Background: an optimization exercise with open tools, aiming at small area, a short achievable clock period and few clock cycles per item. Do not read the settings as production practice. Where RTL was checked, it was by simulation tests only, not by an equivalence proof against the original. The series may have gaps, and a smaller design here may also do less where the tests do not look. For run 2, only the layout was checked, not whether the RTL still works.

## design.v

```verilog
module CONVCOR(	
	clk, 
	rst_n, 
	in_valid, 
	in_a,
	in_b,
	in_mode,	
	out_valid, 
	out
);
input              clk;
input              rst_n;
input              in_valid;
input signed    [15:0]     in_a;
input signed	[15:0]     in_b;
input 	           in_mode;
output  reg        out_valid;
output  reg [35:0] out;
reg signed[7:0] at0[1:0],at1[1:0],at2[1:0];
reg signed[7:0] bt0[1:0],bt1[1:0],bt2[1:0];
reg [3:0] counter1,counter2,counter;
reg mode;
reg flag;
wire signed [17:0] out0_0 = (at0[0]*bt0[0])-(at0[1]*bt0[1]);
wire signed [17:0] out0_1 = (at0[0]*bt0[1])+(at0[1]*bt0[0]);
wire signed [17:0] out1_0 = ((at0[0]*bt1[0])-(at0[1]*bt1[1]))
			+((at1[0]*bt0[0])-(at1[1]*bt0[1]));
wire signed [17:0] out1_1 = ((at0[0]*bt1[1])+(at0[1]*bt1[0]))
			+((at1[0]*bt0[1])+(at1[1]*bt0[0]));
wire signed [17:0] out2_0 = ((at0[0]*bt2[0])-(at0[1]*bt2[1]))
			+((at1[0]*bt1[0])-(at1[1]*bt1[1]))
			+((at2[0]*bt0[0])-(at2[1]*bt0[1]));
wire signed [17:0] out2_1 = ((at0[0]*bt2[1])+(at0[1]*bt2[0]))
			+((at1[0]*bt1[1])+(at1[1]*bt1[0]))
			+((at2[0]*bt0[1])+(at2[1]*bt0[0]));
wire signed [17:0] out3_0 = ((at1[0]*bt2[0])-(at1[1]*bt2[1]))
			+((at2[0]*bt1[0])-(at2[1]*bt1[1]));
wire signed [17:0] out3_1 = ((at1[0]*bt2[1])+(at1[1]*bt2[0]))
			+((at2[0]*bt1[1])+(at2[1]*bt1[0]));
wire signed [17:0] out4_0 = (at2[0]*bt2[0])-(at2[1]*bt2[1]);
wire signed [17:0] out4_1 = (at2[0]*bt2[1])+(at2[1]*bt2[0]);
wire signed [17:0] outc_0 = (at0[0]*bt0[0])+(at0[1]*bt0[1])+(at1[0]*bt1[0])
			+(at1[1]*bt1[1])+(at2[0]*bt2[0])+(at2[1]*bt2[1]);
wire signed [17:0] outc_1 = (at0[1]*bt0[0])-(at0[0]*bt0[1])+(at1[1]*bt1[0])
			-(at1[0]*bt1[1])+(at2[1]*bt2[0])-(at2[0]*bt2[1]);
always@(posedge clk)
begin
	if(rst_n==0)
	begin
		out_valid<=1'b0;
		out<=36'd0;
		counter<=0;
		counter1<=0;
		counter2<=0;
		flag<=0;
	end
	else if(flag==0)
	begin
		if(in_mode==0)
		begin
		mode<=0;
		end
		else if(in_mode==1)
		begin
		mode<=1;
		end
		if(in_valid==1&&counter1==0)
		begin
		{at0[0],at0[1]}<=in_a;
		{bt0[0],bt0[1]}<=in_b;
		counter1<=counter1+1;
		end
		else if(in_valid==1&&counter1==1)
		begin
		{at1[0],at1[1]}<=in_a;
		{bt1[0],bt1[1]}<=in_b;
		counter1<=counter1+1;
		end
		else if(in_valid==1&&counter1==2)
		begin
		{at2[0],at2[1]}<=in_a;
		{bt2[0],bt2[1]}<=in_b;
		counter1<=counter1+1;
		flag<=1;
		end
	end
	else
	begin
		if(mode==0)
		begin
			if(in_valid==0&&counter2==0)
			begin
			out<={out0_0,out0_1};
			counter2<=counter2+1;
			out_valid<=1;
			end
			else if(in_valid==0&&counter2==1)
			begin
			out<={out1_0,out1_1};
			counter2<=counter2+1;
			out_valid<=1;
			end
			else if(in_valid==0&&counter2==2)
			begin
			out<={out2_0,out2_1};
			counter2<=counter2+1;
			out_valid<=1;
			end
			else if(in_valid==0&&counter2==3)
			begin
			out<={out3_0,out3_1};
			counter2<=counter2+1;
			out_valid<=1;
			end
			else if(in_valid==0&&counter2==4)
			begin
			out<={out4_0,out4_1};
			counter2<=counter2+1;
			out_valid<=1;
			end
			else if(counter2==5)
			begin
			out_valid<=0;
			counter<=0;
			out<=0;
			counter1<=0;
			counter2<=0;
			flag<=0;
			end
		end
		else if(mode==1)
		begin
			if(counter==0)
			begin
			out<={outc_0,outc_1};
			out_valid<=1;
			counter<=counter+1;
			end
			else if(counter==1)
			begin
			out_valid<=0;
			counter<=0;
			out<=0;
			counter1<=0;
			counter2<=0;
			flag<=0;
			end
		end
	end
end
endmodule
```

## run.sh

```bash
#!/bin/bash
# synth_recipe.tcl (not shown) runs the flow's synth.tcl, then flattens the netlist and writes it again
# the make line also repeats each setting of config.mk as NAME=value (left out here)
make -C /OpenROAD-flow-scripts/flow DESIGN_CONFIG=/design/flow/config.mk WORK_HOME=/design/flow/orfs CLKGATE_MAP_FILE= SYNTH_SCRIPT=/design/flow/synth_recipe.tcl finish
```

## config.mk

```make
export PLATFORM = sky130hd
export DESIGN_NAME = CONVCOR
export DESIGN_NICKNAME = CONVCOR
export VERILOG_FILES = /design/flow/design.v
export SDC_FILE = /design/flow/constraint.sdc
export NUM_CORES = 4
export LEC_CHECK = 0
export CAP_MARGIN = 20
export CORE_MARGIN = 2
export CORE_UTILIZATION = 40
export PLACE_DENSITY = 0.6
export SLEW_MARGIN = 20
```

## constraint.sdc

```tcl
create_clock -name core_clock -period 13.0 [get_ports {clk}]
set_input_delay 2.6000 -clock core_clock [delete_from_list [all_inputs] [get_ports {clk}]]
set_output_delay 2.6000 -clock core_clock [all_outputs]
set_load 0.01 [all_outputs]
```

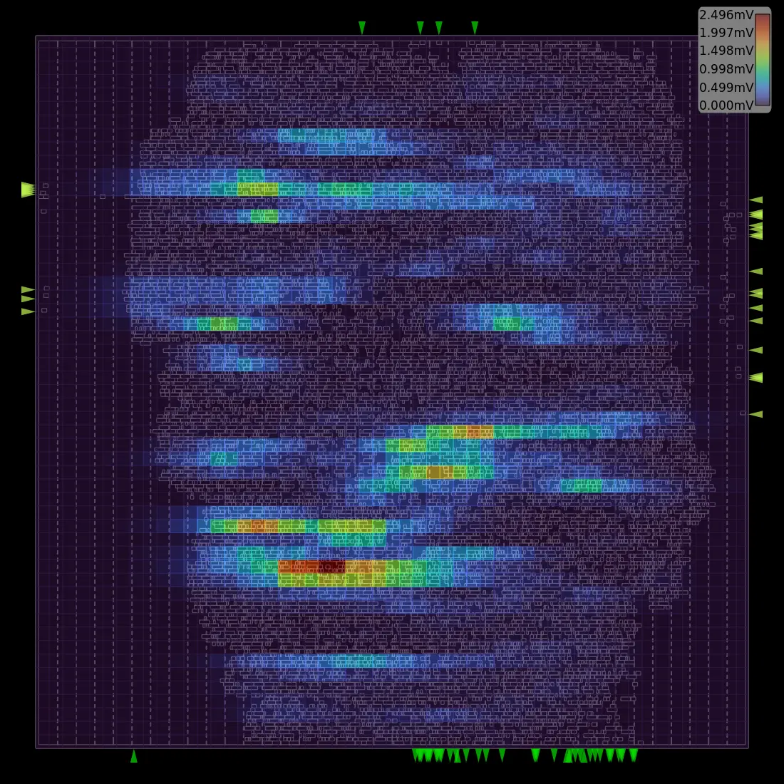
Fig. 1. IR drop map (run 1).

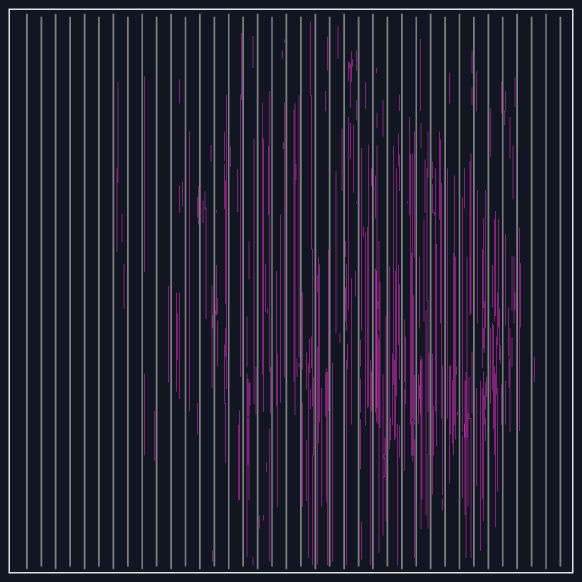
Fig. 2. Metal 4 (run 1).
Supply wires on this layer in gray.
The layer holds 5.9% of the routed length. The longest straight run is 294 um.
Post-Route WL: 398300 um
via count: 78870

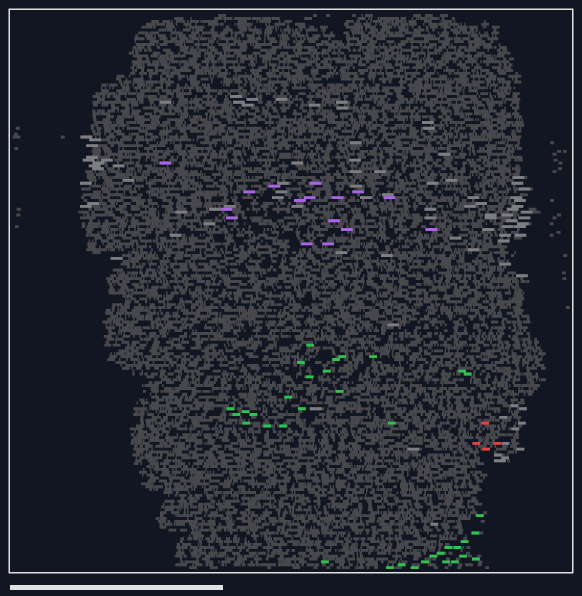
Fig. 3. Sequential cells colored by netlist name (run 1).
Bar = 200 um. Other sequential cells in the stronger gray, the rest of the logic in the fainter gray.
Green shows `out`, sequential cells 36. Purple shows `bt1`, sequential cells 16. Red shows `counter2`, sequential cells 4, where south-east.
Another 91 sequential cells are not colored.

==> impl_metrics.json, run 1 <==
{
  "fill_cells": 26880,
  "worst_hold_slack_ps": 466.2,
  "syn_inst": 11670,
  "worst-path-max-fanout": 15,
  "synth-simple-area-share": 0.1266,
  "drtIter0Drc": 8781,
  "yosysUniqueCellTypes": 83,
  "path_class": "reg2reg",
  "drv_cap": 0,
  "min_period_over_period": 0.8897,
  "status": "finished clean",
  "drtAntennaViolNets": 0,
  "final_cell_area_um2": 115900,
  "ys_seq_area_frac": 0.03552,
  "synth_flop_cell": "edfxtp_1",
  "synth_top_family_by_area": "adder cells",
  "rows": 192,
  "cts_buffer_depth": 2,
  "holdBufCountCts": 0,
  "setup_viol": 0,
  "ys_seq_elements": 147,
  "ys_warn_count": 7,
  "layout_common_cells": "inv_1 (3112), fa_1 (2769), and2_1 (1119)",
  "antenna_found_initial": 39,
  "pin_count": 73,
  "slew_viol_final": 0,
  "synth_edf_count": 97,
  "min_path_type": "reg2reg",
  "drt_pass1_iterations": 6,
  "drt-vias-per-instance": 5.233,
  "die_h_um": 528.8,
  "area_growth_pct": 5.188,
  "ys_async_sr_fraction": 0,
  "rsz0062_at_grt": "false",
  "htreeDepth": 4,
  "mappedNetlistNets": 15560,
  "grt_pass1_wl_um": 588100,
  "post_cts_resized": 0,
  "grt_overflow": 0,
  "clock_latency_ps": 610,
  "grt.total_usage": 0.2952,
  "dp_hpwl_um": 315900,
  "synth_compound_area_frac": 0.04751,
  "fmax_mhz": 86.46,
  "cpMostUsedCell": "fa_1",
  "finalHoldViolations": 0,
  "gp_congestion": 1.016,
  "register_area_um2": 3914,
  "avgSynthCellArea_um2": 9.443,
  "cp.required_ps": 13460,
  "synth_fa_ha_area_frac": 0.6270,
  "port_buffers": 72,
  "drc": 0,
  "timing.slew.headroom": 0.1934,
  "die_w_um": 528.8,
  "worst_pin_slew_ps": 1210,
  "finalNonFillerCells": 15070,
  "post-route-util": 0.4232,
  "postPlaceCellArea_um2": 115200,
  "grt_max_degree": 51,
  "cp.arrival_ps": 12030,
  "synth.cell_area_um2": 110200,
  "setup_tns_ps": 0,
  "final_common_cell": "inv_1",
  "multi_input_area_um2": 92630,
  "die_area_um2": 279700,
  "coreArea_um2": 273900,
  "clk_pin_slew_ps": 100,
  "cp_slowest_stage_delay_ps": 820,
  "cts_made_buffers": 17,
  "initial_core_util": 0.4023,
  "clock_sinks": 147,
  "cts_root_buffer": "clkbuf_16",
  "postCtsSetupRepairBufs": 0,
  "cpMaxStageDelayCell": "edfxtp_1",
  "fin_skew_ps": 29.05,
  "setup.worst_path.end_class": "register",
  "grt_pass1_vias": 81730,
  "start_kind": "register",
  "min_period_ps": 11570,
  "synthMuxAreaShare": 0.0002725,
  "nets": 15340,
  "post_synth_xor_area_fraction": 0.03911,
  "wl_per_cell_um": 26.43,
  "cts_tree": "yes",
  "drive_gt1_frac": 0.02479,
  "placedCellCount": 15010
}
Testbench counts for the RTL of run 1, summed over its fixed seeds: cycles 25,716, items 3,200.
-- run 1: path summary, 6_finish.rpt --
path | startpoint | to | slack (ps) | cells after the start
setup / recovery | at1[0][1] | out[35] | 1430 | 39
hold / removal | counter[2] | counter[2] | 470 | 2
setup reg to reg | at1[0][1] | out[35] | 1430 | 39
hold reg to reg | counter[2] | counter[2] | 470 | 2
-- run 1: routing by layer --
layer,vias to the layer above,GRT usage,part of all wire
met5,-,0.002944,0.00014
met4,10,0.1412,0.059
met3,580,0.08054,0.12
met2,4313,0.4204,0.41
met1,40450,0.4131,0.41
li1,33510,-,-
-- run 1: flip-flops by register name, indices dropped and copies added, names as in the netlist --
signal and flops:
out 36, at0 16, at1 16, at2 16, bt0 16, bt1 16, bt2 16, counter1 4
counter2 4, counter 4, flag 1, mode 1, out_valid 1
-- run 1: per-stage QoR --
stage	setup WS (ps)
2_1_floorplan	2655
3_3_place_gp	1450
3_5_place_dp	1474
4_1_cts	1421
5_1_grt	862.9
6_report	1434
-- run 1: worst max-delay path, delay by kind of cell, from the launching register on --
kind	cells	cell delay, ps
compound gates	12	2180
xor+xnor	2	720
fa+ha+maj	15	6400
buf+inv	6	610
flops	1	820
simple gates	4	660
-- run 1: Yosys cell counts (all sizes together), types with 50 or more instances --
library cell	instances	area, um^2
a21o	80	603.1
xnor2	379	3319
nor2	237	889.6
nand2	1008	3784
a21oi	239	1204
fa	2769	55430
o21bai	70	525.5
and2	1120	7009
nand2b	212	1329
inv	3114	11690
edfxtp	97	2913
xor2	113	989.7
o21ai	154	774.5
ha	1091	13650
dfxtp	50	1001
clkbuf	511	1918
-- run 1: kinds of logic after synthesis --
family                     count (synthesis)
xor gates and xnor gates                 492
DFF                                      147
adders and majority gates               3860
buffers and inverters                   3638
AOI/OAI and AO/OA                        790
muxes                                      3
and+or+nand+nor                         2738
-- run 1: layout make-up --
class                           instances  area share
Antenna cell                           27   0.0005830
Timing Repair Buffer                  279     0.02170
Tap cell                             3589     0.03875
Clock buffer                           17    0.003671
Sequential cell                       147     0.03377
Multi-Input combinational cell       7883      0.7993
Clock inverter                         15    0.001393
Inverter                             3115      0.1009
Fig. 4: run 1, nets reached from selected ports
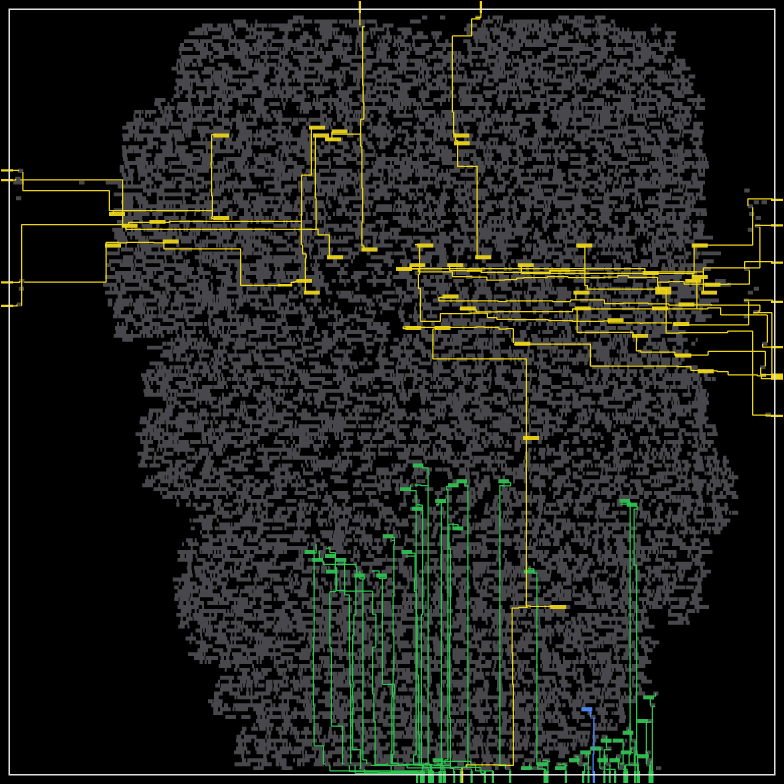

==> run 2, diff against run 1 <==
==> design.v (replaced) <==
module CONVCOR(
	clk,
	rst_n,
	in_valid,
	in_a,
	in_b,
	in_mode,
	out_valid,
	out
);
input              clk;
input              rst_n;
input              in_valid;
input      [15:0]  in_a;
input      [15:0]  in_b;
input              in_mode;
output reg         out_valid;
output reg [35:0]  out;
reg s0, s1, s2, s3, s4, s5, s6;
reg mode;
reg [15:0] a0, a1, a2;
reg [15:0] b0, b1, b2;      
reg signed [16:0] pre, pim;
wire [15:0] in_bx = {in_b[15:8], in_b[7:0] ^ {8{in_mode}}};
wire [15:0] m1a = (s1 | s3&~mode | s4)     ? a0 :
                  (s2 | s5)                ? a1 : a2;
wire [15:0] m1b = s1                       ? b0 :
                  (s2 | s3&~mode)          ? b1 : b2;
wire [15:0] m2a = (s3 & ~mode) ? a1 : (s4 | s5) ? a2 : 16'd0;
wire [15:0] m2b = s5 ? b1 : b0;
wire signed [7:0] m1ar = m1a[15:8], m1ai = m1a[7:0];
wire signed [7:0] m1br = m1b[15:8], m1bi = m1b[7:0];
wire signed [7:0] m2ar = m2a[15:8], m2ai = m2a[7:0];
wire signed [7:0] m2br = m2b[15:8], m2bi = m2b[7:0];
wire c = mode;
wire gp = (s2 & mode) | (s3 & mode) | s4;
wire signed [8:0]  c1r = c ? {m1ar[7], m1ar} : 9'sd0;
wire signed [8:0]  c1i = c ? {m1ai[7], m1ai} : 9'sd0;
wire signed [16:0] gpre = gp ? pre : 17'sd0;
wire signed [16:0] gpim = gp ? pim : 17'sd0;
wire signed [17:0] sre = m1ar*m1br - m1ai*m1bi - c1i + m2ar*m2br - m2ai*m2bi + gpre;
wire signed [17:0] sim = m1ar*m1bi + c1r + m1ai*m1br + m2ar*m2bi + m2ai*m2br + gpim;
always @(posedge clk) begin
	if (!rst_n) begin
		s0 <= 1'b1; s1 <= 1'b0; s2 <= 1'b0; s3 <= 1'b0;
		s4 <= 1'b0; s5 <= 1'b0; s6 <= 1'b0;
		out_valid <= 1'b0;
	end else begin
		s0 <= (s0 & ~in_valid) | (s3 & mode) | s6;
		s1 <= s0 & in_valid;
		s2 <= s1;
		s3 <= s2;
		s4 <= s3 & ~mode;
		s5 <= s4;
		s6 <= s5;
		out_valid <= (s2 & ~mode) | s3 | s4 | s5 | s6;
	end
end
always @(posedge clk) begin
	if (s0) begin
		a0 <= in_a; b0 <= in_bx; mode <= in_mode;
	end
	if (s1) begin
		a1 <= in_a; b1 <= in_bx;
	end
	if (s2) begin
		a2 <= in_a; b2 <= in_bx;
	end
	if (s1 | s2) begin
		pre <= sre[16:0];
		pim <= sim[16:0];
	end
	if (s2)
		out <= {{1{pre[16]}}, pre, {1{pim[16]}}, pim};
	else
		out <= {sre, sim};
end
endmodule
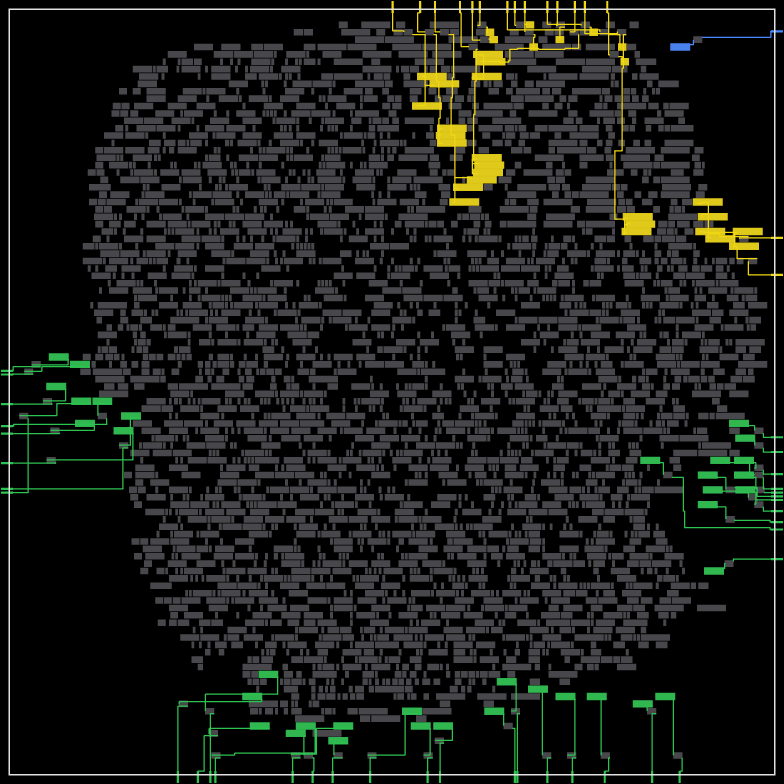
Fig. 5. Nets reached from selected ports (run 2).
Blue shows `out_valid`, bits 1, direction output, edge east, end cells 1, buffers 1, wire 31.3 um. Green shows `out`, bits 36, direction output, edge 17 south, 11 east, 8 west, end cells 36, buffers 36, wire 1170 um. Yellow shows `in_b`, bits 16, direction input, edge 14 north, 2 east, end cells 32, buffers 16, wire 686 um.
IO Port Bufs: 72
IO Pins: 73

==> run 2 against run 1 <==
Synthesized area down 72%. Maximum frequency increased by 21%. Synthesized cell count is 74% lower. Via count down 74%. Die area decreased by 72%. Critical path type unchanged. First-iteration DRC count down 81%. Final area decreased by 71%.
==> impl_metrics.json, run 2 <==
{
  "status": "finished clean",
  "cp.arrival_ps": 9790,
  "ys_async_sr_fraction": 0,
  "ys_seq_elements": 175,
  "ys_seq_area_frac": 0.1562,
  "coreArea_um2": 76080,
  "setup_viol": 0,
  "drc": 0,
  "cts_made_buffers": 17,
  "rsz0062_at_grt": "false",
  "drt_pass1_iterations": 6,
  "avgSynthCellArea_um2": 10.15,
  "layout_common_cells": "inv_1 (846), fa_1 (697), nor2_1 (327)",
  "holdCritStartpoint": "s6",
  "clk_pin_slew_ps": 90,
  "drtAntennaViolNets": 0,
  "timing.slew.headroom": 0.2021,
  "placedCellCount": 4108,
  "area_growth_pct": 8.844,
  "antenna_cells": 0,
  "grt.total_usage": 0.2531,
  "synth.cell_area_um2": 30810,
  "cts_root_buffer": "clkbuf_16",
  "fmax_mhz": 105.0,
  "reg.largest.list": "out x36, pim x17, pre x17",
  "drtIter0Drc": 1677,
  "cp_top_family": "adder cells",
  "finalHoldViolations": 0,
  "wl_per_cell_um": 22.60,
  "post_cts_resized": 0,
  "cp_slowest_stage_delay_ps": 920,
  "start_kind": "register",
  "cpMaxStageDelayCell": "nor2_1",
  "cpMostUsedCell": "fa_1",
  "initial_core_util": 0.4051,
  "fin_skew_ps": 27.06,
  "yosysTopAreaCell": "fa_1",
  "ys_warn_count": 1,
  "htreeDepth": 4,
  "rows": 101,
  "slew_viol_final": 0,
  "fill_cells": 7373,
  "die_area_um2": 79270,
  "routed_wl_um": 93550,
  "min_period_ps": 9523,
  "regMostFlops": "out",
  "path_class": "reg2reg",
  "setup_tns_ps": 0,
  "vias": 20800,
  "setup.worst_path.end_class": "register",
  "synth_edf_count": 131,
  "grt_pass1_wl_um": 143400,
  "nets": 4048,
  "yosysUniqueCellTypes": 67,
  "cts_buffer_depth": 2,
  "synth_area_leaders": "fa_1 (45%), edfxtp_1 (13%), inv_1 (10%)",
  "critPathLaunch": "mode",
  "crit_buf_inv": 9,
  "grt_overflow": 0,
  "die_w_um": 281.6,
  "grt_max_degree": 48,
  "mappedNetlistNets": 3988,
  "cts_tree": "yes",
  "holdBufCountCts": 0,
  "post-route-util": 0.4409,
  "worst_pin_slew_ps": 1174,
  "die_h_um": 281.6,
  "largest_register_ffs": 36,
  "gp_congestion": 1.046,
  "grt_pass1_vias": 21860,
  "synth_flop_cell": "edfxtp_1",
  "min_period_over_period": 0.7325,
  "clock_sinks": 175,
  "cp.required_ps": 13270,
  "r2r_start": "mode",
  "synthMostInstantiatedCell": "inv_1",
  "postCtsSetupRepairBufs": 0,
  "antenna_found_initial": 3,
  "min_path_type": "reg2reg",
  "drt-vias-per-instance": 5.024,
  "ys_top_cells_by_count": "inv_1 (846), fa_1 (697), nor2_1 (329)",
  "worst-path-max-fanout": 46
}
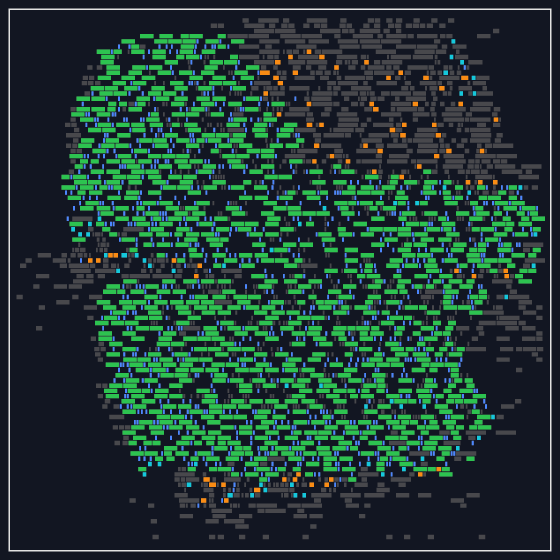
Fig. 6. Selected gate families (run 2).
Blue shows inverters, cells 848, most used inv_1. Orange shows AND-OR and OR-AND gates, cells 70, most used o21a_1. Green shows adder and majority cells, cells 915, most used fa_1. Cyan shows AND and OR gates, cells 56, most used and2_1, where spread over the die.
Final Non-Filler Cells: 4140
fraction of area in multi-input gates: 0.6714
commonest non-fill, non-tap cell in the layout: inv_1

[run 2: final cells by class]
class | count | area, um^2 | share of cell area
inverters | 848 | 3183 | 0.09490
multi-input cells | 1934 | 22520 | 0.6714
clock inverters | 14 | 210.2 | 0.006267
clock buffers | 18 | 429.2 | 0.01280
flip-flops and latches | 175 | 4821 | 0.1437
well taps | 1030 | 1289 | 0.03842
repair buffers | 121 | 1089 | 0.03246
[run 2: metal layers]
metal	global-route usage	vias up	wire length, um
met2	0.3806	914	41870
met3	0.06712	177	9683
met1	0.3483	10620	37740
met4	0.1026	2	4237
li1	-	9088	-
met5	0	-	11
[run 2: worst paths after layout]
kind              to  slack [ps]  depth (start not counted)
max          pre[16]        3480                         28
max reg2reg  pre[16]        3480                         28
min               s0         480                          1
min reg2reg       s0         480                          1
[run 2: kinds of logic (layout without fill, tap and decap cells)]
group	after synthesis	in the layout	synth area share
adder cells (fa/ha/maj)	915	915	0.5413
multiplexers	90	90	0.03139
flip-flops	175	175	0.1562
AND/OR/NAND/NOR	672	672	0.08998
XOR/XNOR	75	75	0.02221
AO/OA/AOI/OAI	182	182	0.04373
buffers and inverters	928	1001	0.1151
[run 2: per-stage QoR]
stage	hold WS, ps	instance area, um^2	worst slack (ps)
final	484.0	33540	3477
after global routing	499.8	33540	3104
after CTS	483.9	33530	3599
after detailed placement	448.3	32890	3635
after global placement	462.6	32890	3729
after floorplan	424.4	30810	4683
==> run 3: a larger rewrite; changed files in full <==
==> design.v <==
module CONVCOR(
	clk,
	rst_n,
	in_valid,
	in_a,
	in_b,
	in_mode,
	out_valid,
	out
);
input              clk;
input              rst_n;
input              in_valid;
input      [15:0]  in_a;
input      [15:0]  in_b;
input              in_mode;
output reg         out_valid;
output reg [35:0]  out;
reg s1, s2, s3, s4, s5, s6, s7, s8, s9, s10;
reg mode;
reg [15:0] a0, a1, a2, b0, b1, b2;
reg [15:0] xa, xb;
reg [17:0] pr_s, pr_c, pi_s, pi_c;
reg acc, vld;
wire [15:0] in_bx = {in_b[15:8], in_b[7:0] ^ {8{in_mode}}};
wire [7:0] xar = xa[15:8];
wire [7:0] xai = xa[7:0];
wire [7:0] xbr = xb[15:8];
wire [7:0] xbi = xb[7:0];
wire cj = mode;
wire tr_0 = (xar[0]&xbr[0]);
wire tr_1 = ~(xai[0]&xbi[0]);
wire tr_2 = ~(cj&xai[0]);
wire tr_3 = (xar[0]&xbr[1]);
wire tr_4 = (xar[1]&xbr[0]);
wire tr_5 = ~(xai[0]&xbi[1]);
wire tr_6 = ~(xai[1]&xbi[0]);
wire tr_7 = ~(cj&xai[1]);
wire tr_8 = (xar[0]&xbr[2]);
wire tr_9 = (xar[1]&xbr[1]);
wire tr_10 = (xar[2]&xbr[0]);
wire tr_11 = ~(xai[0]&xbi[2]);
wire tr_12 = ~(xai[1]&xbi[1]);
wire tr_13 = ~(xai[2]&xbi[0]);
wire tr_14 = ~(cj&xai[2]);
wire tr_15 = (xar[0]&xbr[3]);
wire tr_16 = (xar[1]&xbr[2]);
wire tr_17 = (xar[2]&xbr[1]);
wire tr_18 = (xar[3]&xbr[0]);
wire tr_19 = ~(xai[0]&xbi[3]);
wire tr_20 = ~(xai[1]&xbi[2]);
wire tr_21 = ~(xai[2]&xbi[1]);
wire tr_22 = ~(xai[3]&xbi[0]);
wire tr_23 = ~(cj&xai[3]);
wire tr_24 = (xar[0]&xbr[4]);
wire tr_25 = (xar[1]&xbr[3]);
wire tr_26 = (xar[2]&xbr[2]);
wire tr_27 = (xar[3]&xbr[1]);
wire tr_28 = (xar[4]&xbr[0]);
wire tr_29 = ~(xai[0]&xbi[4]);
wire tr_30 = ~(xai[1]&xbi[3]);
wire tr_31 = ~(xai[2]&xbi[2]);
wire tr_32 = ~(xai[3]&xbi[1]);
wire tr_33 = ~(xai[4]&xbi[0]);
wire tr_34 = ~(cj&xai[4]);
wire tr_35 = (xar[0]&xbr[5]);
wire tr_36 = (xar[1]&xbr[4]);
wire tr_37 = (xar[2]&xbr[3]);
wire tr_38 = (xar[3]&xbr[2]);
wire tr_39 = (xar[4]&xbr[1]);
wire tr_40 = (xar[5]&xbr[0]);
wire tr_41 = ~(xai[0]&xbi[5]);
wire tr_42 = ~(xai[1]&xbi[4]);
wire tr_43 = ~(xai[2]&xbi[3]);
wire tr_44 = ~(xai[3]&xbi[2]);
wire tr_45 = ~(xai[4]&xbi[1]);
wire tr_46 = ~(xai[5]&xbi[0]);
wire tr_47 = ~(cj&xai[5]);
wire tr_48 = (xar[0]&xbr[6]);
wire tr_49 = (xar[1]&xbr[5]);
wire tr_50 = (xar[2]&xbr[4]);
wire tr_51 = (xar[3]&xbr[3]);
wire tr_52 = (xar[4]&xbr[2]);
wire tr_53 = (xar[5]&xbr[1]);
wire tr_54 = (xar[6]&xbr[0]);
wire tr_55 = ~(xai[0]&xbi[6]);
wire tr_56 = ~(xai[1]&xbi[5]);
wire tr_57 = ~(xai[2]&xbi[4]);
wire tr_58 = ~(xai[3]&xbi[3]);
wire tr_59 = ~(xai[4]&xbi[2]);
wire tr_60 = ~(xai[5]&xbi[1]);
wire tr_61 = ~(xai[6]&xbi[0]);
wire tr_62 = ~(cj&xai[6]);
wire tr_63 = ~(xar[0]&xbr[7]);
wire tr_64 = (xar[1]&xbr[6]);
wire tr_65 = (xar[2]&xbr[5]);
wire tr_66 = (xar[3]&xbr[4]);
wire tr_67 = (xar[4]&xbr[3]);
wire tr_68 = (xar[5]&xbr[2]);
wire tr_69 = (xar[6]&xbr[1]);
wire tr_70 = ~(xar[7]&xbr[0]);
wire tr_71 = (xai[0]&xbi[7]);
wire tr_72 = ~(xai[1]&xbi[6]);
wire tr_73 = ~(xai[2]&xbi[5]);
wire tr_74 = ~(xai[3]&xbi[4]);
wire tr_75 = ~(xai[4]&xbi[3]);
wire tr_76 = ~(xai[5]&xbi[2]);
wire tr_77 = ~(xai[6]&xbi[1]);
wire tr_78 = (xai[7]&xbi[0]);
wire tr_79 = (cj&xai[7]);
wire tr_80 = ~(xar[1]&xbr[7]);
wire tr_81 = (xar[2]&xbr[6]);
wire tr_82 = (xar[3]&xbr[5]);
wire tr_83 = (xar[4]&xbr[4]);
wire tr_84 = (xar[5]&xbr[3]);
wire tr_85 = (xar[6]&xbr[2]);
wire tr_86 = ~(xar[7]&xbr[1]);
wire tr_87 = (xai[1]&xbi[7]);
wire tr_88 = ~(xai[2]&xbi[6]);
wire tr_89 = ~(xai[3]&xbi[5]);
wire tr_90 = ~(xai[4]&xbi[4]);
wire tr_91 = ~(xai[5]&xbi[3]);
wire tr_92 = ~(xai[6]&xbi[2]);
wire tr_93 = (xai[7]&xbi[1]);
wire tr_94 = ~(xar[2]&xbr[7]);
wire tr_95 = (xar[3]&xbr[6]);
wire tr_96 = (xar[4]&xbr[5]);
wire tr_97 = (xar[5]&xbr[4]);
wire tr_98 = (xar[6]&xbr[3]);
wire tr_99 = ~(xar[7]&xbr[2]);
wire tr_100 = (xai[2]&xbi[7]);
wire tr_101 = ~(xai[3]&xbi[6]);
wire tr_102 = ~(xai[4]&xbi[5]);
wire tr_103 = ~(xai[5]&xbi[4]);
wire tr_104 = ~(xai[6]&xbi[3]);
wire tr_105 = (xai[7]&xbi[2]);
wire tr_106 = ~(xar[3]&xbr[7]);
wire tr_107 = (xar[4]&xbr[6]);
wire tr_108 = (xar[5]&xbr[5]);
wire tr_109 = (xar[6]&xbr[4]);
wire tr_110 = ~(xar[7]&xbr[3]);
wire tr_111 = (xai[3]&xbi[7]);
wire tr_112 = ~(xai[4]&xbi[6]);
wire tr_113 = ~(xai[5]&xbi[5]);
wire tr_114 = ~(xai[6]&xbi[4]);
wire tr_115 = (xai[7]&xbi[3]);
wire tr_116 = ~(xar[4]&xbr[7]);
wire tr_117 = (xar[5]&xbr[6]);
wire tr_118 = (xar[6]&xbr[5]);
wire tr_119 = ~(xar[7]&xbr[4]);
wire tr_120 = (xai[4]&xbi[7]);
wire tr_121 = ~(xai[5]&xbi[6]);
wire tr_122 = ~(xai[6]&xbi[5]);
wire tr_123 = (xai[7]&xbi[4]);
wire tr_124 = ~(xar[5]&xbr[7]);
wire tr_125 = (xar[6]&xbr[6]);
wire tr_126 = ~(xar[7]&xbr[5]);
wire tr_127 = (xai[5]&xbi[7]);
wire tr_128 = ~(xai[6]&xbi[6]);
wire tr_129 = (xai[7]&xbi[5]);
wire tr_130 = ~(xar[6]&xbr[7]);
wire tr_131 = ~(xar[7]&xbr[6]);
wire tr_132 = (xai[6]&xbi[7]);
wire tr_133 = (xai[7]&xbi[6]);
wire tr_134 = (xar[7]&xbr[7]);
wire tr_135 = ~(xai[7]&xbi[7]);
wire tr_136 = tr_48 ^ tr_49 ^ tr_50;
wire tr_137 = (tr_48 & tr_49) | (tr_48 & tr_50) | (tr_49 & tr_50);
wire tr_138 = 1'b1 ^ tr_63 ^ tr_64;
wire tr_139 = (1'b1 & tr_63) | (1'b1 & tr_64) | (tr_63 & tr_64);
wire tr_140 = tr_65 ^ tr_66 ^ tr_67;
wire tr_141 = (tr_65 & tr_66) | (tr_65 & tr_67) | (tr_66 & tr_67);
wire tr_142 = tr_68 ^ tr_69 ^ tr_70;
wire tr_143 = (tr_68 & tr_69) | (tr_68 & tr_70) | (tr_69 & tr_70);
wire tr_144 = 1'b1 ^ tr_80 ^ tr_81;
wire tr_145 = (1'b1 & tr_80) | (1'b1 & tr_81) | (tr_80 & tr_81);
wire tr_146 = tr_82 ^ tr_83 ^ tr_84;
wire tr_147 = (tr_82 & tr_83) | (tr_82 & tr_84) | (tr_83 & tr_84);
wire tr_148 = tr_85 ^ tr_86;
wire tr_149 = tr_85 & tr_86;
wire tr_150 = tr_94 ^ tr_95 ^ tr_96;
wire tr_151 = (tr_94 & tr_95) | (tr_94 & tr_96) | (tr_95 & tr_96);
wire tr_152 = tr_24 ^ tr_25 ^ tr_26;
wire tr_153 = (tr_24 & tr_25) | (tr_24 & tr_26) | (tr_25 & tr_26);
wire tr_154 = tr_35 ^ tr_36 ^ tr_37;
wire tr_155 = (tr_35 & tr_36) | (tr_35 & tr_37) | (tr_36 & tr_37);
wire tr_156 = tr_38 ^ tr_39 ^ tr_40;
wire tr_157 = (tr_38 & tr_39) | (tr_38 & tr_40) | (tr_39 & tr_40);
wire tr_158 = tr_41 ^ tr_42;
wire tr_159 = tr_41 & tr_42;
wire tr_160 = tr_136 ^ tr_51 ^ tr_52;
wire tr_161 = (tr_136 & tr_51) | (tr_136 & tr_52) | (tr_51 & tr_52);
wire tr_162 = tr_53 ^ tr_54 ^ tr_55;
wire tr_163 = (tr_53 & tr_54) | (tr_53 & tr_55) | (tr_54 & tr_55);
wire tr_164 = tr_56 ^ tr_57 ^ tr_58;
wire tr_165 = (tr_56 & tr_57) | (tr_56 & tr_58) | (tr_57 & tr_58);
wire tr_166 = tr_59 ^ tr_60;
wire tr_167 = tr_59 & tr_60;
wire tr_168 = tr_137 ^ tr_138 ^ tr_140;
wire tr_169 = (tr_137 & tr_138) | (tr_137 & tr_140) | (tr_138 & tr_140);
wire tr_170 = tr_142 ^ tr_71 ^ tr_72;
wire tr_171 = (tr_142 & tr_71) | (tr_142 & tr_72) | (tr_71 & tr_72);
wire tr_172 = tr_73 ^ tr_74 ^ tr_75;
wire tr_173 = (tr_73 & tr_74) | (tr_73 & tr_75) | (tr_74 & tr_75);
wire tr_174 = tr_76 ^ tr_77 ^ tr_78;
wire tr_175 = (tr_76 & tr_77) | (tr_76 & tr_78) | (tr_77 & tr_78);
wire tr_176 = tr_139 ^ tr_141 ^ tr_143;
wire tr_177 = (tr_139 & tr_141) | (tr_139 & tr_143) | (tr_141 & tr_143);
wire tr_178 = tr_144 ^ tr_146 ^ tr_148;
wire tr_179 = (tr_144 & tr_146) | (tr_144 & tr_148) | (tr_146 & tr_148);
wire tr_180 = tr_87 ^ tr_88 ^ tr_89;
wire tr_181 = (tr_87 & tr_88) | (tr_87 & tr_89) | (tr_88 & tr_89);
wire tr_182 = tr_90 ^ tr_91 ^ tr_92;
wire tr_183 = (tr_90 & tr_91) | (tr_90 & tr_92) | (tr_91 & tr_92);
wire tr_184 = tr_145 ^ tr_147 ^ tr_149;
wire tr_185 = (tr_145 & tr_147) | (tr_145 & tr_149) | (tr_147 & tr_149);
wire tr_186 = tr_150 ^ tr_97 ^ tr_98;
wire tr_187 = (tr_150 & tr_97) | (tr_150 & tr_98) | (tr_97 & tr_98);
wire tr_188 = tr_99 ^ tr_100 ^ tr_101;
wire tr_189 = (tr_99 & tr_100) | (tr_99 & tr_101) | (tr_100 & tr_101);
wire tr_190 = tr_102 ^ tr_103 ^ tr_104;
wire tr_191 = (tr_102 & tr_103) | (tr_102 & tr_104) | (tr_103 & tr_104);
wire tr_192 = tr_151 ^ tr_106 ^ tr_107;
wire tr_193 = (tr_151 & tr_106) | (tr_151 & tr_107) | (tr_106 & tr_107);
wire tr_194 = tr_108 ^ tr_109 ^ tr_110;
wire tr_195 = (tr_108 & tr_109) | (tr_108 & tr_110) | (tr_109 & tr_110);
wire tr_196 = tr_111 ^ tr_112 ^ tr_113;
wire tr_197 = (tr_111 & tr_112) | (tr_111 & tr_113) | (tr_112 & tr_113);
wire tr_198 = tr_116 ^ tr_117 ^ tr_118;
wire tr_199 = (tr_116 & tr_117) | (tr_116 & tr_118) | (tr_117 & tr_118);
wire tr_200 = tr_8 ^ tr_9;
wire tr_201 = tr_8 & tr_9;
wire tr_202 = tr_15 ^ tr_16 ^ tr_17;
wire tr_203 = (tr_15 & tr_16) | (tr_15 & tr_17) | (tr_16 & tr_17);
wire tr_204 = tr_18 ^ tr_19 ^ tr_20;
wire tr_205 = (tr_18 & tr_19) | (tr_18 & tr_20) | (tr_19 & tr_20);
wire tr_206 = tr_152 ^ tr_27 ^ tr_28;
wire tr_207 = (tr_152 & tr_27) | (tr_152 & tr_28) | (tr_27 & tr_28);
wire tr_208 = tr_29 ^ tr_30 ^ tr_31;
wire tr_209 = (tr_29 & tr_30) | (tr_29 & tr_31) | (tr_30 & tr_31);
wire tr_210 = tr_32 ^ tr_33;
wire tr_211 = tr_32 & tr_33;
wire tr_212 = tr_153 ^ tr_154 ^ tr_156;
wire tr_213 = (tr_153 & tr_154) | (tr_153 & tr_156) | (tr_154 & tr_156);
wire tr_214 = tr_158 ^ tr_43 ^ tr_44;
wire tr_215 = (tr_158 & tr_43) | (tr_158 & tr_44) | (tr_43 & tr_44);
wire tr_216 = tr_45 ^ tr_46 ^ tr_47;
wire tr_217 = (tr_45 & tr_46) | (tr_45 & tr_47) | (tr_46 & tr_47);
wire tr_218 = tr_155 ^ tr_157 ^ tr_159;
wire tr_219 = (tr_155 & tr_157) | (tr_155 & tr_159) | (tr_157 & tr_159);
wire tr_220 = tr_160 ^ tr_162 ^ tr_164;
wire tr_221 = (tr_160 & tr_162) | (tr_160 & tr_164) | (tr_162 & tr_164);
wire tr_222 = tr_166 ^ tr_61 ^ tr_62;
wire tr_223 = (tr_166 & tr_61) | (tr_166 & tr_62) | (tr_61 & tr_62);
wire tr_224 = tr_161 ^ tr_163 ^ tr_165;
wire tr_225 = (tr_161 & tr_163) | (tr_161 & tr_165) | (tr_163 & tr_165);
wire tr_226 = tr_167 ^ tr_168 ^ tr_170;
wire tr_227 = (tr_167 & tr_168) | (tr_167 & tr_170) | (tr_168 & tr_170);
wire tr_228 = tr_172 ^ tr_174 ^ tr_79;
wire tr_229 = (tr_172 & tr_174) | (tr_172 & tr_79) | (tr_174 & tr_79);
wire tr_230 = tr_169 ^ tr_171 ^ tr_173;
wire tr_231 = (tr_169 & tr_171) | (tr_169 & tr_173) | (tr_171 & tr_173);
wire tr_232 = tr_175 ^ tr_176 ^ tr_178;
wire tr_233 = (tr_175 & tr_176) | (tr_175 & tr_178) | (tr_176 & tr_178);
wire tr_234 = tr_180 ^ tr_182 ^ tr_93;
wire tr_235 = (tr_180 & tr_182) | (tr_180 & tr_93) | (tr_182 & tr_93);
wire tr_236 = tr_177 ^ tr_179 ^ tr_181;
wire tr_237 = (tr_177 & tr_179) | (tr_177 & tr_181) | (tr_179 & tr_181);
wire tr_238 = tr_183 ^ tr_184 ^ tr_186;
wire tr_239 = (tr_183 & tr_184) | (tr_183 & tr_186) | (tr_184 & tr_186);
wire tr_240 = tr_188 ^ tr_190 ^ tr_105;
wire tr_241 = (tr_188 & tr_190) | (tr_188 & tr_105) | (tr_190 & tr_105);
wire tr_242 = tr_185 ^ tr_187 ^ tr_189;
wire tr_243 = (tr_185 & tr_187) | (tr_185 & tr_189) | (tr_187 & tr_189);
wire tr_244 = tr_191 ^ tr_192 ^ tr_194;
wire tr_245 = (tr_191 & tr_192) | (tr_191 & tr_194) | (tr_192 & tr_194);
wire tr_246 = tr_196 ^ tr_114 ^ tr_115;
wire tr_247 = (tr_196 & tr_114) | (tr_196 & tr_115) | (tr_114 & tr_115);
wire tr_248 = tr_193 ^ tr_195 ^ tr_197;
wire tr_249 = (tr_193 & tr_195) | (tr_193 & tr_197) | (tr_195 & tr_197);
wire tr_250 = tr_198 ^ tr_119 ^ tr_120;
wire tr_251 = (tr_198 & tr_119) | (tr_198 & tr_120) | (tr_119 & tr_120);
wire tr_252 = tr_121 ^ tr_122 ^ tr_123;
wire tr_253 = (tr_121 & tr_122) | (tr_121 & tr_123) | (tr_122 & tr_123);
wire tr_254 = tr_199 ^ tr_124 ^ tr_125;
wire tr_255 = (tr_199 & tr_124) | (tr_199 & tr_125) | (tr_124 & tr_125);
wire tr_256 = tr_126 ^ tr_127 ^ tr_128;
wire tr_257 = (tr_126 & tr_127) | (tr_126 & tr_128) | (tr_127 & tr_128);
wire tr_258 = tr_3 ^ tr_4;
wire tr_259 = tr_3 & tr_4;
wire tr_260 = tr_200 ^ tr_10 ^ tr_11;
wire tr_261 = (tr_200 & tr_10) | (tr_200 & tr_11) | (tr_10 & tr_11);
wire tr_262 = tr_12 ^ tr_13;
wire tr_263 = tr_12 & tr_13;
wire tr_264 = tr_201 ^ tr_202 ^ tr_204;
wire tr_265 = (tr_201 & tr_202) | (tr_201 & tr_204) | (tr_202 & tr_204);
wire tr_266 = tr_21 ^ tr_22 ^ tr_23;
wire tr_267 = (tr_21 & tr_22) | (tr_21 & tr_23) | (tr_22 & tr_23);
wire tr_268 = tr_203 ^ tr_205 ^ tr_206;
wire tr_269 = (tr_203 & tr_205) | (tr_203 & tr_206) | (tr_205 & tr_206);
wire tr_270 = tr_208 ^ tr_210 ^ tr_34;
wire tr_271 = (tr_208 & tr_210) | (tr_208 & tr_34) | (tr_210 & tr_34);
wire tr_272 = tr_207 ^ tr_209 ^ tr_211;
wire tr_273 = (tr_207 & tr_209) | (tr_207 & tr_211) | (tr_209 & tr_211);
wire tr_274 = tr_212 ^ tr_214 ^ tr_216;
wire tr_275 = (tr_212 & tr_214) | (tr_212 & tr_216) | (tr_214 & tr_216);
wire tr_276 = tr_213 ^ tr_215 ^ tr_217;
wire tr_277 = (tr_213 & tr_215) | (tr_213 & tr_217) | (tr_215 & tr_217);
wire tr_278 = tr_218 ^ tr_220 ^ tr_222;
wire tr_279 = (tr_218 & tr_220) | (tr_218 & tr_222) | (tr_220 & tr_222);
wire tr_280 = tr_219 ^ tr_221 ^ tr_223;
wire tr_281 = (tr_219 & tr_221) | (tr_219 & tr_223) | (tr_221 & tr_223);
wire tr_282 = tr_224 ^ tr_226 ^ tr_228;
wire tr_283 = (tr_224 & tr_226) | (tr_224 & tr_228) | (tr_226 & tr_228);
wire tr_284 = tr_225 ^ tr_227 ^ tr_229;
wire tr_285 = (tr_225 & tr_227) | (tr_225 & tr_229) | (tr_227 & tr_229);
wire tr_286 = tr_230 ^ tr_232 ^ tr_234;
wire tr_287 = (tr_230 & tr_232) | (tr_230 & tr_234) | (tr_232 & tr_234);
wire tr_288 = tr_231 ^ tr_233 ^ tr_235;
wire tr_289 = (tr_231 & tr_233) | (tr_231 & tr_235) | (tr_233 & tr_235);
wire tr_290 = tr_236 ^ tr_238 ^ tr_240;
wire tr_291 = (tr_236 & tr_238) | (tr_236 & tr_240) | (tr_238 & tr_240);
wire tr_292 = tr_237 ^ tr_239 ^ tr_241;
wire tr_293 = (tr_237 & tr_239) | (tr_237 & tr_241) | (tr_239 & tr_241);
wire tr_294 = tr_242 ^ tr_244 ^ tr_246;
wire tr_295 = (tr_242 & tr_244) | (tr_242 & tr_246) | (tr_244 & tr_246);
wire tr_296 = tr_243 ^ tr_245 ^ tr_247;
wire tr_297 = (tr_243 & tr_245) | (tr_243 & tr_247) | (tr_245 & tr_247);
wire tr_298 = tr_248 ^ tr_250 ^ tr_252;
wire tr_299 = (tr_248 & tr_250) | (tr_248 & tr_252) | (tr_250 & tr_252);
wire tr_300 = tr_249 ^ tr_251 ^ tr_253;
wire tr_301 = (tr_249 & tr_251) | (tr_249 & tr_253) | (tr_251 & tr_253);
wire tr_302 = tr_254 ^ tr_256 ^ tr_129;
wire tr_303 = (tr_254 & tr_256) | (tr_254 & tr_129) | (tr_256 & tr_129);
wire tr_304 = tr_255 ^ tr_257 ^ tr_130;
wire tr_305 = (tr_255 & tr_257) | (tr_255 & tr_130) | (tr_257 & tr_130);
wire tr_306 = tr_131 ^ tr_132 ^ tr_133;
wire tr_307 = (tr_131 & tr_132) | (tr_131 & tr_133) | (tr_132 & tr_133);
wire tr_308 = tr_258 ^ tr_5;
wire tr_309 = tr_258 & tr_5;
wire tr_310 = tr_259 ^ tr_260 ^ tr_262;
wire tr_311 = (tr_259 & tr_260) | (tr_259 & tr_262) | (tr_260 & tr_262);
wire tr_312 = tr_261 ^ tr_263 ^ tr_264;
wire tr_313 = (tr_261 & tr_263) | (tr_261 & tr_264) | (tr_263 & tr_264);
wire tr_314 = tr_265 ^ tr_267 ^ tr_268;
wire tr_315 = (tr_265 & tr_267) | (tr_265 & tr_268) | (tr_267 & tr_268);
wire tr_316 = tr_269 ^ tr_271 ^ tr_272;
wire tr_317 = (tr_269 & tr_271) | (tr_269 & tr_272) | (tr_271 & tr_272);
wire tr_318 = tr_273 ^ tr_275 ^ tr_276;
wire tr_319 = (tr_273 & tr_275) | (tr_273 & tr_276) | (tr_275 & tr_276);
wire tr_320 = tr_277 ^ tr_279 ^ tr_280;
wire tr_321 = (tr_277 & tr_279) | (tr_277 & tr_280) | (tr_279 & tr_280);
wire tr_322 = tr_281 ^ tr_283 ^ tr_284;
wire tr_323 = (tr_281 & tr_283) | (tr_281 & tr_284) | (tr_283 & tr_284);
wire tr_324 = tr_285 ^ tr_287 ^ tr_288;
wire tr_325 = (tr_285 & tr_287) | (tr_285 & tr_288) | (tr_287 & tr_288);
wire tr_326 = tr_289 ^ tr_291 ^ tr_292;
wire tr_327 = (tr_289 & tr_291) | (tr_289 & tr_292) | (tr_291 & tr_292);
wire tr_328 = tr_293 ^ tr_295 ^ tr_296;
wire tr_329 = (tr_293 & tr_295) | (tr_293 & tr_296) | (tr_295 & tr_296);
wire tr_330 = tr_297 ^ tr_299 ^ tr_300;
wire tr_331 = (tr_297 & tr_299) | (tr_297 & tr_300) | (tr_299 & tr_300);
wire tr_332 = tr_301 ^ tr_303 ^ tr_304;
wire tr_333 = (tr_301 & tr_303) | (tr_301 & tr_304) | (tr_303 & tr_304);
wire tr_334 = tr_305 ^ tr_307 ^ tr_134;
wire tr_335 = (tr_305 & tr_307) | (tr_305 & tr_134) | (tr_307 & tr_134);
wire tr_336 = tr_0 ^ tr_1;
wire tr_337 = tr_0 & tr_1;
wire tr_338 = tr_308 ^ tr_6 ^ tr_7;
wire tr_339 = (tr_308 & tr_6) | (tr_308 & tr_7) | (tr_6 & tr_7);
wire tr_340 = tr_309 ^ tr_310 ^ tr_14;
wire tr_341 = (tr_309 & tr_310) | (tr_309 & tr_14) | (tr_310 & tr_14);
wire tr_342 = tr_311 ^ tr_312 ^ tr_266;
wire tr_343 = (tr_311 & tr_312) | (tr_311 & tr_266) | (tr_312 & tr_266);
wire tr_344 = tr_313 ^ tr_314 ^ tr_270;
wire tr_345 = (tr_313 & tr_314) | (tr_313 & tr_270) | (tr_314 & tr_270);
wire tr_346 = tr_315 ^ tr_316 ^ tr_274;
wire tr_347 = (tr_315 & tr_316) | (tr_315 & tr_274) | (tr_316 & tr_274);
wire tr_348 = tr_317 ^ tr_318 ^ tr_278;
wire tr_349 = (tr_317 & tr_318) | (tr_317 & tr_278) | (tr_318 & tr_278);
wire tr_350 = tr_319 ^ tr_320 ^ tr_282;
wire tr_351 = (tr_319 & tr_320) | (tr_319 & tr_282) | (tr_320 & tr_282);
wire tr_352 = tr_321 ^ tr_322 ^ tr_286;
wire tr_353 = (tr_321 & tr_322) | (tr_321 & tr_286) | (tr_322 & tr_286);
wire tr_354 = tr_323 ^ tr_324 ^ tr_290;
wire tr_355 = (tr_323 & tr_324) | (tr_323 & tr_290) | (tr_324 & tr_290);
wire tr_356 = tr_325 ^ tr_326 ^ tr_294;
wire tr_357 = (tr_325 & tr_326) | (tr_325 & tr_294) | (tr_326 & tr_294);
wire tr_358 = tr_327 ^ tr_328 ^ tr_298;
wire tr_359 = (tr_327 & tr_328) | (tr_327 & tr_298) | (tr_328 & tr_298);
wire tr_360 = tr_329 ^ tr_330 ^ tr_302;
wire tr_361 = (tr_329 & tr_330) | (tr_329 & tr_302) | (tr_330 & tr_302);
wire tr_362 = tr_331 ^ tr_332 ^ tr_306;
wire tr_363 = (tr_331 & tr_332) | (tr_331 & tr_306) | (tr_332 & tr_306);
wire tr_364 = tr_333 ^ tr_334 ^ tr_135;
wire tr_365 = (tr_333 & tr_334) | (tr_333 & tr_135) | (tr_334 & tr_135);
wire ti_0 = (xar[0]&xbi[0]);
wire ti_1 = (xai[0]&xbr[0]);
wire ti_2 = (cj&xar[0]);
wire ti_3 = (xar[0]&xbi[1]);
wire ti_4 = (xar[1]&xbi[0]);
wire ti_5 = (xai[0]&xbr[1]);
wire ti_6 = (xai[1]&xbr[0]);
wire ti_7 = (cj&xar[1]);
wire ti_8 = (xar[0]&xbi[2]);
wire ti_9 = (xar[1]&xbi[1]);
wire ti_10 = (xar[2]&xbi[0]);
wire ti_11 = (xai[0]&xbr[2]);
wire ti_12 = (xai[1]&xbr[1]);
wire ti_13 = (xai[2]&xbr[0]);
wire ti_14 = (cj&xar[2]);
wire ti_15 = (xar[0]&xbi[3]);
wire ti_16 = (xar[1]&xbi[2]);
wire ti_17 = (xar[2]&xbi[1]);
wire ti_18 = (xar[3]&xbi[0]);
wire ti_19 = (xai[0]&xbr[3]);
wire ti_20 = (xai[1]&xbr[2]);
wire ti_21 = (xai[2]&xbr[1]);
wire ti_22 = (xai[3]&xbr[0]);
wire ti_23 = (cj&xar[3]);
wire ti_24 = (xar[0]&xbi[4]);
wire ti_25 = (xar[1]&xbi[3]);
wire ti_26 = (xar[2]&xbi[2]);
wire ti_27 = (xar[3]&xbi[1]);
wire ti_28 = (xar[4]&xbi[0]);
wire ti_29 = (xai[0]&xbr[4]);
wire ti_30 = (xai[1]&xbr[3]);
wire ti_31 = (xai[2]&xbr[2]);
wire ti_32 = (xai[3]&xbr[1]);
wire ti_33 = (xai[4]&xbr[0]);
wire ti_34 = (cj&xar[4]);
wire ti_35 = (xar[0]&xbi[5]);
wire ti_36 = (xar[1]&xbi[4]);
wire ti_37 = (xar[2]&xbi[3]);
wire ti_38 = (xar[3]&xbi[2]);
wire ti_39 = (xar[4]&xbi[1]);
wire ti_40 = (xar[5]&xbi[0]);
wire ti_41 = (xai[0]&xbr[5]);
wire ti_42 = (xai[1]&xbr[4]);
wire ti_43 = (xai[2]&xbr[3]);
wire ti_44 = (xai[3]&xbr[2]);
wire ti_45 = (xai[4]&xbr[1]);
wire ti_46 = (xai[5]&xbr[0]);
wire ti_47 = (cj&xar[5]);
wire ti_48 = (xar[0]&xbi[6]);
wire ti_49 = (xar[1]&xbi[5]);
wire ti_50 = (xar[2]&xbi[4]);
wire ti_51 = (xar[3]&xbi[3]);
wire ti_52 = (xar[4]&xbi[2]);
wire ti_53 = (xar[5]&xbi[1]);
wire ti_54 = (xar[6]&xbi[0]);
wire ti_55 = (xai[0]&xbr[6]);
wire ti_56 = (xai[1]&xbr[5]);
wire ti_57 = (xai[2]&xbr[4]);
wire ti_58 = (xai[3]&xbr[3]);
wire ti_59 = (xai[4]&xbr[2]);
wire ti_60 = (xai[5]&xbr[1]);
wire ti_61 = (xai[6]&xbr[0]);
wire ti_62 = (cj&xar[6]);
wire ti_63 = ~(xar[0]&xbi[7]);
wire ti_64 = (xar[1]&xbi[6]);
wire ti_65 = (xar[2]&xbi[5]);
wire ti_66 = (xar[3]&xbi[4]);
wire ti_67 = (xar[4]&xbi[3]);
wire ti_68 = (xar[5]&xbi[2]);
wire ti_69 = (xar[6]&xbi[1]);
wire ti_70 = ~(xar[7]&xbi[0]);
wire ti_71 = ~(xai[0]&xbr[7]);
wire ti_72 = (xai[1]&xbr[6]);
wire ti_73 = (xai[2]&xbr[5]);
wire ti_74 = (xai[3]&xbr[4]);
wire ti_75 = (xai[4]&xbr[3]);
wire ti_76 = (xai[5]&xbr[2]);
wire ti_77 = (xai[6]&xbr[1]);
wire ti_78 = ~(xai[7]&xbr[0]);
wire ti_79 = ~(cj&xar[7]);
wire ti_80 = ~(xar[1]&xbi[7]);
wire ti_81 = (xar[2]&xbi[6]);
wire ti_82 = (xar[3]&xbi[5]);
wire ti_83 = (xar[4]&xbi[4]);
wire ti_84 = (xar[5]&xbi[3]);
wire ti_85 = (xar[6]&xbi[2]);
wire ti_86 = ~(xar[7]&xbi[1]);
wire ti_87 = ~(xai[1]&xbr[7]);
wire ti_88 = (xai[2]&xbr[6]);
wire ti_89 = (xai[3]&xbr[5]);
wire ti_90 = (xai[4]&xbr[4]);
wire ti_91 = (xai[5]&xbr[3]);
wire ti_92 = (xai[6]&xbr[2]);
wire ti_93 = ~(xai[7]&xbr[1]);
wire ti_94 = ~(xar[2]&xbi[7]);
wire ti_95 = (xar[3]&xbi[6]);
wire ti_96 = (xar[4]&xbi[5]);
wire ti_97 = (xar[5]&xbi[4]);
wire ti_98 = (xar[6]&xbi[3]);
wire ti_99 = ~(xar[7]&xbi[2]);
wire ti_100 = ~(xai[2]&xbr[7]);
wire ti_101 = (xai[3]&xbr[6]);
wire ti_102 = (xai[4]&xbr[5]);
wire ti_103 = (xai[5]&xbr[4]);
wire ti_104 = (xai[6]&xbr[3]);
wire ti_105 = ~(xai[7]&xbr[2]);
wire ti_106 = ~(xar[3]&xbi[7]);
wire ti_107 = (xar[4]&xbi[6]);
wire ti_108 = (xar[5]&xbi[5]);
wire ti_109 = (xar[6]&xbi[4]);
wire ti_110 = ~(xar[7]&xbi[3]);
wire ti_111 = ~(xai[3]&xbr[7]);
wire ti_112 = (xai[4]&xbr[6]);
wire ti_113 = (xai[5]&xbr[5]);
wire ti_114 = (xai[6]&xbr[4]);
wire ti_115 = ~(xai[7]&xbr[3]);
wire ti_116 = ~(xar[4]&xbi[7]);
wire ti_117 = (xar[5]&xbi[6]);
wire ti_118 = (xar[6]&xbi[5]);
wire ti_119 = ~(xar[7]&xbi[4]);
wire ti_120 = ~(xai[4]&xbr[7]);
wire ti_121 = (xai[5]&xbr[6]);
wire ti_122 = (xai[6]&xbr[5]);
wire ti_123 = ~(xai[7]&xbr[4]);
wire ti_124 = ~(xar[5]&xbi[7]);
wire ti_125 = (xar[6]&xbi[6]);
wire ti_126 = ~(xar[7]&xbi[5]);
wire ti_127 = ~(xai[5]&xbr[7]);
wire ti_128 = (xai[6]&xbr[6]);
wire ti_129 = ~(xai[7]&xbr[5]);
wire ti_130 = ~(xar[6]&xbi[7]);
wire ti_131 = ~(xar[7]&xbi[6]);
wire ti_132 = ~(xai[6]&xbr[7]);
wire ti_133 = ~(xai[7]&xbr[6]);
wire ti_134 = (xar[7]&xbi[7]);
wire ti_135 = (xai[7]&xbr[7]);
wire ti_136 = ti_48 ^ ti_49 ^ ti_50;
wire ti_137 = (ti_48 & ti_49) | (ti_48 & ti_50) | (ti_49 & ti_50);
wire ti_138 = 1'b1 ^ ti_63 ^ ti_64;
wire ti_139 = (1'b1 & ti_63) | (1'b1 & ti_64) | (ti_63 & ti_64);
wire ti_140 = ti_65 ^ ti_66 ^ ti_67;
wire ti_141 = (ti_65 & ti_66) | (ti_65 & ti_67) | (ti_66 & ti_67);
wire ti_142 = ti_68 ^ ti_69 ^ ti_70;
wire ti_143 = (ti_68 & ti_69) | (ti_68 & ti_70) | (ti_69 & ti_70);
wire ti_144 = 1'b1 ^ ti_80 ^ ti_81;
wire ti_145 = (1'b1 & ti_80) | (1'b1 & ti_81) | (ti_80 & ti_81);
wire ti_146 = ti_82 ^ ti_83 ^ ti_84;
wire ti_147 = (ti_82 & ti_83) | (ti_82 & ti_84) | (ti_83 & ti_84);
wire ti_148 = ti_85 ^ ti_86;
wire ti_149 = ti_85 & ti_86;
wire ti_150 = ti_94 ^ ti_95 ^ ti_96;
wire ti_151 = (ti_94 & ti_95) | (ti_94 & ti_96) | (ti_95 & ti_96);
wire ti_152 = ti_24 ^ ti_25 ^ ti_26;
wire ti_153 = (ti_24 & ti_25) | (ti_24 & ti_26) | (ti_25 & ti_26);
wire ti_154 = ti_35 ^ ti_36 ^ ti_37;
wire ti_155 = (ti_35 & ti_36) | (ti_35 & ti_37) | (ti_36 & ti_37);
wire ti_156 = ti_38 ^ ti_39 ^ ti_40;
wire ti_157 = (ti_38 & ti_39) | (ti_38 & ti_40) | (ti_39 & ti_40);
wire ti_158 = ti_41 ^ ti_42;
wire ti_159 = ti_41 & ti_42;
wire ti_160 = ti_136 ^ ti_51 ^ ti_52;
wire ti_161 = (ti_136 & ti_51) | (ti_136 & ti_52) | (ti_51 & ti_52);
wire ti_162 = ti_53 ^ ti_54 ^ ti_55;
wire ti_163 = (ti_53 & ti_54) | (ti_53 & ti_55) | (ti_54 & ti_55);
wire ti_164 = ti_56 ^ ti_57 ^ ti_58;
wire ti_165 = (ti_56 & ti_57) | (ti_56 & ti_58) | (ti_57 & ti_58);
wire ti_166 = ti_59 ^ ti_60;
wire ti_167 = ti_59 & ti_60;
wire ti_168 = ti_137 ^ ti_138 ^ ti_140;
wire ti_169 = (ti_137 & ti_138) | (ti_137 & ti_140) | (ti_138 & ti_140);
wire ti_170 = ti_142 ^ ti_71 ^ ti_72;
wire ti_171 = (ti_142 & ti_71) | (ti_142 & ti_72) | (ti_71 & ti_72);
wire ti_172 = ti_73 ^ ti_74 ^ ti_75;
wire ti_173 = (ti_73 & ti_74) | (ti_73 & ti_75) | (ti_74 & ti_75);
wire ti_174 = ti_76 ^ ti_77 ^ ti_78;
wire ti_175 = (ti_76 & ti_77) | (ti_76 & ti_78) | (ti_77 & ti_78);
wire ti_176 = ti_139 ^ ti_141 ^ ti_143;
wire ti_177 = (ti_139 & ti_141) | (ti_139 & ti_143) | (ti_141 & ti_143);
wire ti_178 = ti_144 ^ ti_146 ^ ti_148;
wire ti_179 = (ti_144 & ti_146) | (ti_144 & ti_148) | (ti_146 & ti_148);
wire ti_180 = ti_87 ^ ti_88 ^ ti_89;
wire ti_181 = (ti_87 & ti_88) | (ti_87 & ti_89) | (ti_88 & ti_89);
wire ti_182 = ti_90 ^ ti_91 ^ ti_92;
wire ti_183 = (ti_90 & ti_91) | (ti_90 & ti_92) | (ti_91 & ti_92);
wire ti_184 = ti_145 ^ ti_147 ^ ti_149;
wire ti_185 = (ti_145 & ti_147) | (ti_145 & ti_149) | (ti_147 & ti_149);
wire ti_186 = ti_150 ^ ti_97 ^ ti_98;
wire ti_187 = (ti_150 & ti_97) | (ti_150 & ti_98) | (ti_97 & ti_98);
wire ti_188 = ti_99 ^ ti_100 ^ ti_101;
wire ti_189 = (ti_99 & ti_100) | (ti_99 & ti_101) | (ti_100 & ti_101);
wire ti_190 = ti_102 ^ ti_103 ^ ti_104;
wire ti_191 = (ti_102 & ti_103) | (ti_102 & ti_104) | (ti_103 & ti_104);
wire ti_192 = ti_151 ^ ti_106 ^ ti_107;
wire ti_193 = (ti_151 & ti_106) | (ti_151 & ti_107) | (ti_106 & ti_107);
wire ti_194 = ti_108 ^ ti_109 ^ ti_110;
wire ti_195 = (ti_108 & ti_109) | (ti_108 & ti_110) | (ti_109 & ti_110);
wire ti_196 = ti_111 ^ ti_112 ^ ti_113;
wire ti_197 = (ti_111 & ti_112) | (ti_111 & ti_113) | (ti_112 & ti_113);
wire ti_198 = ti_116 ^ ti_117 ^ ti_118;
wire ti_199 = (ti_116 & ti_117) | (ti_116 & ti_118) | (ti_117 & ti_118);
wire ti_200 = ti_8 ^ ti_9;
wire ti_201 = ti_8 & ti_9;
wire ti_202 = ti_15 ^ ti_16 ^ ti_17;
wire ti_203 = (ti_15 & ti_16) | (ti_15 & ti_17) | (ti_16 & ti_17);
wire ti_204 = ti_18 ^ ti_19 ^ ti_20;
wire ti_205 = (ti_18 & ti_19) | (ti_18 & ti_20) | (ti_19 & ti_20);
wire ti_206 = ti_152 ^ ti_27 ^ ti_28;
wire ti_207 = (ti_152 & ti_27) | (ti_152 & ti_28) | (ti_27 & ti_28);
wire ti_208 = ti_29 ^ ti_30 ^ ti_31;
wire ti_209 = (ti_29 & ti_30) | (ti_29 & ti_31) | (ti_30 & ti_31);
wire ti_210 = ti_32 ^ ti_33;
wire ti_211 = ti_32 & ti_33;
wire ti_212 = ti_153 ^ ti_154 ^ ti_156;
wire ti_213 = (ti_153 & ti_154) | (ti_153 & ti_156) | (ti_154 & ti_156);
wire ti_214 = ti_158 ^ ti_43 ^ ti_44;
wire ti_215 = (ti_158 & ti_43) | (ti_158 & ti_44) | (ti_43 & ti_44);
wire ti_216 = ti_45 ^ ti_46 ^ ti_47;
wire ti_217 = (ti_45 & ti_46) | (ti_45 & ti_47) | (ti_46 & ti_47);
wire ti_218 = ti_155 ^ ti_157 ^ ti_159;
wire ti_219 = (ti_155 & ti_157) | (ti_155 & ti_159) | (ti_157 & ti_159);
wire ti_220 = ti_160 ^ ti_162 ^ ti_164;
wire ti_221 = (ti_160 & ti_162) | (ti_160 & ti_164) | (ti_162 & ti_164);
wire ti_222 = ti_166 ^ ti_61 ^ ti_62;
wire ti_223 = (ti_166 & ti_61) | (ti_166 & ti_62) | (ti_61 & ti_62);
wire ti_224 = ti_161 ^ ti_163 ^ ti_165;
wire ti_225 = (ti_161 & ti_163) | (ti_161 & ti_165) | (ti_163 & ti_165);
wire ti_226 = ti_167 ^ ti_168 ^ ti_170;
wire ti_227 = (ti_167 & ti_168) | (ti_167 & ti_170) | (ti_168 & ti_170);
wire ti_228 = ti_172 ^ ti_174 ^ ti_79;
wire ti_229 = (ti_172 & ti_174) | (ti_172 & ti_79) | (ti_174 & ti_79);
wire ti_230 = ti_169 ^ ti_171 ^ ti_173;
wire ti_231 = (ti_169 & ti_171) | (ti_169 & ti_173) | (ti_171 & ti_173);
wire ti_232 = ti_175 ^ ti_176 ^ ti_178;
wire ti_233 = (ti_175 & ti_176) | (ti_175 & ti_178) | (ti_176 & ti_178);
wire ti_234 = ti_180 ^ ti_182 ^ ti_93;
wire ti_235 = (ti_180 & ti_182) | (ti_180 & ti_93) | (ti_182 & ti_93);
wire ti_236 = ti_177 ^ ti_179 ^ ti_181;
wire ti_237 = (ti_177 & ti_179) | (ti_177 & ti_181) | (ti_179 & ti_181);
wire ti_238 = ti_183 ^ ti_184 ^ ti_186;
wire ti_239 = (ti_183 & ti_184) | (ti_183 & ti_186) | (ti_184 & ti_186);
wire ti_240 = ti_188 ^ ti_190 ^ ti_105;
wire ti_241 = (ti_188 & ti_190) | (ti_188 & ti_105) | (ti_190 & ti_105);
wire ti_242 = ti_185 ^ ti_187 ^ ti_189;
wire ti_243 = (ti_185 & ti_187) | (ti_185 & ti_189) | (ti_187 & ti_189);
wire ti_244 = ti_191 ^ ti_192 ^ ti_194;
wire ti_245 = (ti_191 & ti_192) | (ti_191 & ti_194) | (ti_192 & ti_194);
wire ti_246 = ti_196 ^ ti_114 ^ ti_115;
wire ti_247 = (ti_196 & ti_114) | (ti_196 & ti_115) | (ti_114 & ti_115);
wire ti_248 = ti_193 ^ ti_195 ^ ti_197;
wire ti_249 = (ti_193 & ti_195) | (ti_193 & ti_197) | (ti_195 & ti_197);
wire ti_250 = ti_198 ^ ti_119 ^ ti_120;
wire ti_251 = (ti_198 & ti_119) | (ti_198 & ti_120) | (ti_119 & ti_120);
wire ti_252 = ti_121 ^ ti_122 ^ ti_123;
wire ti_253 = (ti_121 & ti_122) | (ti_121 & ti_123) | (ti_122 & ti_123);
wire ti_254 = ti_199 ^ ti_124 ^ ti_125;
wire ti_255 = (ti_199 & ti_124) | (ti_199 & ti_125) | (ti_124 & ti_125);
wire ti_256 = ti_126 ^ ti_127 ^ ti_128;
wire ti_257 = (ti_126 & ti_127) | (ti_126 & ti_128) | (ti_127 & ti_128);
wire ti_258 = ti_3 ^ ti_4;
wire ti_259 = ti_3 & ti_4;
wire ti_260 = ti_200 ^ ti_10 ^ ti_11;
wire ti_261 = (ti_200 & ti_10) | (ti_200 & ti_11) | (ti_10 & ti_11);
wire ti_262 = ti_12 ^ ti_13;
wire ti_263 = ti_12 & ti_13;
wire ti_264 = ti_201 ^ ti_202 ^ ti_204;
wire ti_265 = (ti_201 & ti_202) | (ti_201 & ti_204) | (ti_202 & ti_204);
wire ti_266 = ti_21 ^ ti_22 ^ ti_23;
wire ti_267 = (ti_21 & ti_22) | (ti_21 & ti_23) | (ti_22 & ti_23);
wire ti_268 = ti_203 ^ ti_205 ^ ti_206;
wire ti_269 = (ti_203 & ti_205) | (ti_203 & ti_206) | (ti_205 & ti_206);
wire ti_270 = ti_208 ^ ti_210 ^ ti_34;
wire ti_271 = (ti_208 & ti_210) | (ti_208 & ti_34) | (ti_210 & ti_34);
wire ti_272 = ti_207 ^ ti_209 ^ ti_211;
wire ti_273 = (ti_207 & ti_209) | (ti_207 & ti_211) | (ti_209 & ti_211);
wire ti_274 = ti_212 ^ ti_214 ^ ti_216;
wire ti_275 = (ti_212 & ti_214) | (ti_212 & ti_216) | (ti_214 & ti_216);
wire ti_276 = ti_213 ^ ti_215 ^ ti_217;
wire ti_277 = (ti_213 & ti_215) | (ti_213 & ti_217) | (ti_215 & ti_217);
wire ti_278 = ti_218 ^ ti_220 ^ ti_222;
wire ti_279 = (ti_218 & ti_220) | (ti_218 & ti_222) | (ti_220 & ti_222);
wire ti_280 = ti_219 ^ ti_221 ^ ti_223;
wire ti_281 = (ti_219 & ti_221) | (ti_219 & ti_223) | (ti_221 & ti_223);
wire ti_282 = ti_224 ^ ti_226 ^ ti_228;
wire ti_283 = (ti_224 & ti_226) | (ti_224 & ti_228) | (ti_226 & ti_228);
wire ti_284 = ti_225 ^ ti_227 ^ ti_229;
wire ti_285 = (ti_225 & ti_227) | (ti_225 & ti_229) | (ti_227 & ti_229);
wire ti_286 = ti_230 ^ ti_232 ^ ti_234;
wire ti_287 = (ti_230 & ti_232) | (ti_230 & ti_234) | (ti_232 & ti_234);
wire ti_288 = ti_231 ^ ti_233 ^ ti_235;
wire ti_289 = (ti_231 & ti_233) | (ti_231 & ti_235) | (ti_233 & ti_235);
wire ti_290 = ti_236 ^ ti_238 ^ ti_240;
wire ti_291 = (ti_236 & ti_238) | (ti_236 & ti_240) | (ti_238 & ti_240);
wire ti_292 = ti_237 ^ ti_239 ^ ti_241;
wire ti_293 = (ti_237 & ti_239) | (ti_237 & ti_241) | (ti_239 & ti_241);
wire ti_294 = ti_242 ^ ti_244 ^ ti_246;
wire ti_295 = (ti_242 & ti_244) | (ti_242 & ti_246) | (ti_244 & ti_246);
wire ti_296 = ti_243 ^ ti_245 ^ ti_247;
wire ti_297 = (ti_243 & ti_245) | (ti_243 & ti_247) | (ti_245 & ti_247);
wire ti_298 = ti_248 ^ ti_250 ^ ti_252;
wire ti_299 = (ti_248 & ti_250) | (ti_248 & ti_252) | (ti_250 & ti_252);
wire ti_300 = ti_249 ^ ti_251 ^ ti_253;
wire ti_301 = (ti_249 & ti_251) | (ti_249 & ti_253) | (ti_251 & ti_253);
wire ti_302 = ti_254 ^ ti_256 ^ ti_129;
wire ti_303 = (ti_254 & ti_256) | (ti_254 & ti_129) | (ti_256 & ti_129);
wire ti_304 = ti_255 ^ ti_257 ^ ti_130;
wire ti_305 = (ti_255 & ti_257) | (ti_255 & ti_130) | (ti_257 & ti_130);
wire ti_306 = ti_131 ^ ti_132 ^ ti_133;
wire ti_307 = (ti_131 & ti_132) | (ti_131 & ti_133) | (ti_132 & ti_133);
wire ti_308 = ti_258 ^ ti_5;
wire ti_309 = ti_258 & ti_5;
wire ti_310 = ti_259 ^ ti_260 ^ ti_262;
wire ti_311 = (ti_259 & ti_260) | (ti_259 & ti_262) | (ti_260 & ti_262);
wire ti_312 = ti_261 ^ ti_263 ^ ti_264;
wire ti_313 = (ti_261 & ti_263) | (ti_261 & ti_264) | (ti_263 & ti_264);
wire ti_314 = ti_265 ^ ti_267 ^ ti_268;
wire ti_315 = (ti_265 & ti_267) | (ti_265 & ti_268) | (ti_267 & ti_268);
wire ti_316 = ti_269 ^ ti_271 ^ ti_272;
wire ti_317 = (ti_269 & ti_271) | (ti_269 & ti_272) | (ti_271 & ti_272);
wire ti_318 = ti_273 ^ ti_275 ^ ti_276;
wire ti_319 = (ti_273 & ti_275) | (ti_273 & ti_276) | (ti_275 & ti_276);
wire ti_320 = ti_277 ^ ti_279 ^ ti_280;
wire ti_321 = (ti_277 & ti_279) | (ti_277 & ti_280) | (ti_279 & ti_280);
wire ti_322 = ti_281 ^ ti_283 ^ ti_284;
wire ti_323 = (ti_281 & ti_283) | (ti_281 & ti_284) | (ti_283 & ti_284);
wire ti_324 = ti_285 ^ ti_287 ^ ti_288;
wire ti_325 = (ti_285 & ti_287) | (ti_285 & ti_288) | (ti_287 & ti_288);
wire ti_326 = ti_289 ^ ti_291 ^ ti_292;
wire ti_327 = (ti_289 & ti_291) | (ti_289 & ti_292) | (ti_291 & ti_292);
wire ti_328 = ti_293 ^ ti_295 ^ ti_296;
wire ti_329 = (ti_293 & ti_295) | (ti_293 & ti_296) | (ti_295 & ti_296);
wire ti_330 = ti_297 ^ ti_299 ^ ti_300;
wire ti_331 = (ti_297 & ti_299) | (ti_297 & ti_300) | (ti_299 & ti_300);
wire ti_332 = ti_301 ^ ti_303 ^ ti_304;
wire ti_333 = (ti_301 & ti_303) | (ti_301 & ti_304) | (ti_303 & ti_304);
wire ti_334 = ti_305 ^ ti_307 ^ ti_134;
wire ti_335 = (ti_305 & ti_307) | (ti_305 & ti_134) | (ti_307 & ti_134);
wire ti_336 = ti_0 ^ ti_1;
wire ti_337 = ti_0 & ti_1;
wire ti_338 = ti_308 ^ ti_6 ^ ti_7;
wire ti_339 = (ti_308 & ti_6) | (ti_308 & ti_7) | (ti_6 & ti_7);
wire ti_340 = ti_309 ^ ti_310 ^ ti_14;
wire ti_341 = (ti_309 & ti_310) | (ti_309 & ti_14) | (ti_310 & ti_14);
wire ti_342 = ti_311 ^ ti_312 ^ ti_266;
wire ti_343 = (ti_311 & ti_312) | (ti_311 & ti_266) | (ti_312 & ti_266);
wire ti_344 = ti_313 ^ ti_314 ^ ti_270;
wire ti_345 = (ti_313 & ti_314) | (ti_313 & ti_270) | (ti_314 & ti_270);
wire ti_346 = ti_315 ^ ti_316 ^ ti_274;
wire ti_347 = (ti_315 & ti_316) | (ti_315 & ti_274) | (ti_316 & ti_274);
wire ti_348 = ti_317 ^ ti_318 ^ ti_278;
wire ti_349 = (ti_317 & ti_318) | (ti_317 & ti_278) | (ti_318 & ti_278);
wire ti_350 = ti_319 ^ ti_320 ^ ti_282;
wire ti_351 = (ti_319 & ti_320) | (ti_319 & ti_282) | (ti_320 & ti_282);
wire ti_352 = ti_321 ^ ti_322 ^ ti_286;
wire ti_353 = (ti_321 & ti_322) | (ti_321 & ti_286) | (ti_322 & ti_286);
wire ti_354 = ti_323 ^ ti_324 ^ ti_290;
wire ti_355 = (ti_323 & ti_324) | (ti_323 & ti_290) | (ti_324 & ti_290);
wire ti_356 = ti_325 ^ ti_326 ^ ti_294;
wire ti_357 = (ti_325 & ti_326) | (ti_325 & ti_294) | (ti_326 & ti_294);
wire ti_358 = ti_327 ^ ti_328 ^ ti_298;
wire ti_359 = (ti_327 & ti_328) | (ti_327 & ti_298) | (ti_328 & ti_298);
wire ti_360 = ti_329 ^ ti_330 ^ ti_302;
wire ti_361 = (ti_329 & ti_330) | (ti_329 & ti_302) | (ti_330 & ti_302);
wire ti_362 = ti_331 ^ ti_332 ^ ti_306;
wire ti_363 = (ti_331 & ti_332) | (ti_331 & ti_306) | (ti_332 & ti_306);
wire ti_364 = ti_333 ^ ti_334 ^ ti_135;
wire ti_365 = (ti_333 & ti_334) | (ti_333 & ti_135) | (ti_334 & ti_135);
wire [17:0] re_s = {1'b1, 1'b1, tr_365, tr_363, tr_361, tr_359, tr_357, tr_355, tr_353, tr_351, tr_349, tr_347, tr_345, tr_343, tr_341, tr_339, tr_337, tr_336};
wire [17:0] re_c = {1'b0, 1'b0, tr_335, tr_364, tr_362, tr_360, tr_358, tr_356, tr_354, tr_352, tr_350, tr_348, tr_346, tr_344, tr_342, tr_340, tr_338, tr_2};
wire [17:0] im_s = {1'b1, 1'b1, ti_365, ti_363, ti_361, ti_359, ti_357, ti_355, ti_353, ti_351, ti_349, ti_347, ti_345, ti_343, ti_341, ti_339, ti_337, ti_336};
wire [17:0] im_c = {1'b0, 1'b0, ti_335, ti_364, ti_362, ti_360, ti_358, ti_356, ti_354, ti_352, ti_350, ti_348, ti_346, ti_344, ti_342, ti_340, ti_338, ti_2};
localparam [17:0] RE_M0 = 18'h00000, RE_M1 = 18'h00000, RE_K = 18'h00000;
localparam [17:0] IM_M0 = 18'h00000, IM_M1 = 18'h00000, IM_K = 18'h00000;
wire xa_in = s1 | ((s2 | s3) & mode);
wire xa_0  = (s2 & ~mode) | s6;
wire xa_1  = (s3 & ~mode) | s4 | s7;
wire xb_in = s1 | s2 | (s3 & mode);
wire xb_0  = (s3 & ~mode) | s5;
wire xb_1  = s4 | s8;
wire [17:0] o_re = out[35:18];
wire [17:0] o_im = out[17:0];
wire [17:0] acc_re = acc ? o_re : 18'd0;
wire [17:0] acc_im = acc ? o_im : 18'd0;
always @(posedge clk) begin
	if (!rst_n) begin
		s1 <= 1'b1; s2 <= 1'b0; s3 <= 1'b0; s4 <= 1'b0; s5 <= 1'b0;
		s6 <= 1'b0; s7 <= 1'b0; s8 <= 1'b0; s9 <= 1'b0; s10 <= 1'b0;
		vld <= 1'b0;
		out_valid <= 1'b0;
	end else begin
		s1 <= (s1 & ~in_valid) | (s4 & mode) | s10;
		s2 <= s1 & in_valid;
		s3 <= s2;
		s4 <= s3;
		s5 <= s4 & ~mode;
		s6 <= s5;
		s7 <= s6;
		s8 <= s7;
		s9 <= s8;
		s10 <= s9;
		vld <= (s2 & ~mode) | s4 | s7 | s9 | s10;
		out_valid <= vld;
	end
end
always @(posedge clk) begin
	if (s1) begin
		a0 <= in_a; b0 <= in_bx; mode <= in_mode;
	end
	if (s2) begin
		a1 <= in_a; b1 <= in_bx;
	end
	if (s3) begin
		a2 <= in_a; b2 <= in_bx;
	end
	xa <= xa_in ? in_a : xa_0 ? a0 : xa_1 ? a1 : a2;
	xb <= xb_in ? in_bx : xb_0 ? b0 : xb_1 ? b1 : b2;
	acc <= (s3 & mode) | s4 | s6 | s7 | s9;
	pr_s <= re_s; pr_c <= re_c;
	pi_s <= im_s; pi_c <= im_c;
	out <= {(pr_s ^ RE_M0) + (pr_c ^ RE_M1) + RE_K + acc_re,
	        (pi_s ^ IM_M0) + (pi_c ^ IM_M1) + IM_K + acc_im};
end
endmodule
==> config.mk <==
export PLATFORM = sky130hd
export DESIGN_NAME = CONVCOR
export DESIGN_NICKNAME = CONVCOR
export VERILOG_FILES = /design/flow/design.v
export SDC_FILE = /design/flow/constraint.sdc
export NUM_CORES = 4
export LEC_CHECK = 0
export CAP_MARGIN = 80
export CORE_MARGIN = 2
export CORE_UTILIZATION = 40
export PLACE_DENSITY = 0.6
export SLEW_MARGIN = 80
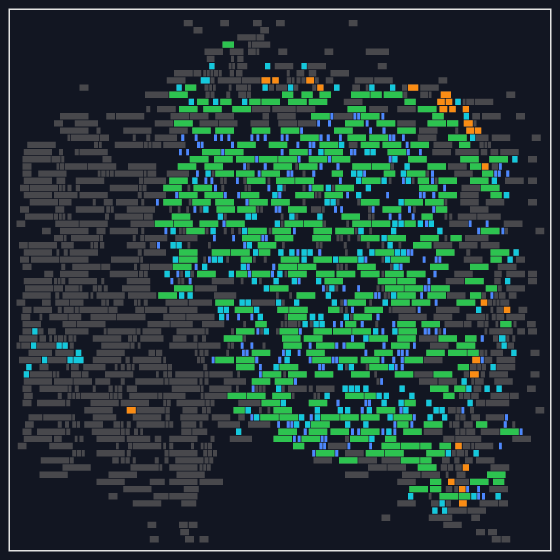
Fig. 7. Selected gate families (run 3).
Cyan shows AND and OR gates, cells 189, most used and2_1. Green shows adder and majority cells, cells 296, most used fa_1. Orange shows AND-OR and OR-AND gates, cells 25, most used a21o_1. Blue shows inverters, cells 229, most used inv_1.
Final Non-Filler Cells: 2124
commonest non-fill, non-tap cell in the layout: fa_1
fraction of area in multi-input gates: 0.4993

==> run 3 against run 2 <==
Clock-buffer cell count is 20 higher. Critical path type unchanged. Still clean. Highest routed layer is now met4. Synthesized cell count is 51% lower. Maximum frequency is 93% higher.
==> impl_metrics.json, run 3 <==
{
  "fmax_mhz": 202.4,
  "largest_register_ffs": 36,
  "clock_sinks": 242,
  "ys_seq_area_frac": 0.3603,
  "cp_top_family": "buffers and inverters",
  "dp_worst_setup_slack_ps": 8065,
  "crit_buf_inv": 5,
  "ys_warn_count": 1,
  "grt_pass1_vias": 11010,
  "register_area_um2": 5936,
  "yosysTopAreaCell": "fa_1",
  "pin_count": 73,
  "regMostFlops": "out",
  "post_cts_resized": 0,
  "postPlaceCellArea_um2": 17830,
  "cpMaxStageDelayCell": "clkdlybuf4s50_1",
  "gp_congestion": 0.8414,
  "coreArea_um2": 39820,
  "met3_usage": 0.03086,
  "wl_per_cell_um": 16.44,
  "setup_viol": 0,
  "ys_seq_elements": 242,
  "cts_made_buffers": 28,
  "routed_wl_um": 34910,
  "final_cell_area_um2": 18810,
  "postCtsSetupRepairBufs": 0,
  "cp.arrival_ps": 5410,
  "cts_tree": "yes",
  "fin_skew_ps": 48.57,
  "multi_input_area_um2": 9390,
  "use_met2": 0.2951,
  "fill_cells": 3674,
  "worst_pin_slew_ps": 285.7,
  "cpMostUsedCell": "clkdlybuf4s50_1",
  "start_kind": "register",
  "setup_tns_ps": 0,
  "grt_pass1_wl_um": 57460,
  "synth_flop_cell": "dfxtp_1",
  "yosysUniqueCellTypes": 54,
  "grtUsageMet1": 0.2359,
  "avgSynthCellArea_um2": 10.74,
  "mappedNetlistNets": 1835,
  "area_growth_pct": 16.51,
  "synthMostInstantiatedCell": "fa_1",
  "status": "finished clean",
  "holdBufCountCts": 0,
  "setup.worst_path.end_class": "register",
  "synth.cell_area_um2": 16140,
  "rsz0062_at_grt": "false",
  "antenna_cells": 0,
  "drtAntennaViolNets": 0,
  "initial_core_util": 0.4053,
  "rows": 73,
  "finalHoldViolations": 0,
  "top_usage_layer": "met2",
  "synth_area_leaders": "fa_1 (30%), edfxtp_1 (18%), dfxtp_1 (18%)",
  "drtIter0Drc": 776,
  "ys_async_sr_fraction": 0,
  "timing.final.ws_setup_ps": 8059,
  "layout_common_cells": "fa_1 (242), inv_1 (229), nand2_1 (208)",
  "drt-vias-per-instance": 4.890,
  "cp_slowest_stage_delay_ps": 550
}
Testbench counts for the RTL of run 3, summed over its fixed seeds: cycles 33,778, items 3,200.
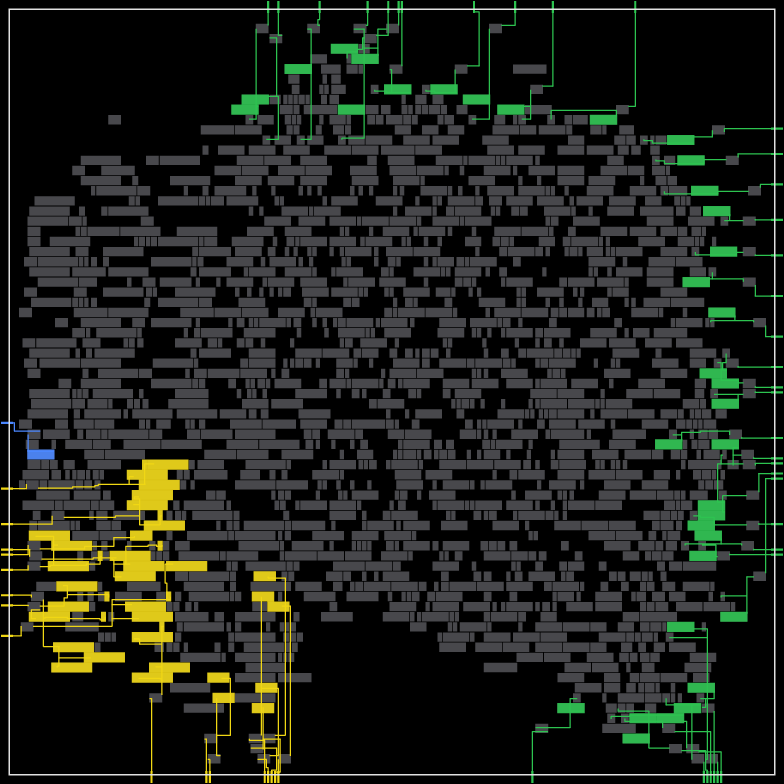
Fig. 8. Nets reached from selected ports (run 3).
Green shows `out`, bits 36, direction output, edge 18 east, 11 north, 7 south, end cells 36, buffers 36, wire 1040 um. Yellow shows `in_b`, bits 16, direction input, edge 8 south, 8 west, end cells 40, buffers 16, wire 720 um. Blue shows `out_valid`, bits 1, direction output, edge west, end cells 1, buffers 1, wire 21.1 um.

[run 3: changes by cell type after synthesis, sizes merged, moves of 31 or more]
cell	delta
inv	-617
fa	-455
nor2	-297
ha	-164
and2	+134
dfxtp	+101
nand2	-45
mux2	-42
o21ai	+37
xnor2	-35
edfxtp	-34
o21a	-33
buf	-31
[run 3: area by class of cell]
class                   count  share of cell area
well taps                 525             0.03493
inverters                 229             0.04571
repair buffers            102             0.05569
multi-input cells         974              0.4993
clock inverters            14            0.007851
flip-flops and latches    242              0.3156
clock buffers              38             0.04085
[run 3: path summary, 6_finish.rpt]
| kind | start | endpoint | slack, ps | depth (start not counted) |
|---|---|---|---|---|
| setup / recovery | acc | out[14] | 8060 | 14 |
| hold / removal | vld | out_valid | 450 | 1 |
| setup reg to reg | acc | out[14] | 8060 | 14 |
| hold reg to reg | vld | out_valid | 450 | 1 |
[run 3: kinds of logic after synthesis]
group	Yosys count	share of synthesized area
AND/OR/NAND/NOR	469	0.1435
multiplexers	18	0.01124
buffers and inverters	287	0.06682
flip-flops	242	0.3603
adder cells (fa/ha/maj)	296	0.3420
XOR/XNOR	32	0.01736
AO/OA/AOI/OAI	159	0.05876
[run 3: stage by stage]
| step | hold WS (ps) | util | instances |
|---|---|---|---|
| 2_1_floorplan | 411.5 | - | 1503 |
| 3_3_place_gp | 435.6 | 0.4365 | 2053 |
| 3_5_place_dp | 438.4 | 0.4478 | 2070 |
| 4_1_cts | 450.4 | 0.4708 | 2122 |
| 5_1_grt | 462.6 | 0.4722 | 2124 |
| 6_report | 446.5 | 0.4722 | 2124 |
[run 3: routing by layer]
| layer | wire (um) | vias to the layer above |
|---|---|---|
| li1 | - | 4830 |
| met1 | 15520 | 5241 |
| met2 | 16560 | 249 |
| met3 | 1991 | 67 |
| met4 | 836 | 0 |
| met5 | 0 | - |
==> run 4, diff against run 3 <==
--- a/config.mk
+++ b/config.mk
@@ -6,7 +6,7 @@
 export NUM_CORES = 4
 export LEC_CHECK = 0
-export CAP_MARGIN = 80
+export CAP_MARGIN = 20
 export CORE_MARGIN = 2
 export CORE_UTILIZATION = 40
 export PLACE_DENSITY = 0.6
-export SLEW_MARGIN = 80
+export SLEW_MARGIN = 20
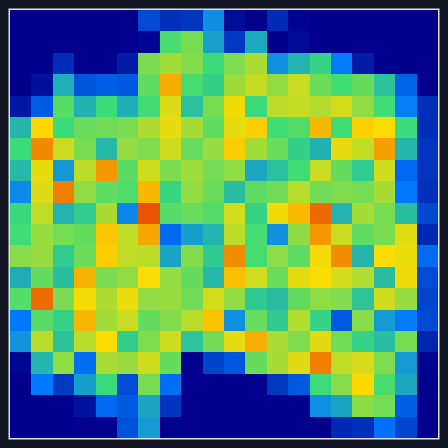
Fig. 9. Placement density heat map (run 4).
The die is cut into 20 by 20 equal tiles; dark blue is low, red is high, 0 to 100% covered.
7.0% of the tiles are over 75% full. 18% of the tiles are nearly empty. The fullest tile reaches 91%. The emptiest ninth of the die: north-west. The mean over all tiles is 42%.

==> run 4 against run 3 <==
Core utilization decreased by 1.4 points. First-iteration DRC count decreased by 30%. Synthesized area unchanged. Maximum frequency increased by 16%. Final area decreased by 2.9%.
==> impl_metrics.json, run 4 <==
{
  "worst_hold_slack_ps": 452.9,
  "dp_worst_setup_slack_ps": 8752,
  "finalNonFillerCells": 2104,
  "gp_congestion": 0.8414,
  "synth.cell_area_um2": 16140,
  "yosysTopAreaCell": "fa_1",
  "min_period_ps": 4256,
  "yosysUniqueCellTypes": 54,
  "initial_core_util": 0.4053,
  "holdBufCountCts": 0,
  "synth_edf_count": 97,
  "ys_seq_elements": 242,
  "fin_skew_ps": 7.321,
  "pin_count": 73,
  "ys_warn_count": 1,
  "clock_sinks": 242,
  "die_w_um": 204.9,
  "cp.arrival_ps": 4700,
  "clk_pin_slew_ps": 60,
  "status": "finished clean",
  "grt_pass1_wl_um": 57660,
  "ys_seq_area_frac": 0.3603,
  "area_growth_pct": 13.11,
  "layout_common_cells": "fa_1 (242), inv_1 (229), nand2_1 (208)",
  "fmax_mhz": 235.0,
  "synth_flop_cell": "dfxtp_1",
  "mappedNetlistNets": 1835,
  "avgSynthCellArea_um2": 10.74,
  "grt_pass1_vias": 11050,
  "die_area_um2": 41970,
  "setup_tns_ps": 0,
  "postCtsSetupRepairBufs": 0,
  "vias": 10330,
  "ys_async_sr_fraction": 0,
  "setup_viol": 0,
  "rows": 73,
  "timing.final.ws_setup_ps": 8744,
  "worst_pin_slew_ps": 1046,
  "dp_hpwl_um": 24320,
  "coreArea_um2": 39820,
  "grt_overflow": 0,
  "drtAntennaViolNets": 0,
  "drtIter0Drc": 543,
  "slew_viol_final": 0,
  "largest_register_ffs": 36,
  "drt-vias-per-instance": 4.908,
  "finalHoldViolations": 0,
  "setup.worst_path.end_class": "register",
  "final_common_cell": "fa_1",
  "rsz0062_at_grt": "false",
  "cts_made_buffers": 27,
  "regMostFlops": "out",
  "routed_wl_um": 34990,
  "post_cts_resized": 0,
  "cts_tree": "yes",
  "start_kind": "register",
  "placedCellCount": 2053,
  "htreeDepth": 1,
  "wl_per_cell_um": 16.63,
  "synthMostInstantiatedCell": "fa_1",
  "synth_area_leaders": "fa_1 (30%), edfxtp_1 (18%), dfxtp_1 (18%)"
}
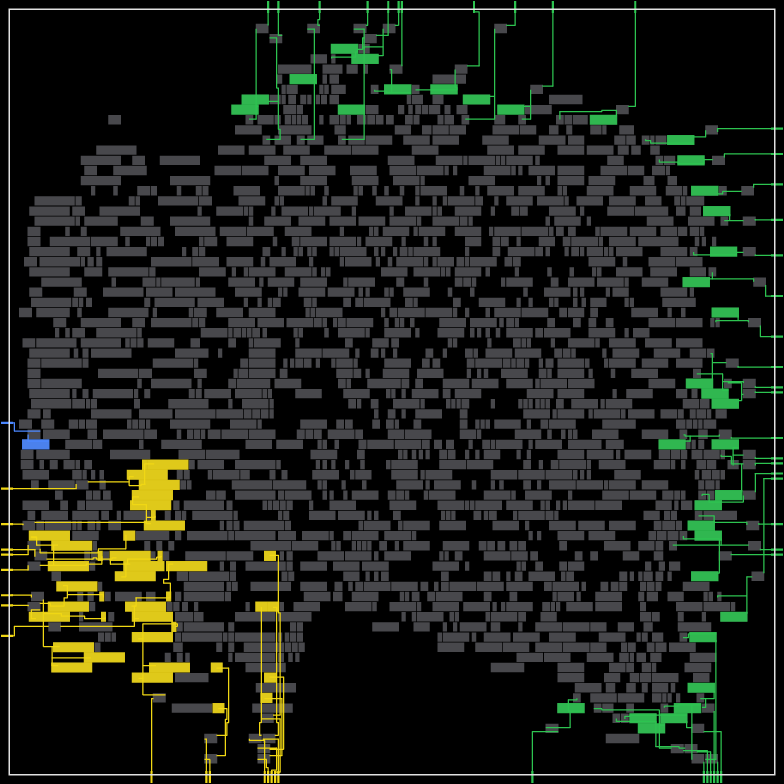
Fig. 10. Nets reached from selected ports (run 4).

[run 4: changes by cell type in the layout (fill, tap and decap cells not counted), moves of 5 or more]
cell / change
o21ai_0: +9
dfxtp_1: +32
xor2_1: +8
xor2_2: -8
buf_8: -6
clkinvlp_4: +5
dfxtp_4: -32
o21ai_1: -8
[run 4: per-layer routing]
| metal | wire length [um] | GRT usage | up-vias |
|---|---|---|---|
| li1 | - | - | 4789 |
| met5 | 0 | 0 | - |
| met4 | 930 | 0.04985 | 0 |
| met1 | 15700 | 0.2377 | 5195 |
| met2 | 16320 | 0.2915 | 268 |
| met3 | 2039 | 0.03229 | 74 |
[run 4: cell families after synthesis]
family	count (synthesis)	share of synthesized area
muxes	18	0.01124
xor gates and xnor gates	32	0.01736
buffers and inverters	287	0.06682
AOI/OAI and AO/OA	159	0.05876
DFF	242	0.3603
and+or+nand+nor	469	0.1435
adders and majority gates	296	0.3420
[run 4: metrics by stage]
step | utilization | cell area, um^2
6_report | 0.4584 | 18260
5_1_grt | 0.4584 | 18250
4_1_cts | 0.4583 | 18250
3_5_place_dp | 0.4365 | 17380
3_3_place_gp | 0.4365 | 17380
2_1_floorplan | - | 16140
[run 4: path summary, 6_finish.rpt]
check	startpoint	end	slack, ps	cells after the start
hold reg to reg	vld	out_valid	450	1
setup / recovery	xa[10]	pi_c[10]	8740	11
hold / removal	vld	out_valid	450	1
setup reg to reg	xa[10]	pi_c[10]	8740	11
[run 4: area by class of cell]
class                      instances  area [um^2]
clock inverter                    11        108.9
sequential                       242         5816
fill                            3769        21570
inverter                         229        859.6
clock buffer                      39        760.7
antenna                            1        2.502
tap                              525        656.9
timing repair buffer              83        803.3
multi-input combinational        974         9249
[run 4: critical path, cell delays in order, from the launching register on]
cell and delay, ps:
dfxtp_1 790, nand2_1 180, fa_1 580, inv_1 60
fa_1 530, inv_1 50, fa_1 470, inv_1 50
fa_1 410, fa_1 510, inv_1 50, fa_1 430
==> run 5, diff against run 4 <==
==> flow/run.sh (new file) <==
#!/bin/bash
set -euo pipefail
export SETUP_SLACK_MARGIN=9.6
bash standard.sh > flow_standard.log 2>&1
==> standard.sh (new file) <==
#!/bin/bash
# synth_recipe.tcl (not shown) runs the flow's synth.tcl, then flattens the netlist and writes it again
# the make line also repeats each setting of config.mk as NAME=value (left out here)
make -C /OpenROAD-flow-scripts/flow DESIGN_CONFIG=/design/flow/config.mk WORK_HOME=/design/flow/orfs CLKGATE_MAP_FILE= SYNTH_SCRIPT=/design/flow/synth_recipe.tcl "${@:-finish}"
--- a/config.mk
+++ b/config.mk
@@ -9,4 +9,5 @@
 export CORE_MARGIN = 2
 export CORE_UTILIZATION = 40
+export CTS_BUF_LIST = sky130_fd_sc_hd__clkbuf_4 sky130_fd_sc_hd__clkbuf_8
 export PLACE_DENSITY = 0.6
 export SLEW_MARGIN = 20
removed: run.sh
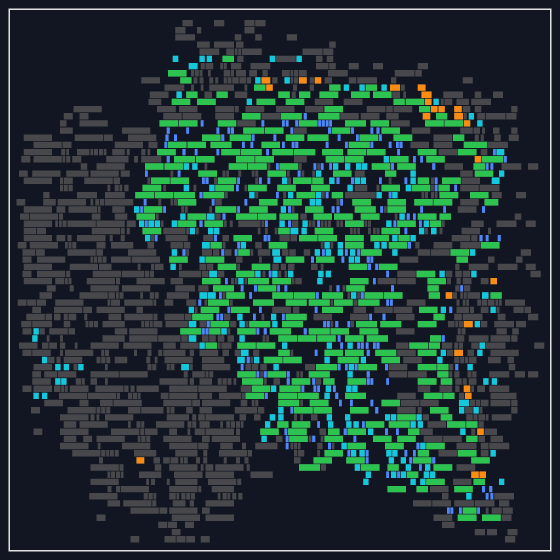
Fig. 11. Selected gate families (run 5).
Blue shows inverters, cells 229, most used inv_1. Green shows adder and majority cells, cells 296, most used fa_1. Cyan shows AND and OR gates, cells 189, most used and2_1. Orange shows AND-OR and OR-AND gates, cells 25, most used a21o_1.
fraction of area in multi-input gates: 0.4866
Final Non-Filler Cells: 2216
commonest non-fill, non-tap cell in the layout: inv_1

==> run 5 against run 4 <==
Highest routed layer unchanged. Die area is the same. Synthesized cell count is the same. Sequential share of layout area shrank 1.3 points. Clock-buffer cell count grew 26.
==> impl_metrics.json, run 5 <==
{
  "status": "finished clean",
  "slew_viol_final": 0,
  "rows": 73,
  "ys_async_sr_fraction": 0,
  "fin_skew_ps": 42.55,
  "area_growth_pct": 21.03,
  "r2r_start": "xa[10]",
  "clk_pin_slew_ps": 70,
  "cp_top_family": "adder cells",
  "min_period_ps": 3787,
  "cp.required_ps": 13470,
  "worst-path-max-fanout": 5,
  "die_h_um": 204.9,
  "cp.arrival_ps": 4250,
  "min_path_type": "reg2reg",
  "coreArea_um2": 39820,
  "cp.depth": 11,
  "critPathLaunch": "xa[10]",
  "crit_chain": "and2_4 > fa_1 > inv_1 > fa_1 > inv_1 > fa_2 > fa_2 > inv_2 > fa_2 > inv_2 > fa_1",
  "ys_warn_count": 1,
  "regMostFlops": "out",
  "clock_sinks": 242,
  "grt.total_usage": 0.1861,
  "final_cell_area_um2": 19540,
  "synth_edf_count": 97,
  "synthMostInstantiatedCell": "fa_1",
  "path_class": "reg2reg",
  "routed_wl_um": 36720,
  "synthDominantCellAreaShare": 0.3002,
  "port_buffers": 72,
  "r2r_cells": 11,
  "drive_gt1_frac": 0.2330,
  "crit_buf_inv": 4,
  "synth.cell_area_um2": 16140,
  "htreeDepth": 2,
  "yosysUniqueCellTypes": 54,
  "dp_hpwl_um": 24080,
  "wl_met1_um": 16110,
  "drt-vias-per-instance": 4.830,
  "setup_tns_ps": 0,
  "cts_buffer_depth": 3,
  "ys_seq_elements": 242,
  "mappedNetlistNets": 1835,
  "holdBufCountCts": 0,
  "drc": 0,
  "setup.worst_path.end_class": "register",
  "largest_register_ffs": 36,
  "vias": 10700,
  "start_kind": "register",
  "fmax_mhz": 264.1,
  "nets": 1989,
  "layout_common_cells": "inv_1 (205), nand2_1 (199), fa_1 (190)",
  "cts_made_buffers": 43,
  "wl_per_cell_um": 16.57,
  "ys_seq_area_frac": 0.3603,
  "pin_count": 73,
  "wl_met2_um": 17080,
  "worstReg2RegEnd": "pi_c[7]",
  "rsz0062_at_grt": "true",
  "worst_pin_slew_ps": 1028,
  "synth_flop_cell": "dfxtp_1",
  "drtAntennaViolNets": 0,
  "grt_pass1_vias": 11610,
  "finalHoldViolations": 0,
  "clock_latency_ps": 630,
  "wl_met3_um": 2484,
  "worst_hold_slack_ps": 436.3,
  "drtIter0Drc": 503,
  "cts_tree": "yes",
  "ff2ff_setup_slack_ps": 9210,
  "antenna_cells": 0,
  "drt_pass1_iterations": 5,
  "setup_viol": 0,
  "min_period_over_period": 0.2913,
  "cts_root_buffer": "clkbuf_8",
  "syn_inst": 1503,
  "cp_slowest_stage_delay_ps": 570,
  "initial_core_util": 0.4053,
  "die_w_um": 204.9,
  "postPlaceCellArea_um2": 17510,
  "endpoint": "pi_c[7]",
  "yosysTopAreaCell": "fa_1",
  "avgSynthCellArea_um2": 10.74,
  "top_layer_used": "met4",
  "gp_congestion": 0.8133,
  "synth_area_leaders": "fa_1 (30%), edfxtp_1 (18%), dfxtp_1 (18%)",
  "grt_pass1_wl_um": 60300,
  "die_area_um2": 41970,
  "grt_overflow": 0,
  "cpMaxStageDelayCell": "fa_2"
}
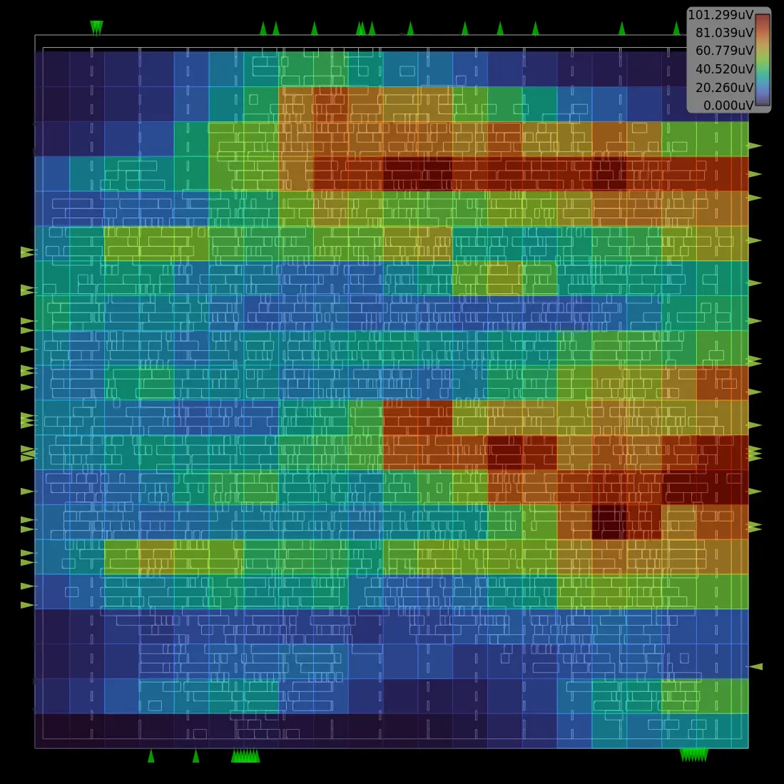
Fig. 12. IR drop map (run 5).

[run 5: logic make-up after synthesis]
group                    share of synthesized area
AND/OR/NAND/NOR                             0.1435
XOR/XNOR                                   0.01736
flip-flops                                  0.3603
adder cells (fa/ha/maj)                     0.3420
buffers and inverters                      0.06682
AO/OA/AOI/OAI                              0.05876
multiplexers                               0.01124
[run 5: layout make-up]
cell class	count	area [um^2]
clock buffers	65	819.5
clock inverters	14	136.4
fillers	3666	20290
inverters	229	859.6
multi-input cells	974	9505
flip-flops and latches	242	5971
well taps	525	656.9
repair buffers	167	1587
[run 5: how the worst min path moves through the flow]
stage | start | end | slack (ps) | depth (start not counted)
global placement | s10 | s1 | 430 | 1
floorplan | s9 | acc | 410 | 2
finish | vld | out_valid | 440 | 1
global route | vld | out_valid | 450 | 1
CTS | vld | out_valid | 440 | 1
detailed placement | vld | out_valid | 430 | 1
[run 5: per-layer routing]
| metal | track usage | vias to the layer above |
|---|---|---|
| li1 | - | 5000 |
| met1 | 0.2450 | 5295 |
| met2 | 0.3060 | 324 |
| met3 | 0.04057 | 84 |
| met4 | 0.06064 | 0 |
| met5 | 0 | - |
[run 5: worst register-to-register path: cells and delay by family, from the launching register on]
family	cells	cell delay (ps)
adder cells (fa/ha/maj)	6	2920
buffers and inverters	4	200
flip-flops	1	370
AND/OR/NAND/NOR	1	150
[run 5: metrics by stage]
step           std cells  worst slack (ps)    util
3_5_place_dp        2050              8993  0.4397
3_3_place_gp        2050              9021  0.4397
6_report            2216              9213  0.4905
5_1_grt             2216              9113  0.4905
4_1_cts             2200              9223  0.4855
2_1_floorplan       1503              9353       -
[run 5: timing repair]
action,CTS,global route
setup buffers,70,16
resized for setup,303,33
gates cloned,1,0
setup endpoints to repair,86,83
pin swaps,34,27
Fig. 13: run 5, nets reached from selected ports
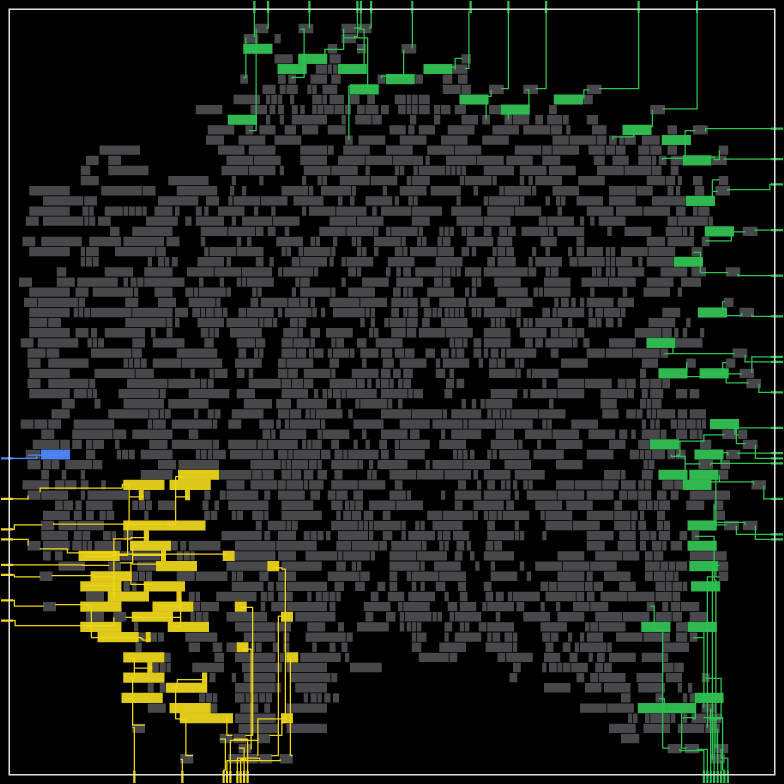

==> run 6, diff against run 5 <==
==> flow/run.sh (replaced) <==
#!/bin/bash
# Standard ORFS layout, with repair_timing asked for a larger setup margin
# than the 13 ns clock needs, so that the resizer works on the critical paths.
set -euo pipefail
export SETUP_SLACK_MARGIN=${MARGIN:-9.5}
bash standard.sh > flow_standard.log 2>&1
--- a/config.mk
+++ b/config.mk
@@ -9,5 +9,4 @@
 export CORE_MARGIN = 2
 export CORE_UTILIZATION = 40
-export CTS_BUF_LIST = sky130_fd_sc_hd__clkbuf_4 sky130_fd_sc_hd__clkbuf_8
 export PLACE_DENSITY = 0.6
 export SLEW_MARGIN = 20
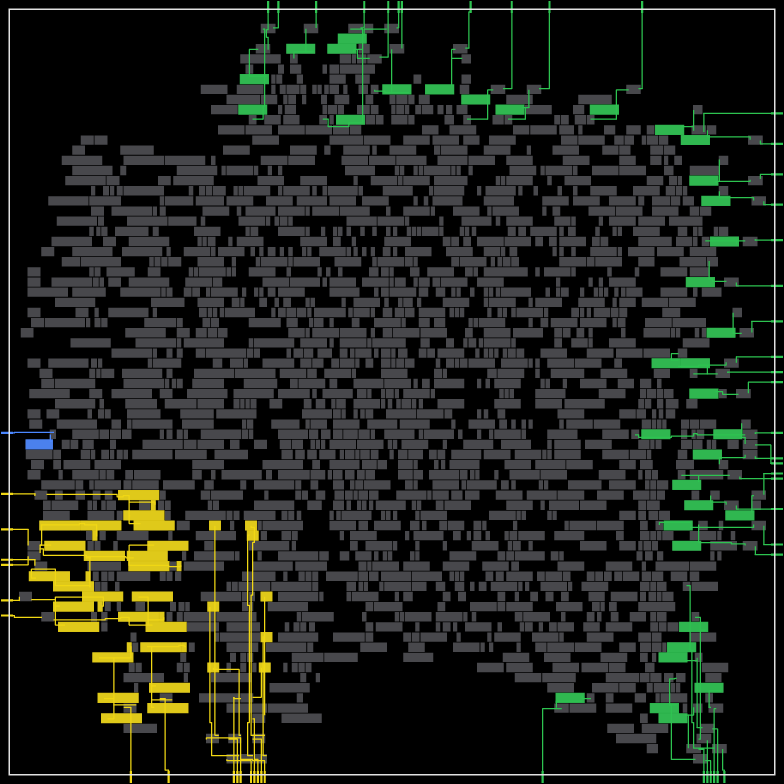
Fig. 14. Nets reached from selected ports (run 6).
Green shows `out`, bits 36, direction output, edge 18 east, 11 north, 7 south, end cells 36, buffers 36, wire 976 um. Yellow shows `in_b`, bits 16, direction input, edge 10 south, 6 west, end cells 40, buffers 16, wire 823 um. Blue shows `out_valid`, bits 1, direction output, edge west, end cells 1, buffers 1, wire 13.6 um.

==> run 6 against run 5 <==
Setup slack gained 21 ps. Register-to-register slack improved by 20 ps. Flip-flop and latch count unchanged. Clock-buffer cell count is 28 lower. Synthesized area unchanged. Final cell count shrank 0.86%. Die area unchanged. Critical path type unchanged. Critical endpoint unchanged. Highest routed layer unchanged.
==> impl_metrics.json, run 6 <==
{
  "wl_met3_um": 2301,
  "synth_area_leaders": "fa_1 (30%), edfxtp_1 (18%), dfxtp_1 (18%)",
  "dp_worst_setup_slack_ps": 8912,
  "cp.required_ps": 13500,
  "fmax_mhz": 265.5,
  "min_period_ps": 3766,
  "cts_tree": "yes",
  "final_common_cell": "nand2_1",
  "synth_flop_cell": "dfxtp_1",
  "synth_edf_count": 97,
  "wl_per_cell_um": 17.05,
  "synthMostInstantiatedCell": "fa_1",
  "ys_warn_count": 1,
  "placedCellCount": 2051,
  "holdCritStartpoint": "vld",
  "antenna_cells": 0,
  "die_w_um": 204.9,
  "die_area_um2": 41970,
  "clk_pin_slew_ps": 60,
  "drc": 0,
  "yosysUniqueCellTypes": 54,
  "largest_register_ffs": 36,
  "gp_congestion": 0.8241,
  "grt_overflow": 0,
  "cpMaxStageDelayCell": "fa_2",
  "worst_pin_slew_ps": 1022,
  "cts_root_buffer": "clkbuf_16",
  "drtAntennaViolNets": 0,
  "clock_sinks": 242,
  "worst-path-max-fanout": 5,
  "crit_chain": "and2_4 > fa_1 > inv_1 > fa_1 > inv_2 > fa_2 > inv_2 > fa_2 > fa_2 > inv_2 > fa_2",
  "cp_top_family": "adder cells",
  "port_buffers": 72,
  "vias": 10770,
  "r2r_start": "xa[10]",
  "drtIter0Drc": 483,
  "synthDominantCellAreaShare": 0.3002,
  "layout_common_cells": "nand2_1 (201), inv_1 (197), fa_1 (190)",
  "setup_tns_ps": 0,
  "routed_wl_um": 37450,
  "post-route-util": 0.4923,
  "dp_hpwl_um": 24600,
  "ys_seq_elements": 242,
  "status": "finished clean",
  "ff2ff_setup_slack_ps": 9230,
  "ys_async_sr_fraction": 0,
  "whs_path_depth": 1,
  "setup.worst_path.end_class": "register",
  "finalNonFillerCells": 2197,
  "finalHoldViolations": 0,
  "drive_gt1_frac": 0.2249,
  "drt-vias-per-instance": 4.902,
  "drt_pass1_iterations": 5,
  "path_class": "reg2reg",
  "timing.final.ws_setup_ps": 9234,
  "avgSynthCellArea_um2": 10.74,
  "start_kind": "register",
  "cts_made_buffers": 28,
  "cp.arrival_ps": 4260,
  "holdBufCountCts": 0,
  "setup_viol": 0,
  "cts_buffer_depth": 3,
  "yosysTopAreaCell": "fa_1",
  "grt_pass1_wl_um": 60110,
  "pin_count": 73,
  "die_h_um": 204.9,
  "synth.cell_area_um2": 16140,
  "ys_seq_area_frac": 0.3603,
  "wl_met1_um": 16400,
  "crit_buf_inv": 4,
  "wl_met2_um": 17780,
  "rows": 73,
  "cp_slowest_stage_delay_ps": 560,
  "syn_inst": 1503,
  "coreArea_um2": 39820,
  "top_layer_used": "met4",
  "r2r_cells": 11,
  "min_path_type": "reg2reg"
}
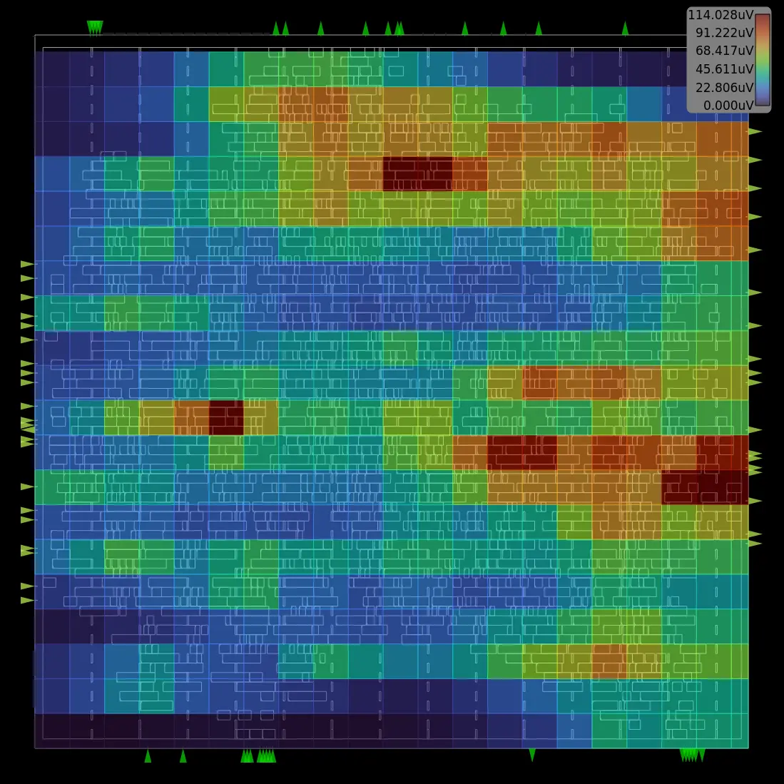
Fig. 15. IR drop map (run 6).

-- run 6: how the worst max path moves through the flow --
| stage | from | endpoint | slack, ps | cells after the start |
|---|---|---|---|---|
| floorplan | xa[9] | pi_c[7] | 9350 | 12 |
| global placement | in_mode | xb[0] | 9050 | 4 |
| detailed placement | xb[0] | pi_c[8] | 8910 | 10 |
| CTS | xa[10] | pi_c[7] | 9250 | 11 |
| global route | xa[10] | pi_c[7] | 9160 | 11 |
| finish | xa[10] | pi_c[7] | 9230 | 11 |
-- run 6: per-stage QoR --
step                hold slack (ps)
finish                        443.9
detailed placement            428.6
floorplan                     411.5
global route                  458.5
global placement              427.8
CTS                           444.7
-- run 6: area by class of cell --
type	instances	area, um^2
multi-input cells	974	9513
well taps	525	656.9
fillers	3679	20220
clock inverters	15	210.2
repair buffers	175	1634
flip-flops and latches	242	5967
inverters	229	859.6
clock buffers	37	764.5
-- run 6: metal layers --
| metal | up-vias | track usage |
|---|---|---|
| met5 | - | 0 |
| met3 | 66 | 0.03245 |
| li1 | 4976 | - |
| met1 | 5431 | 0.2478 |
| met2 | 297 | 0.3130 |
| met4 | 0 | 0.05036 |
-- run 6: cell families after synthesis --
group           share of synthesized area
xor+xnor                          0.01736
flops                              0.3603
fa+ha+maj                          0.3420
simple gates                       0.1435
mux                               0.01124
buf+inv                           0.06682
compound gates                    0.05876
-- run 6: repair_timing --
item / CTS / global route
gates cloned: 1 / 0
pin swaps: 26 / 44
resized for setup: 302 / 65
endpoints found under the setup margin: 83 / 72
setup buffers: 70 / 23

-- afterwards: timing with drivers on the ports --
No port has a modelled driver above. Below, the same layouts with a new extraction and two added sets of constraints. Step 1 assumes that a clkbuf_16 drives the clock port and a buf_2 every other input. Step 2 moves the port delays by t, midway between the first and last clock arrival at a register: inputs arrive t later, outputs are due t later. That takes back most of the time a late clock gives input paths. Three values: no drivers, after step 1, after step 2; two values: the first two.
| run | t (ns) | setup slack, ns | worst hold slack (ns) | worst register clock-pin slew, ns | pins driven straight from the clock port |
|---|---|---|---|---|---|
| run 1 | 0.673 | 1.434 / 1.434 / 1.434 | 0.466 / 0.466 / 0.466 | 0.10 / 0.10 | 1 |
| run 2 | 0.579 | 3.477 / 3.477 / 3.477 | 0.484 / 0.484 / 0.484 | 0.10 / 0.10 | 1 |
| run 3 | 0.609 | 8.059 / 8.059 / 8.059 | 0.446 / 0.446 / 0.446 | 0.06 / 0.06 | 1 |
| run 4 | 0.617 | 8.744 / 8.744 / 8.744 | 0.453 / 0.453 / 0.453 | 0.06 / 0.06 | 1 |
| run 5 | 0.662 | 9.213 / 9.213 / 9.213 | 0.436 / 0.436 / 0.436 | 0.07 / 0.07 | 1 |
| run 6 | 0.616 | 9.234 / 9.234 / 8.994 | 0.444 / 0.444 / 0.444 | 0.07 / 0.07 | 1 |
After both steps every run listed still meets setup and hold. For run 6, which loses most, drivers alone change the setup slack by 0.000 ns; drivers and shift together by -0.240 ns.
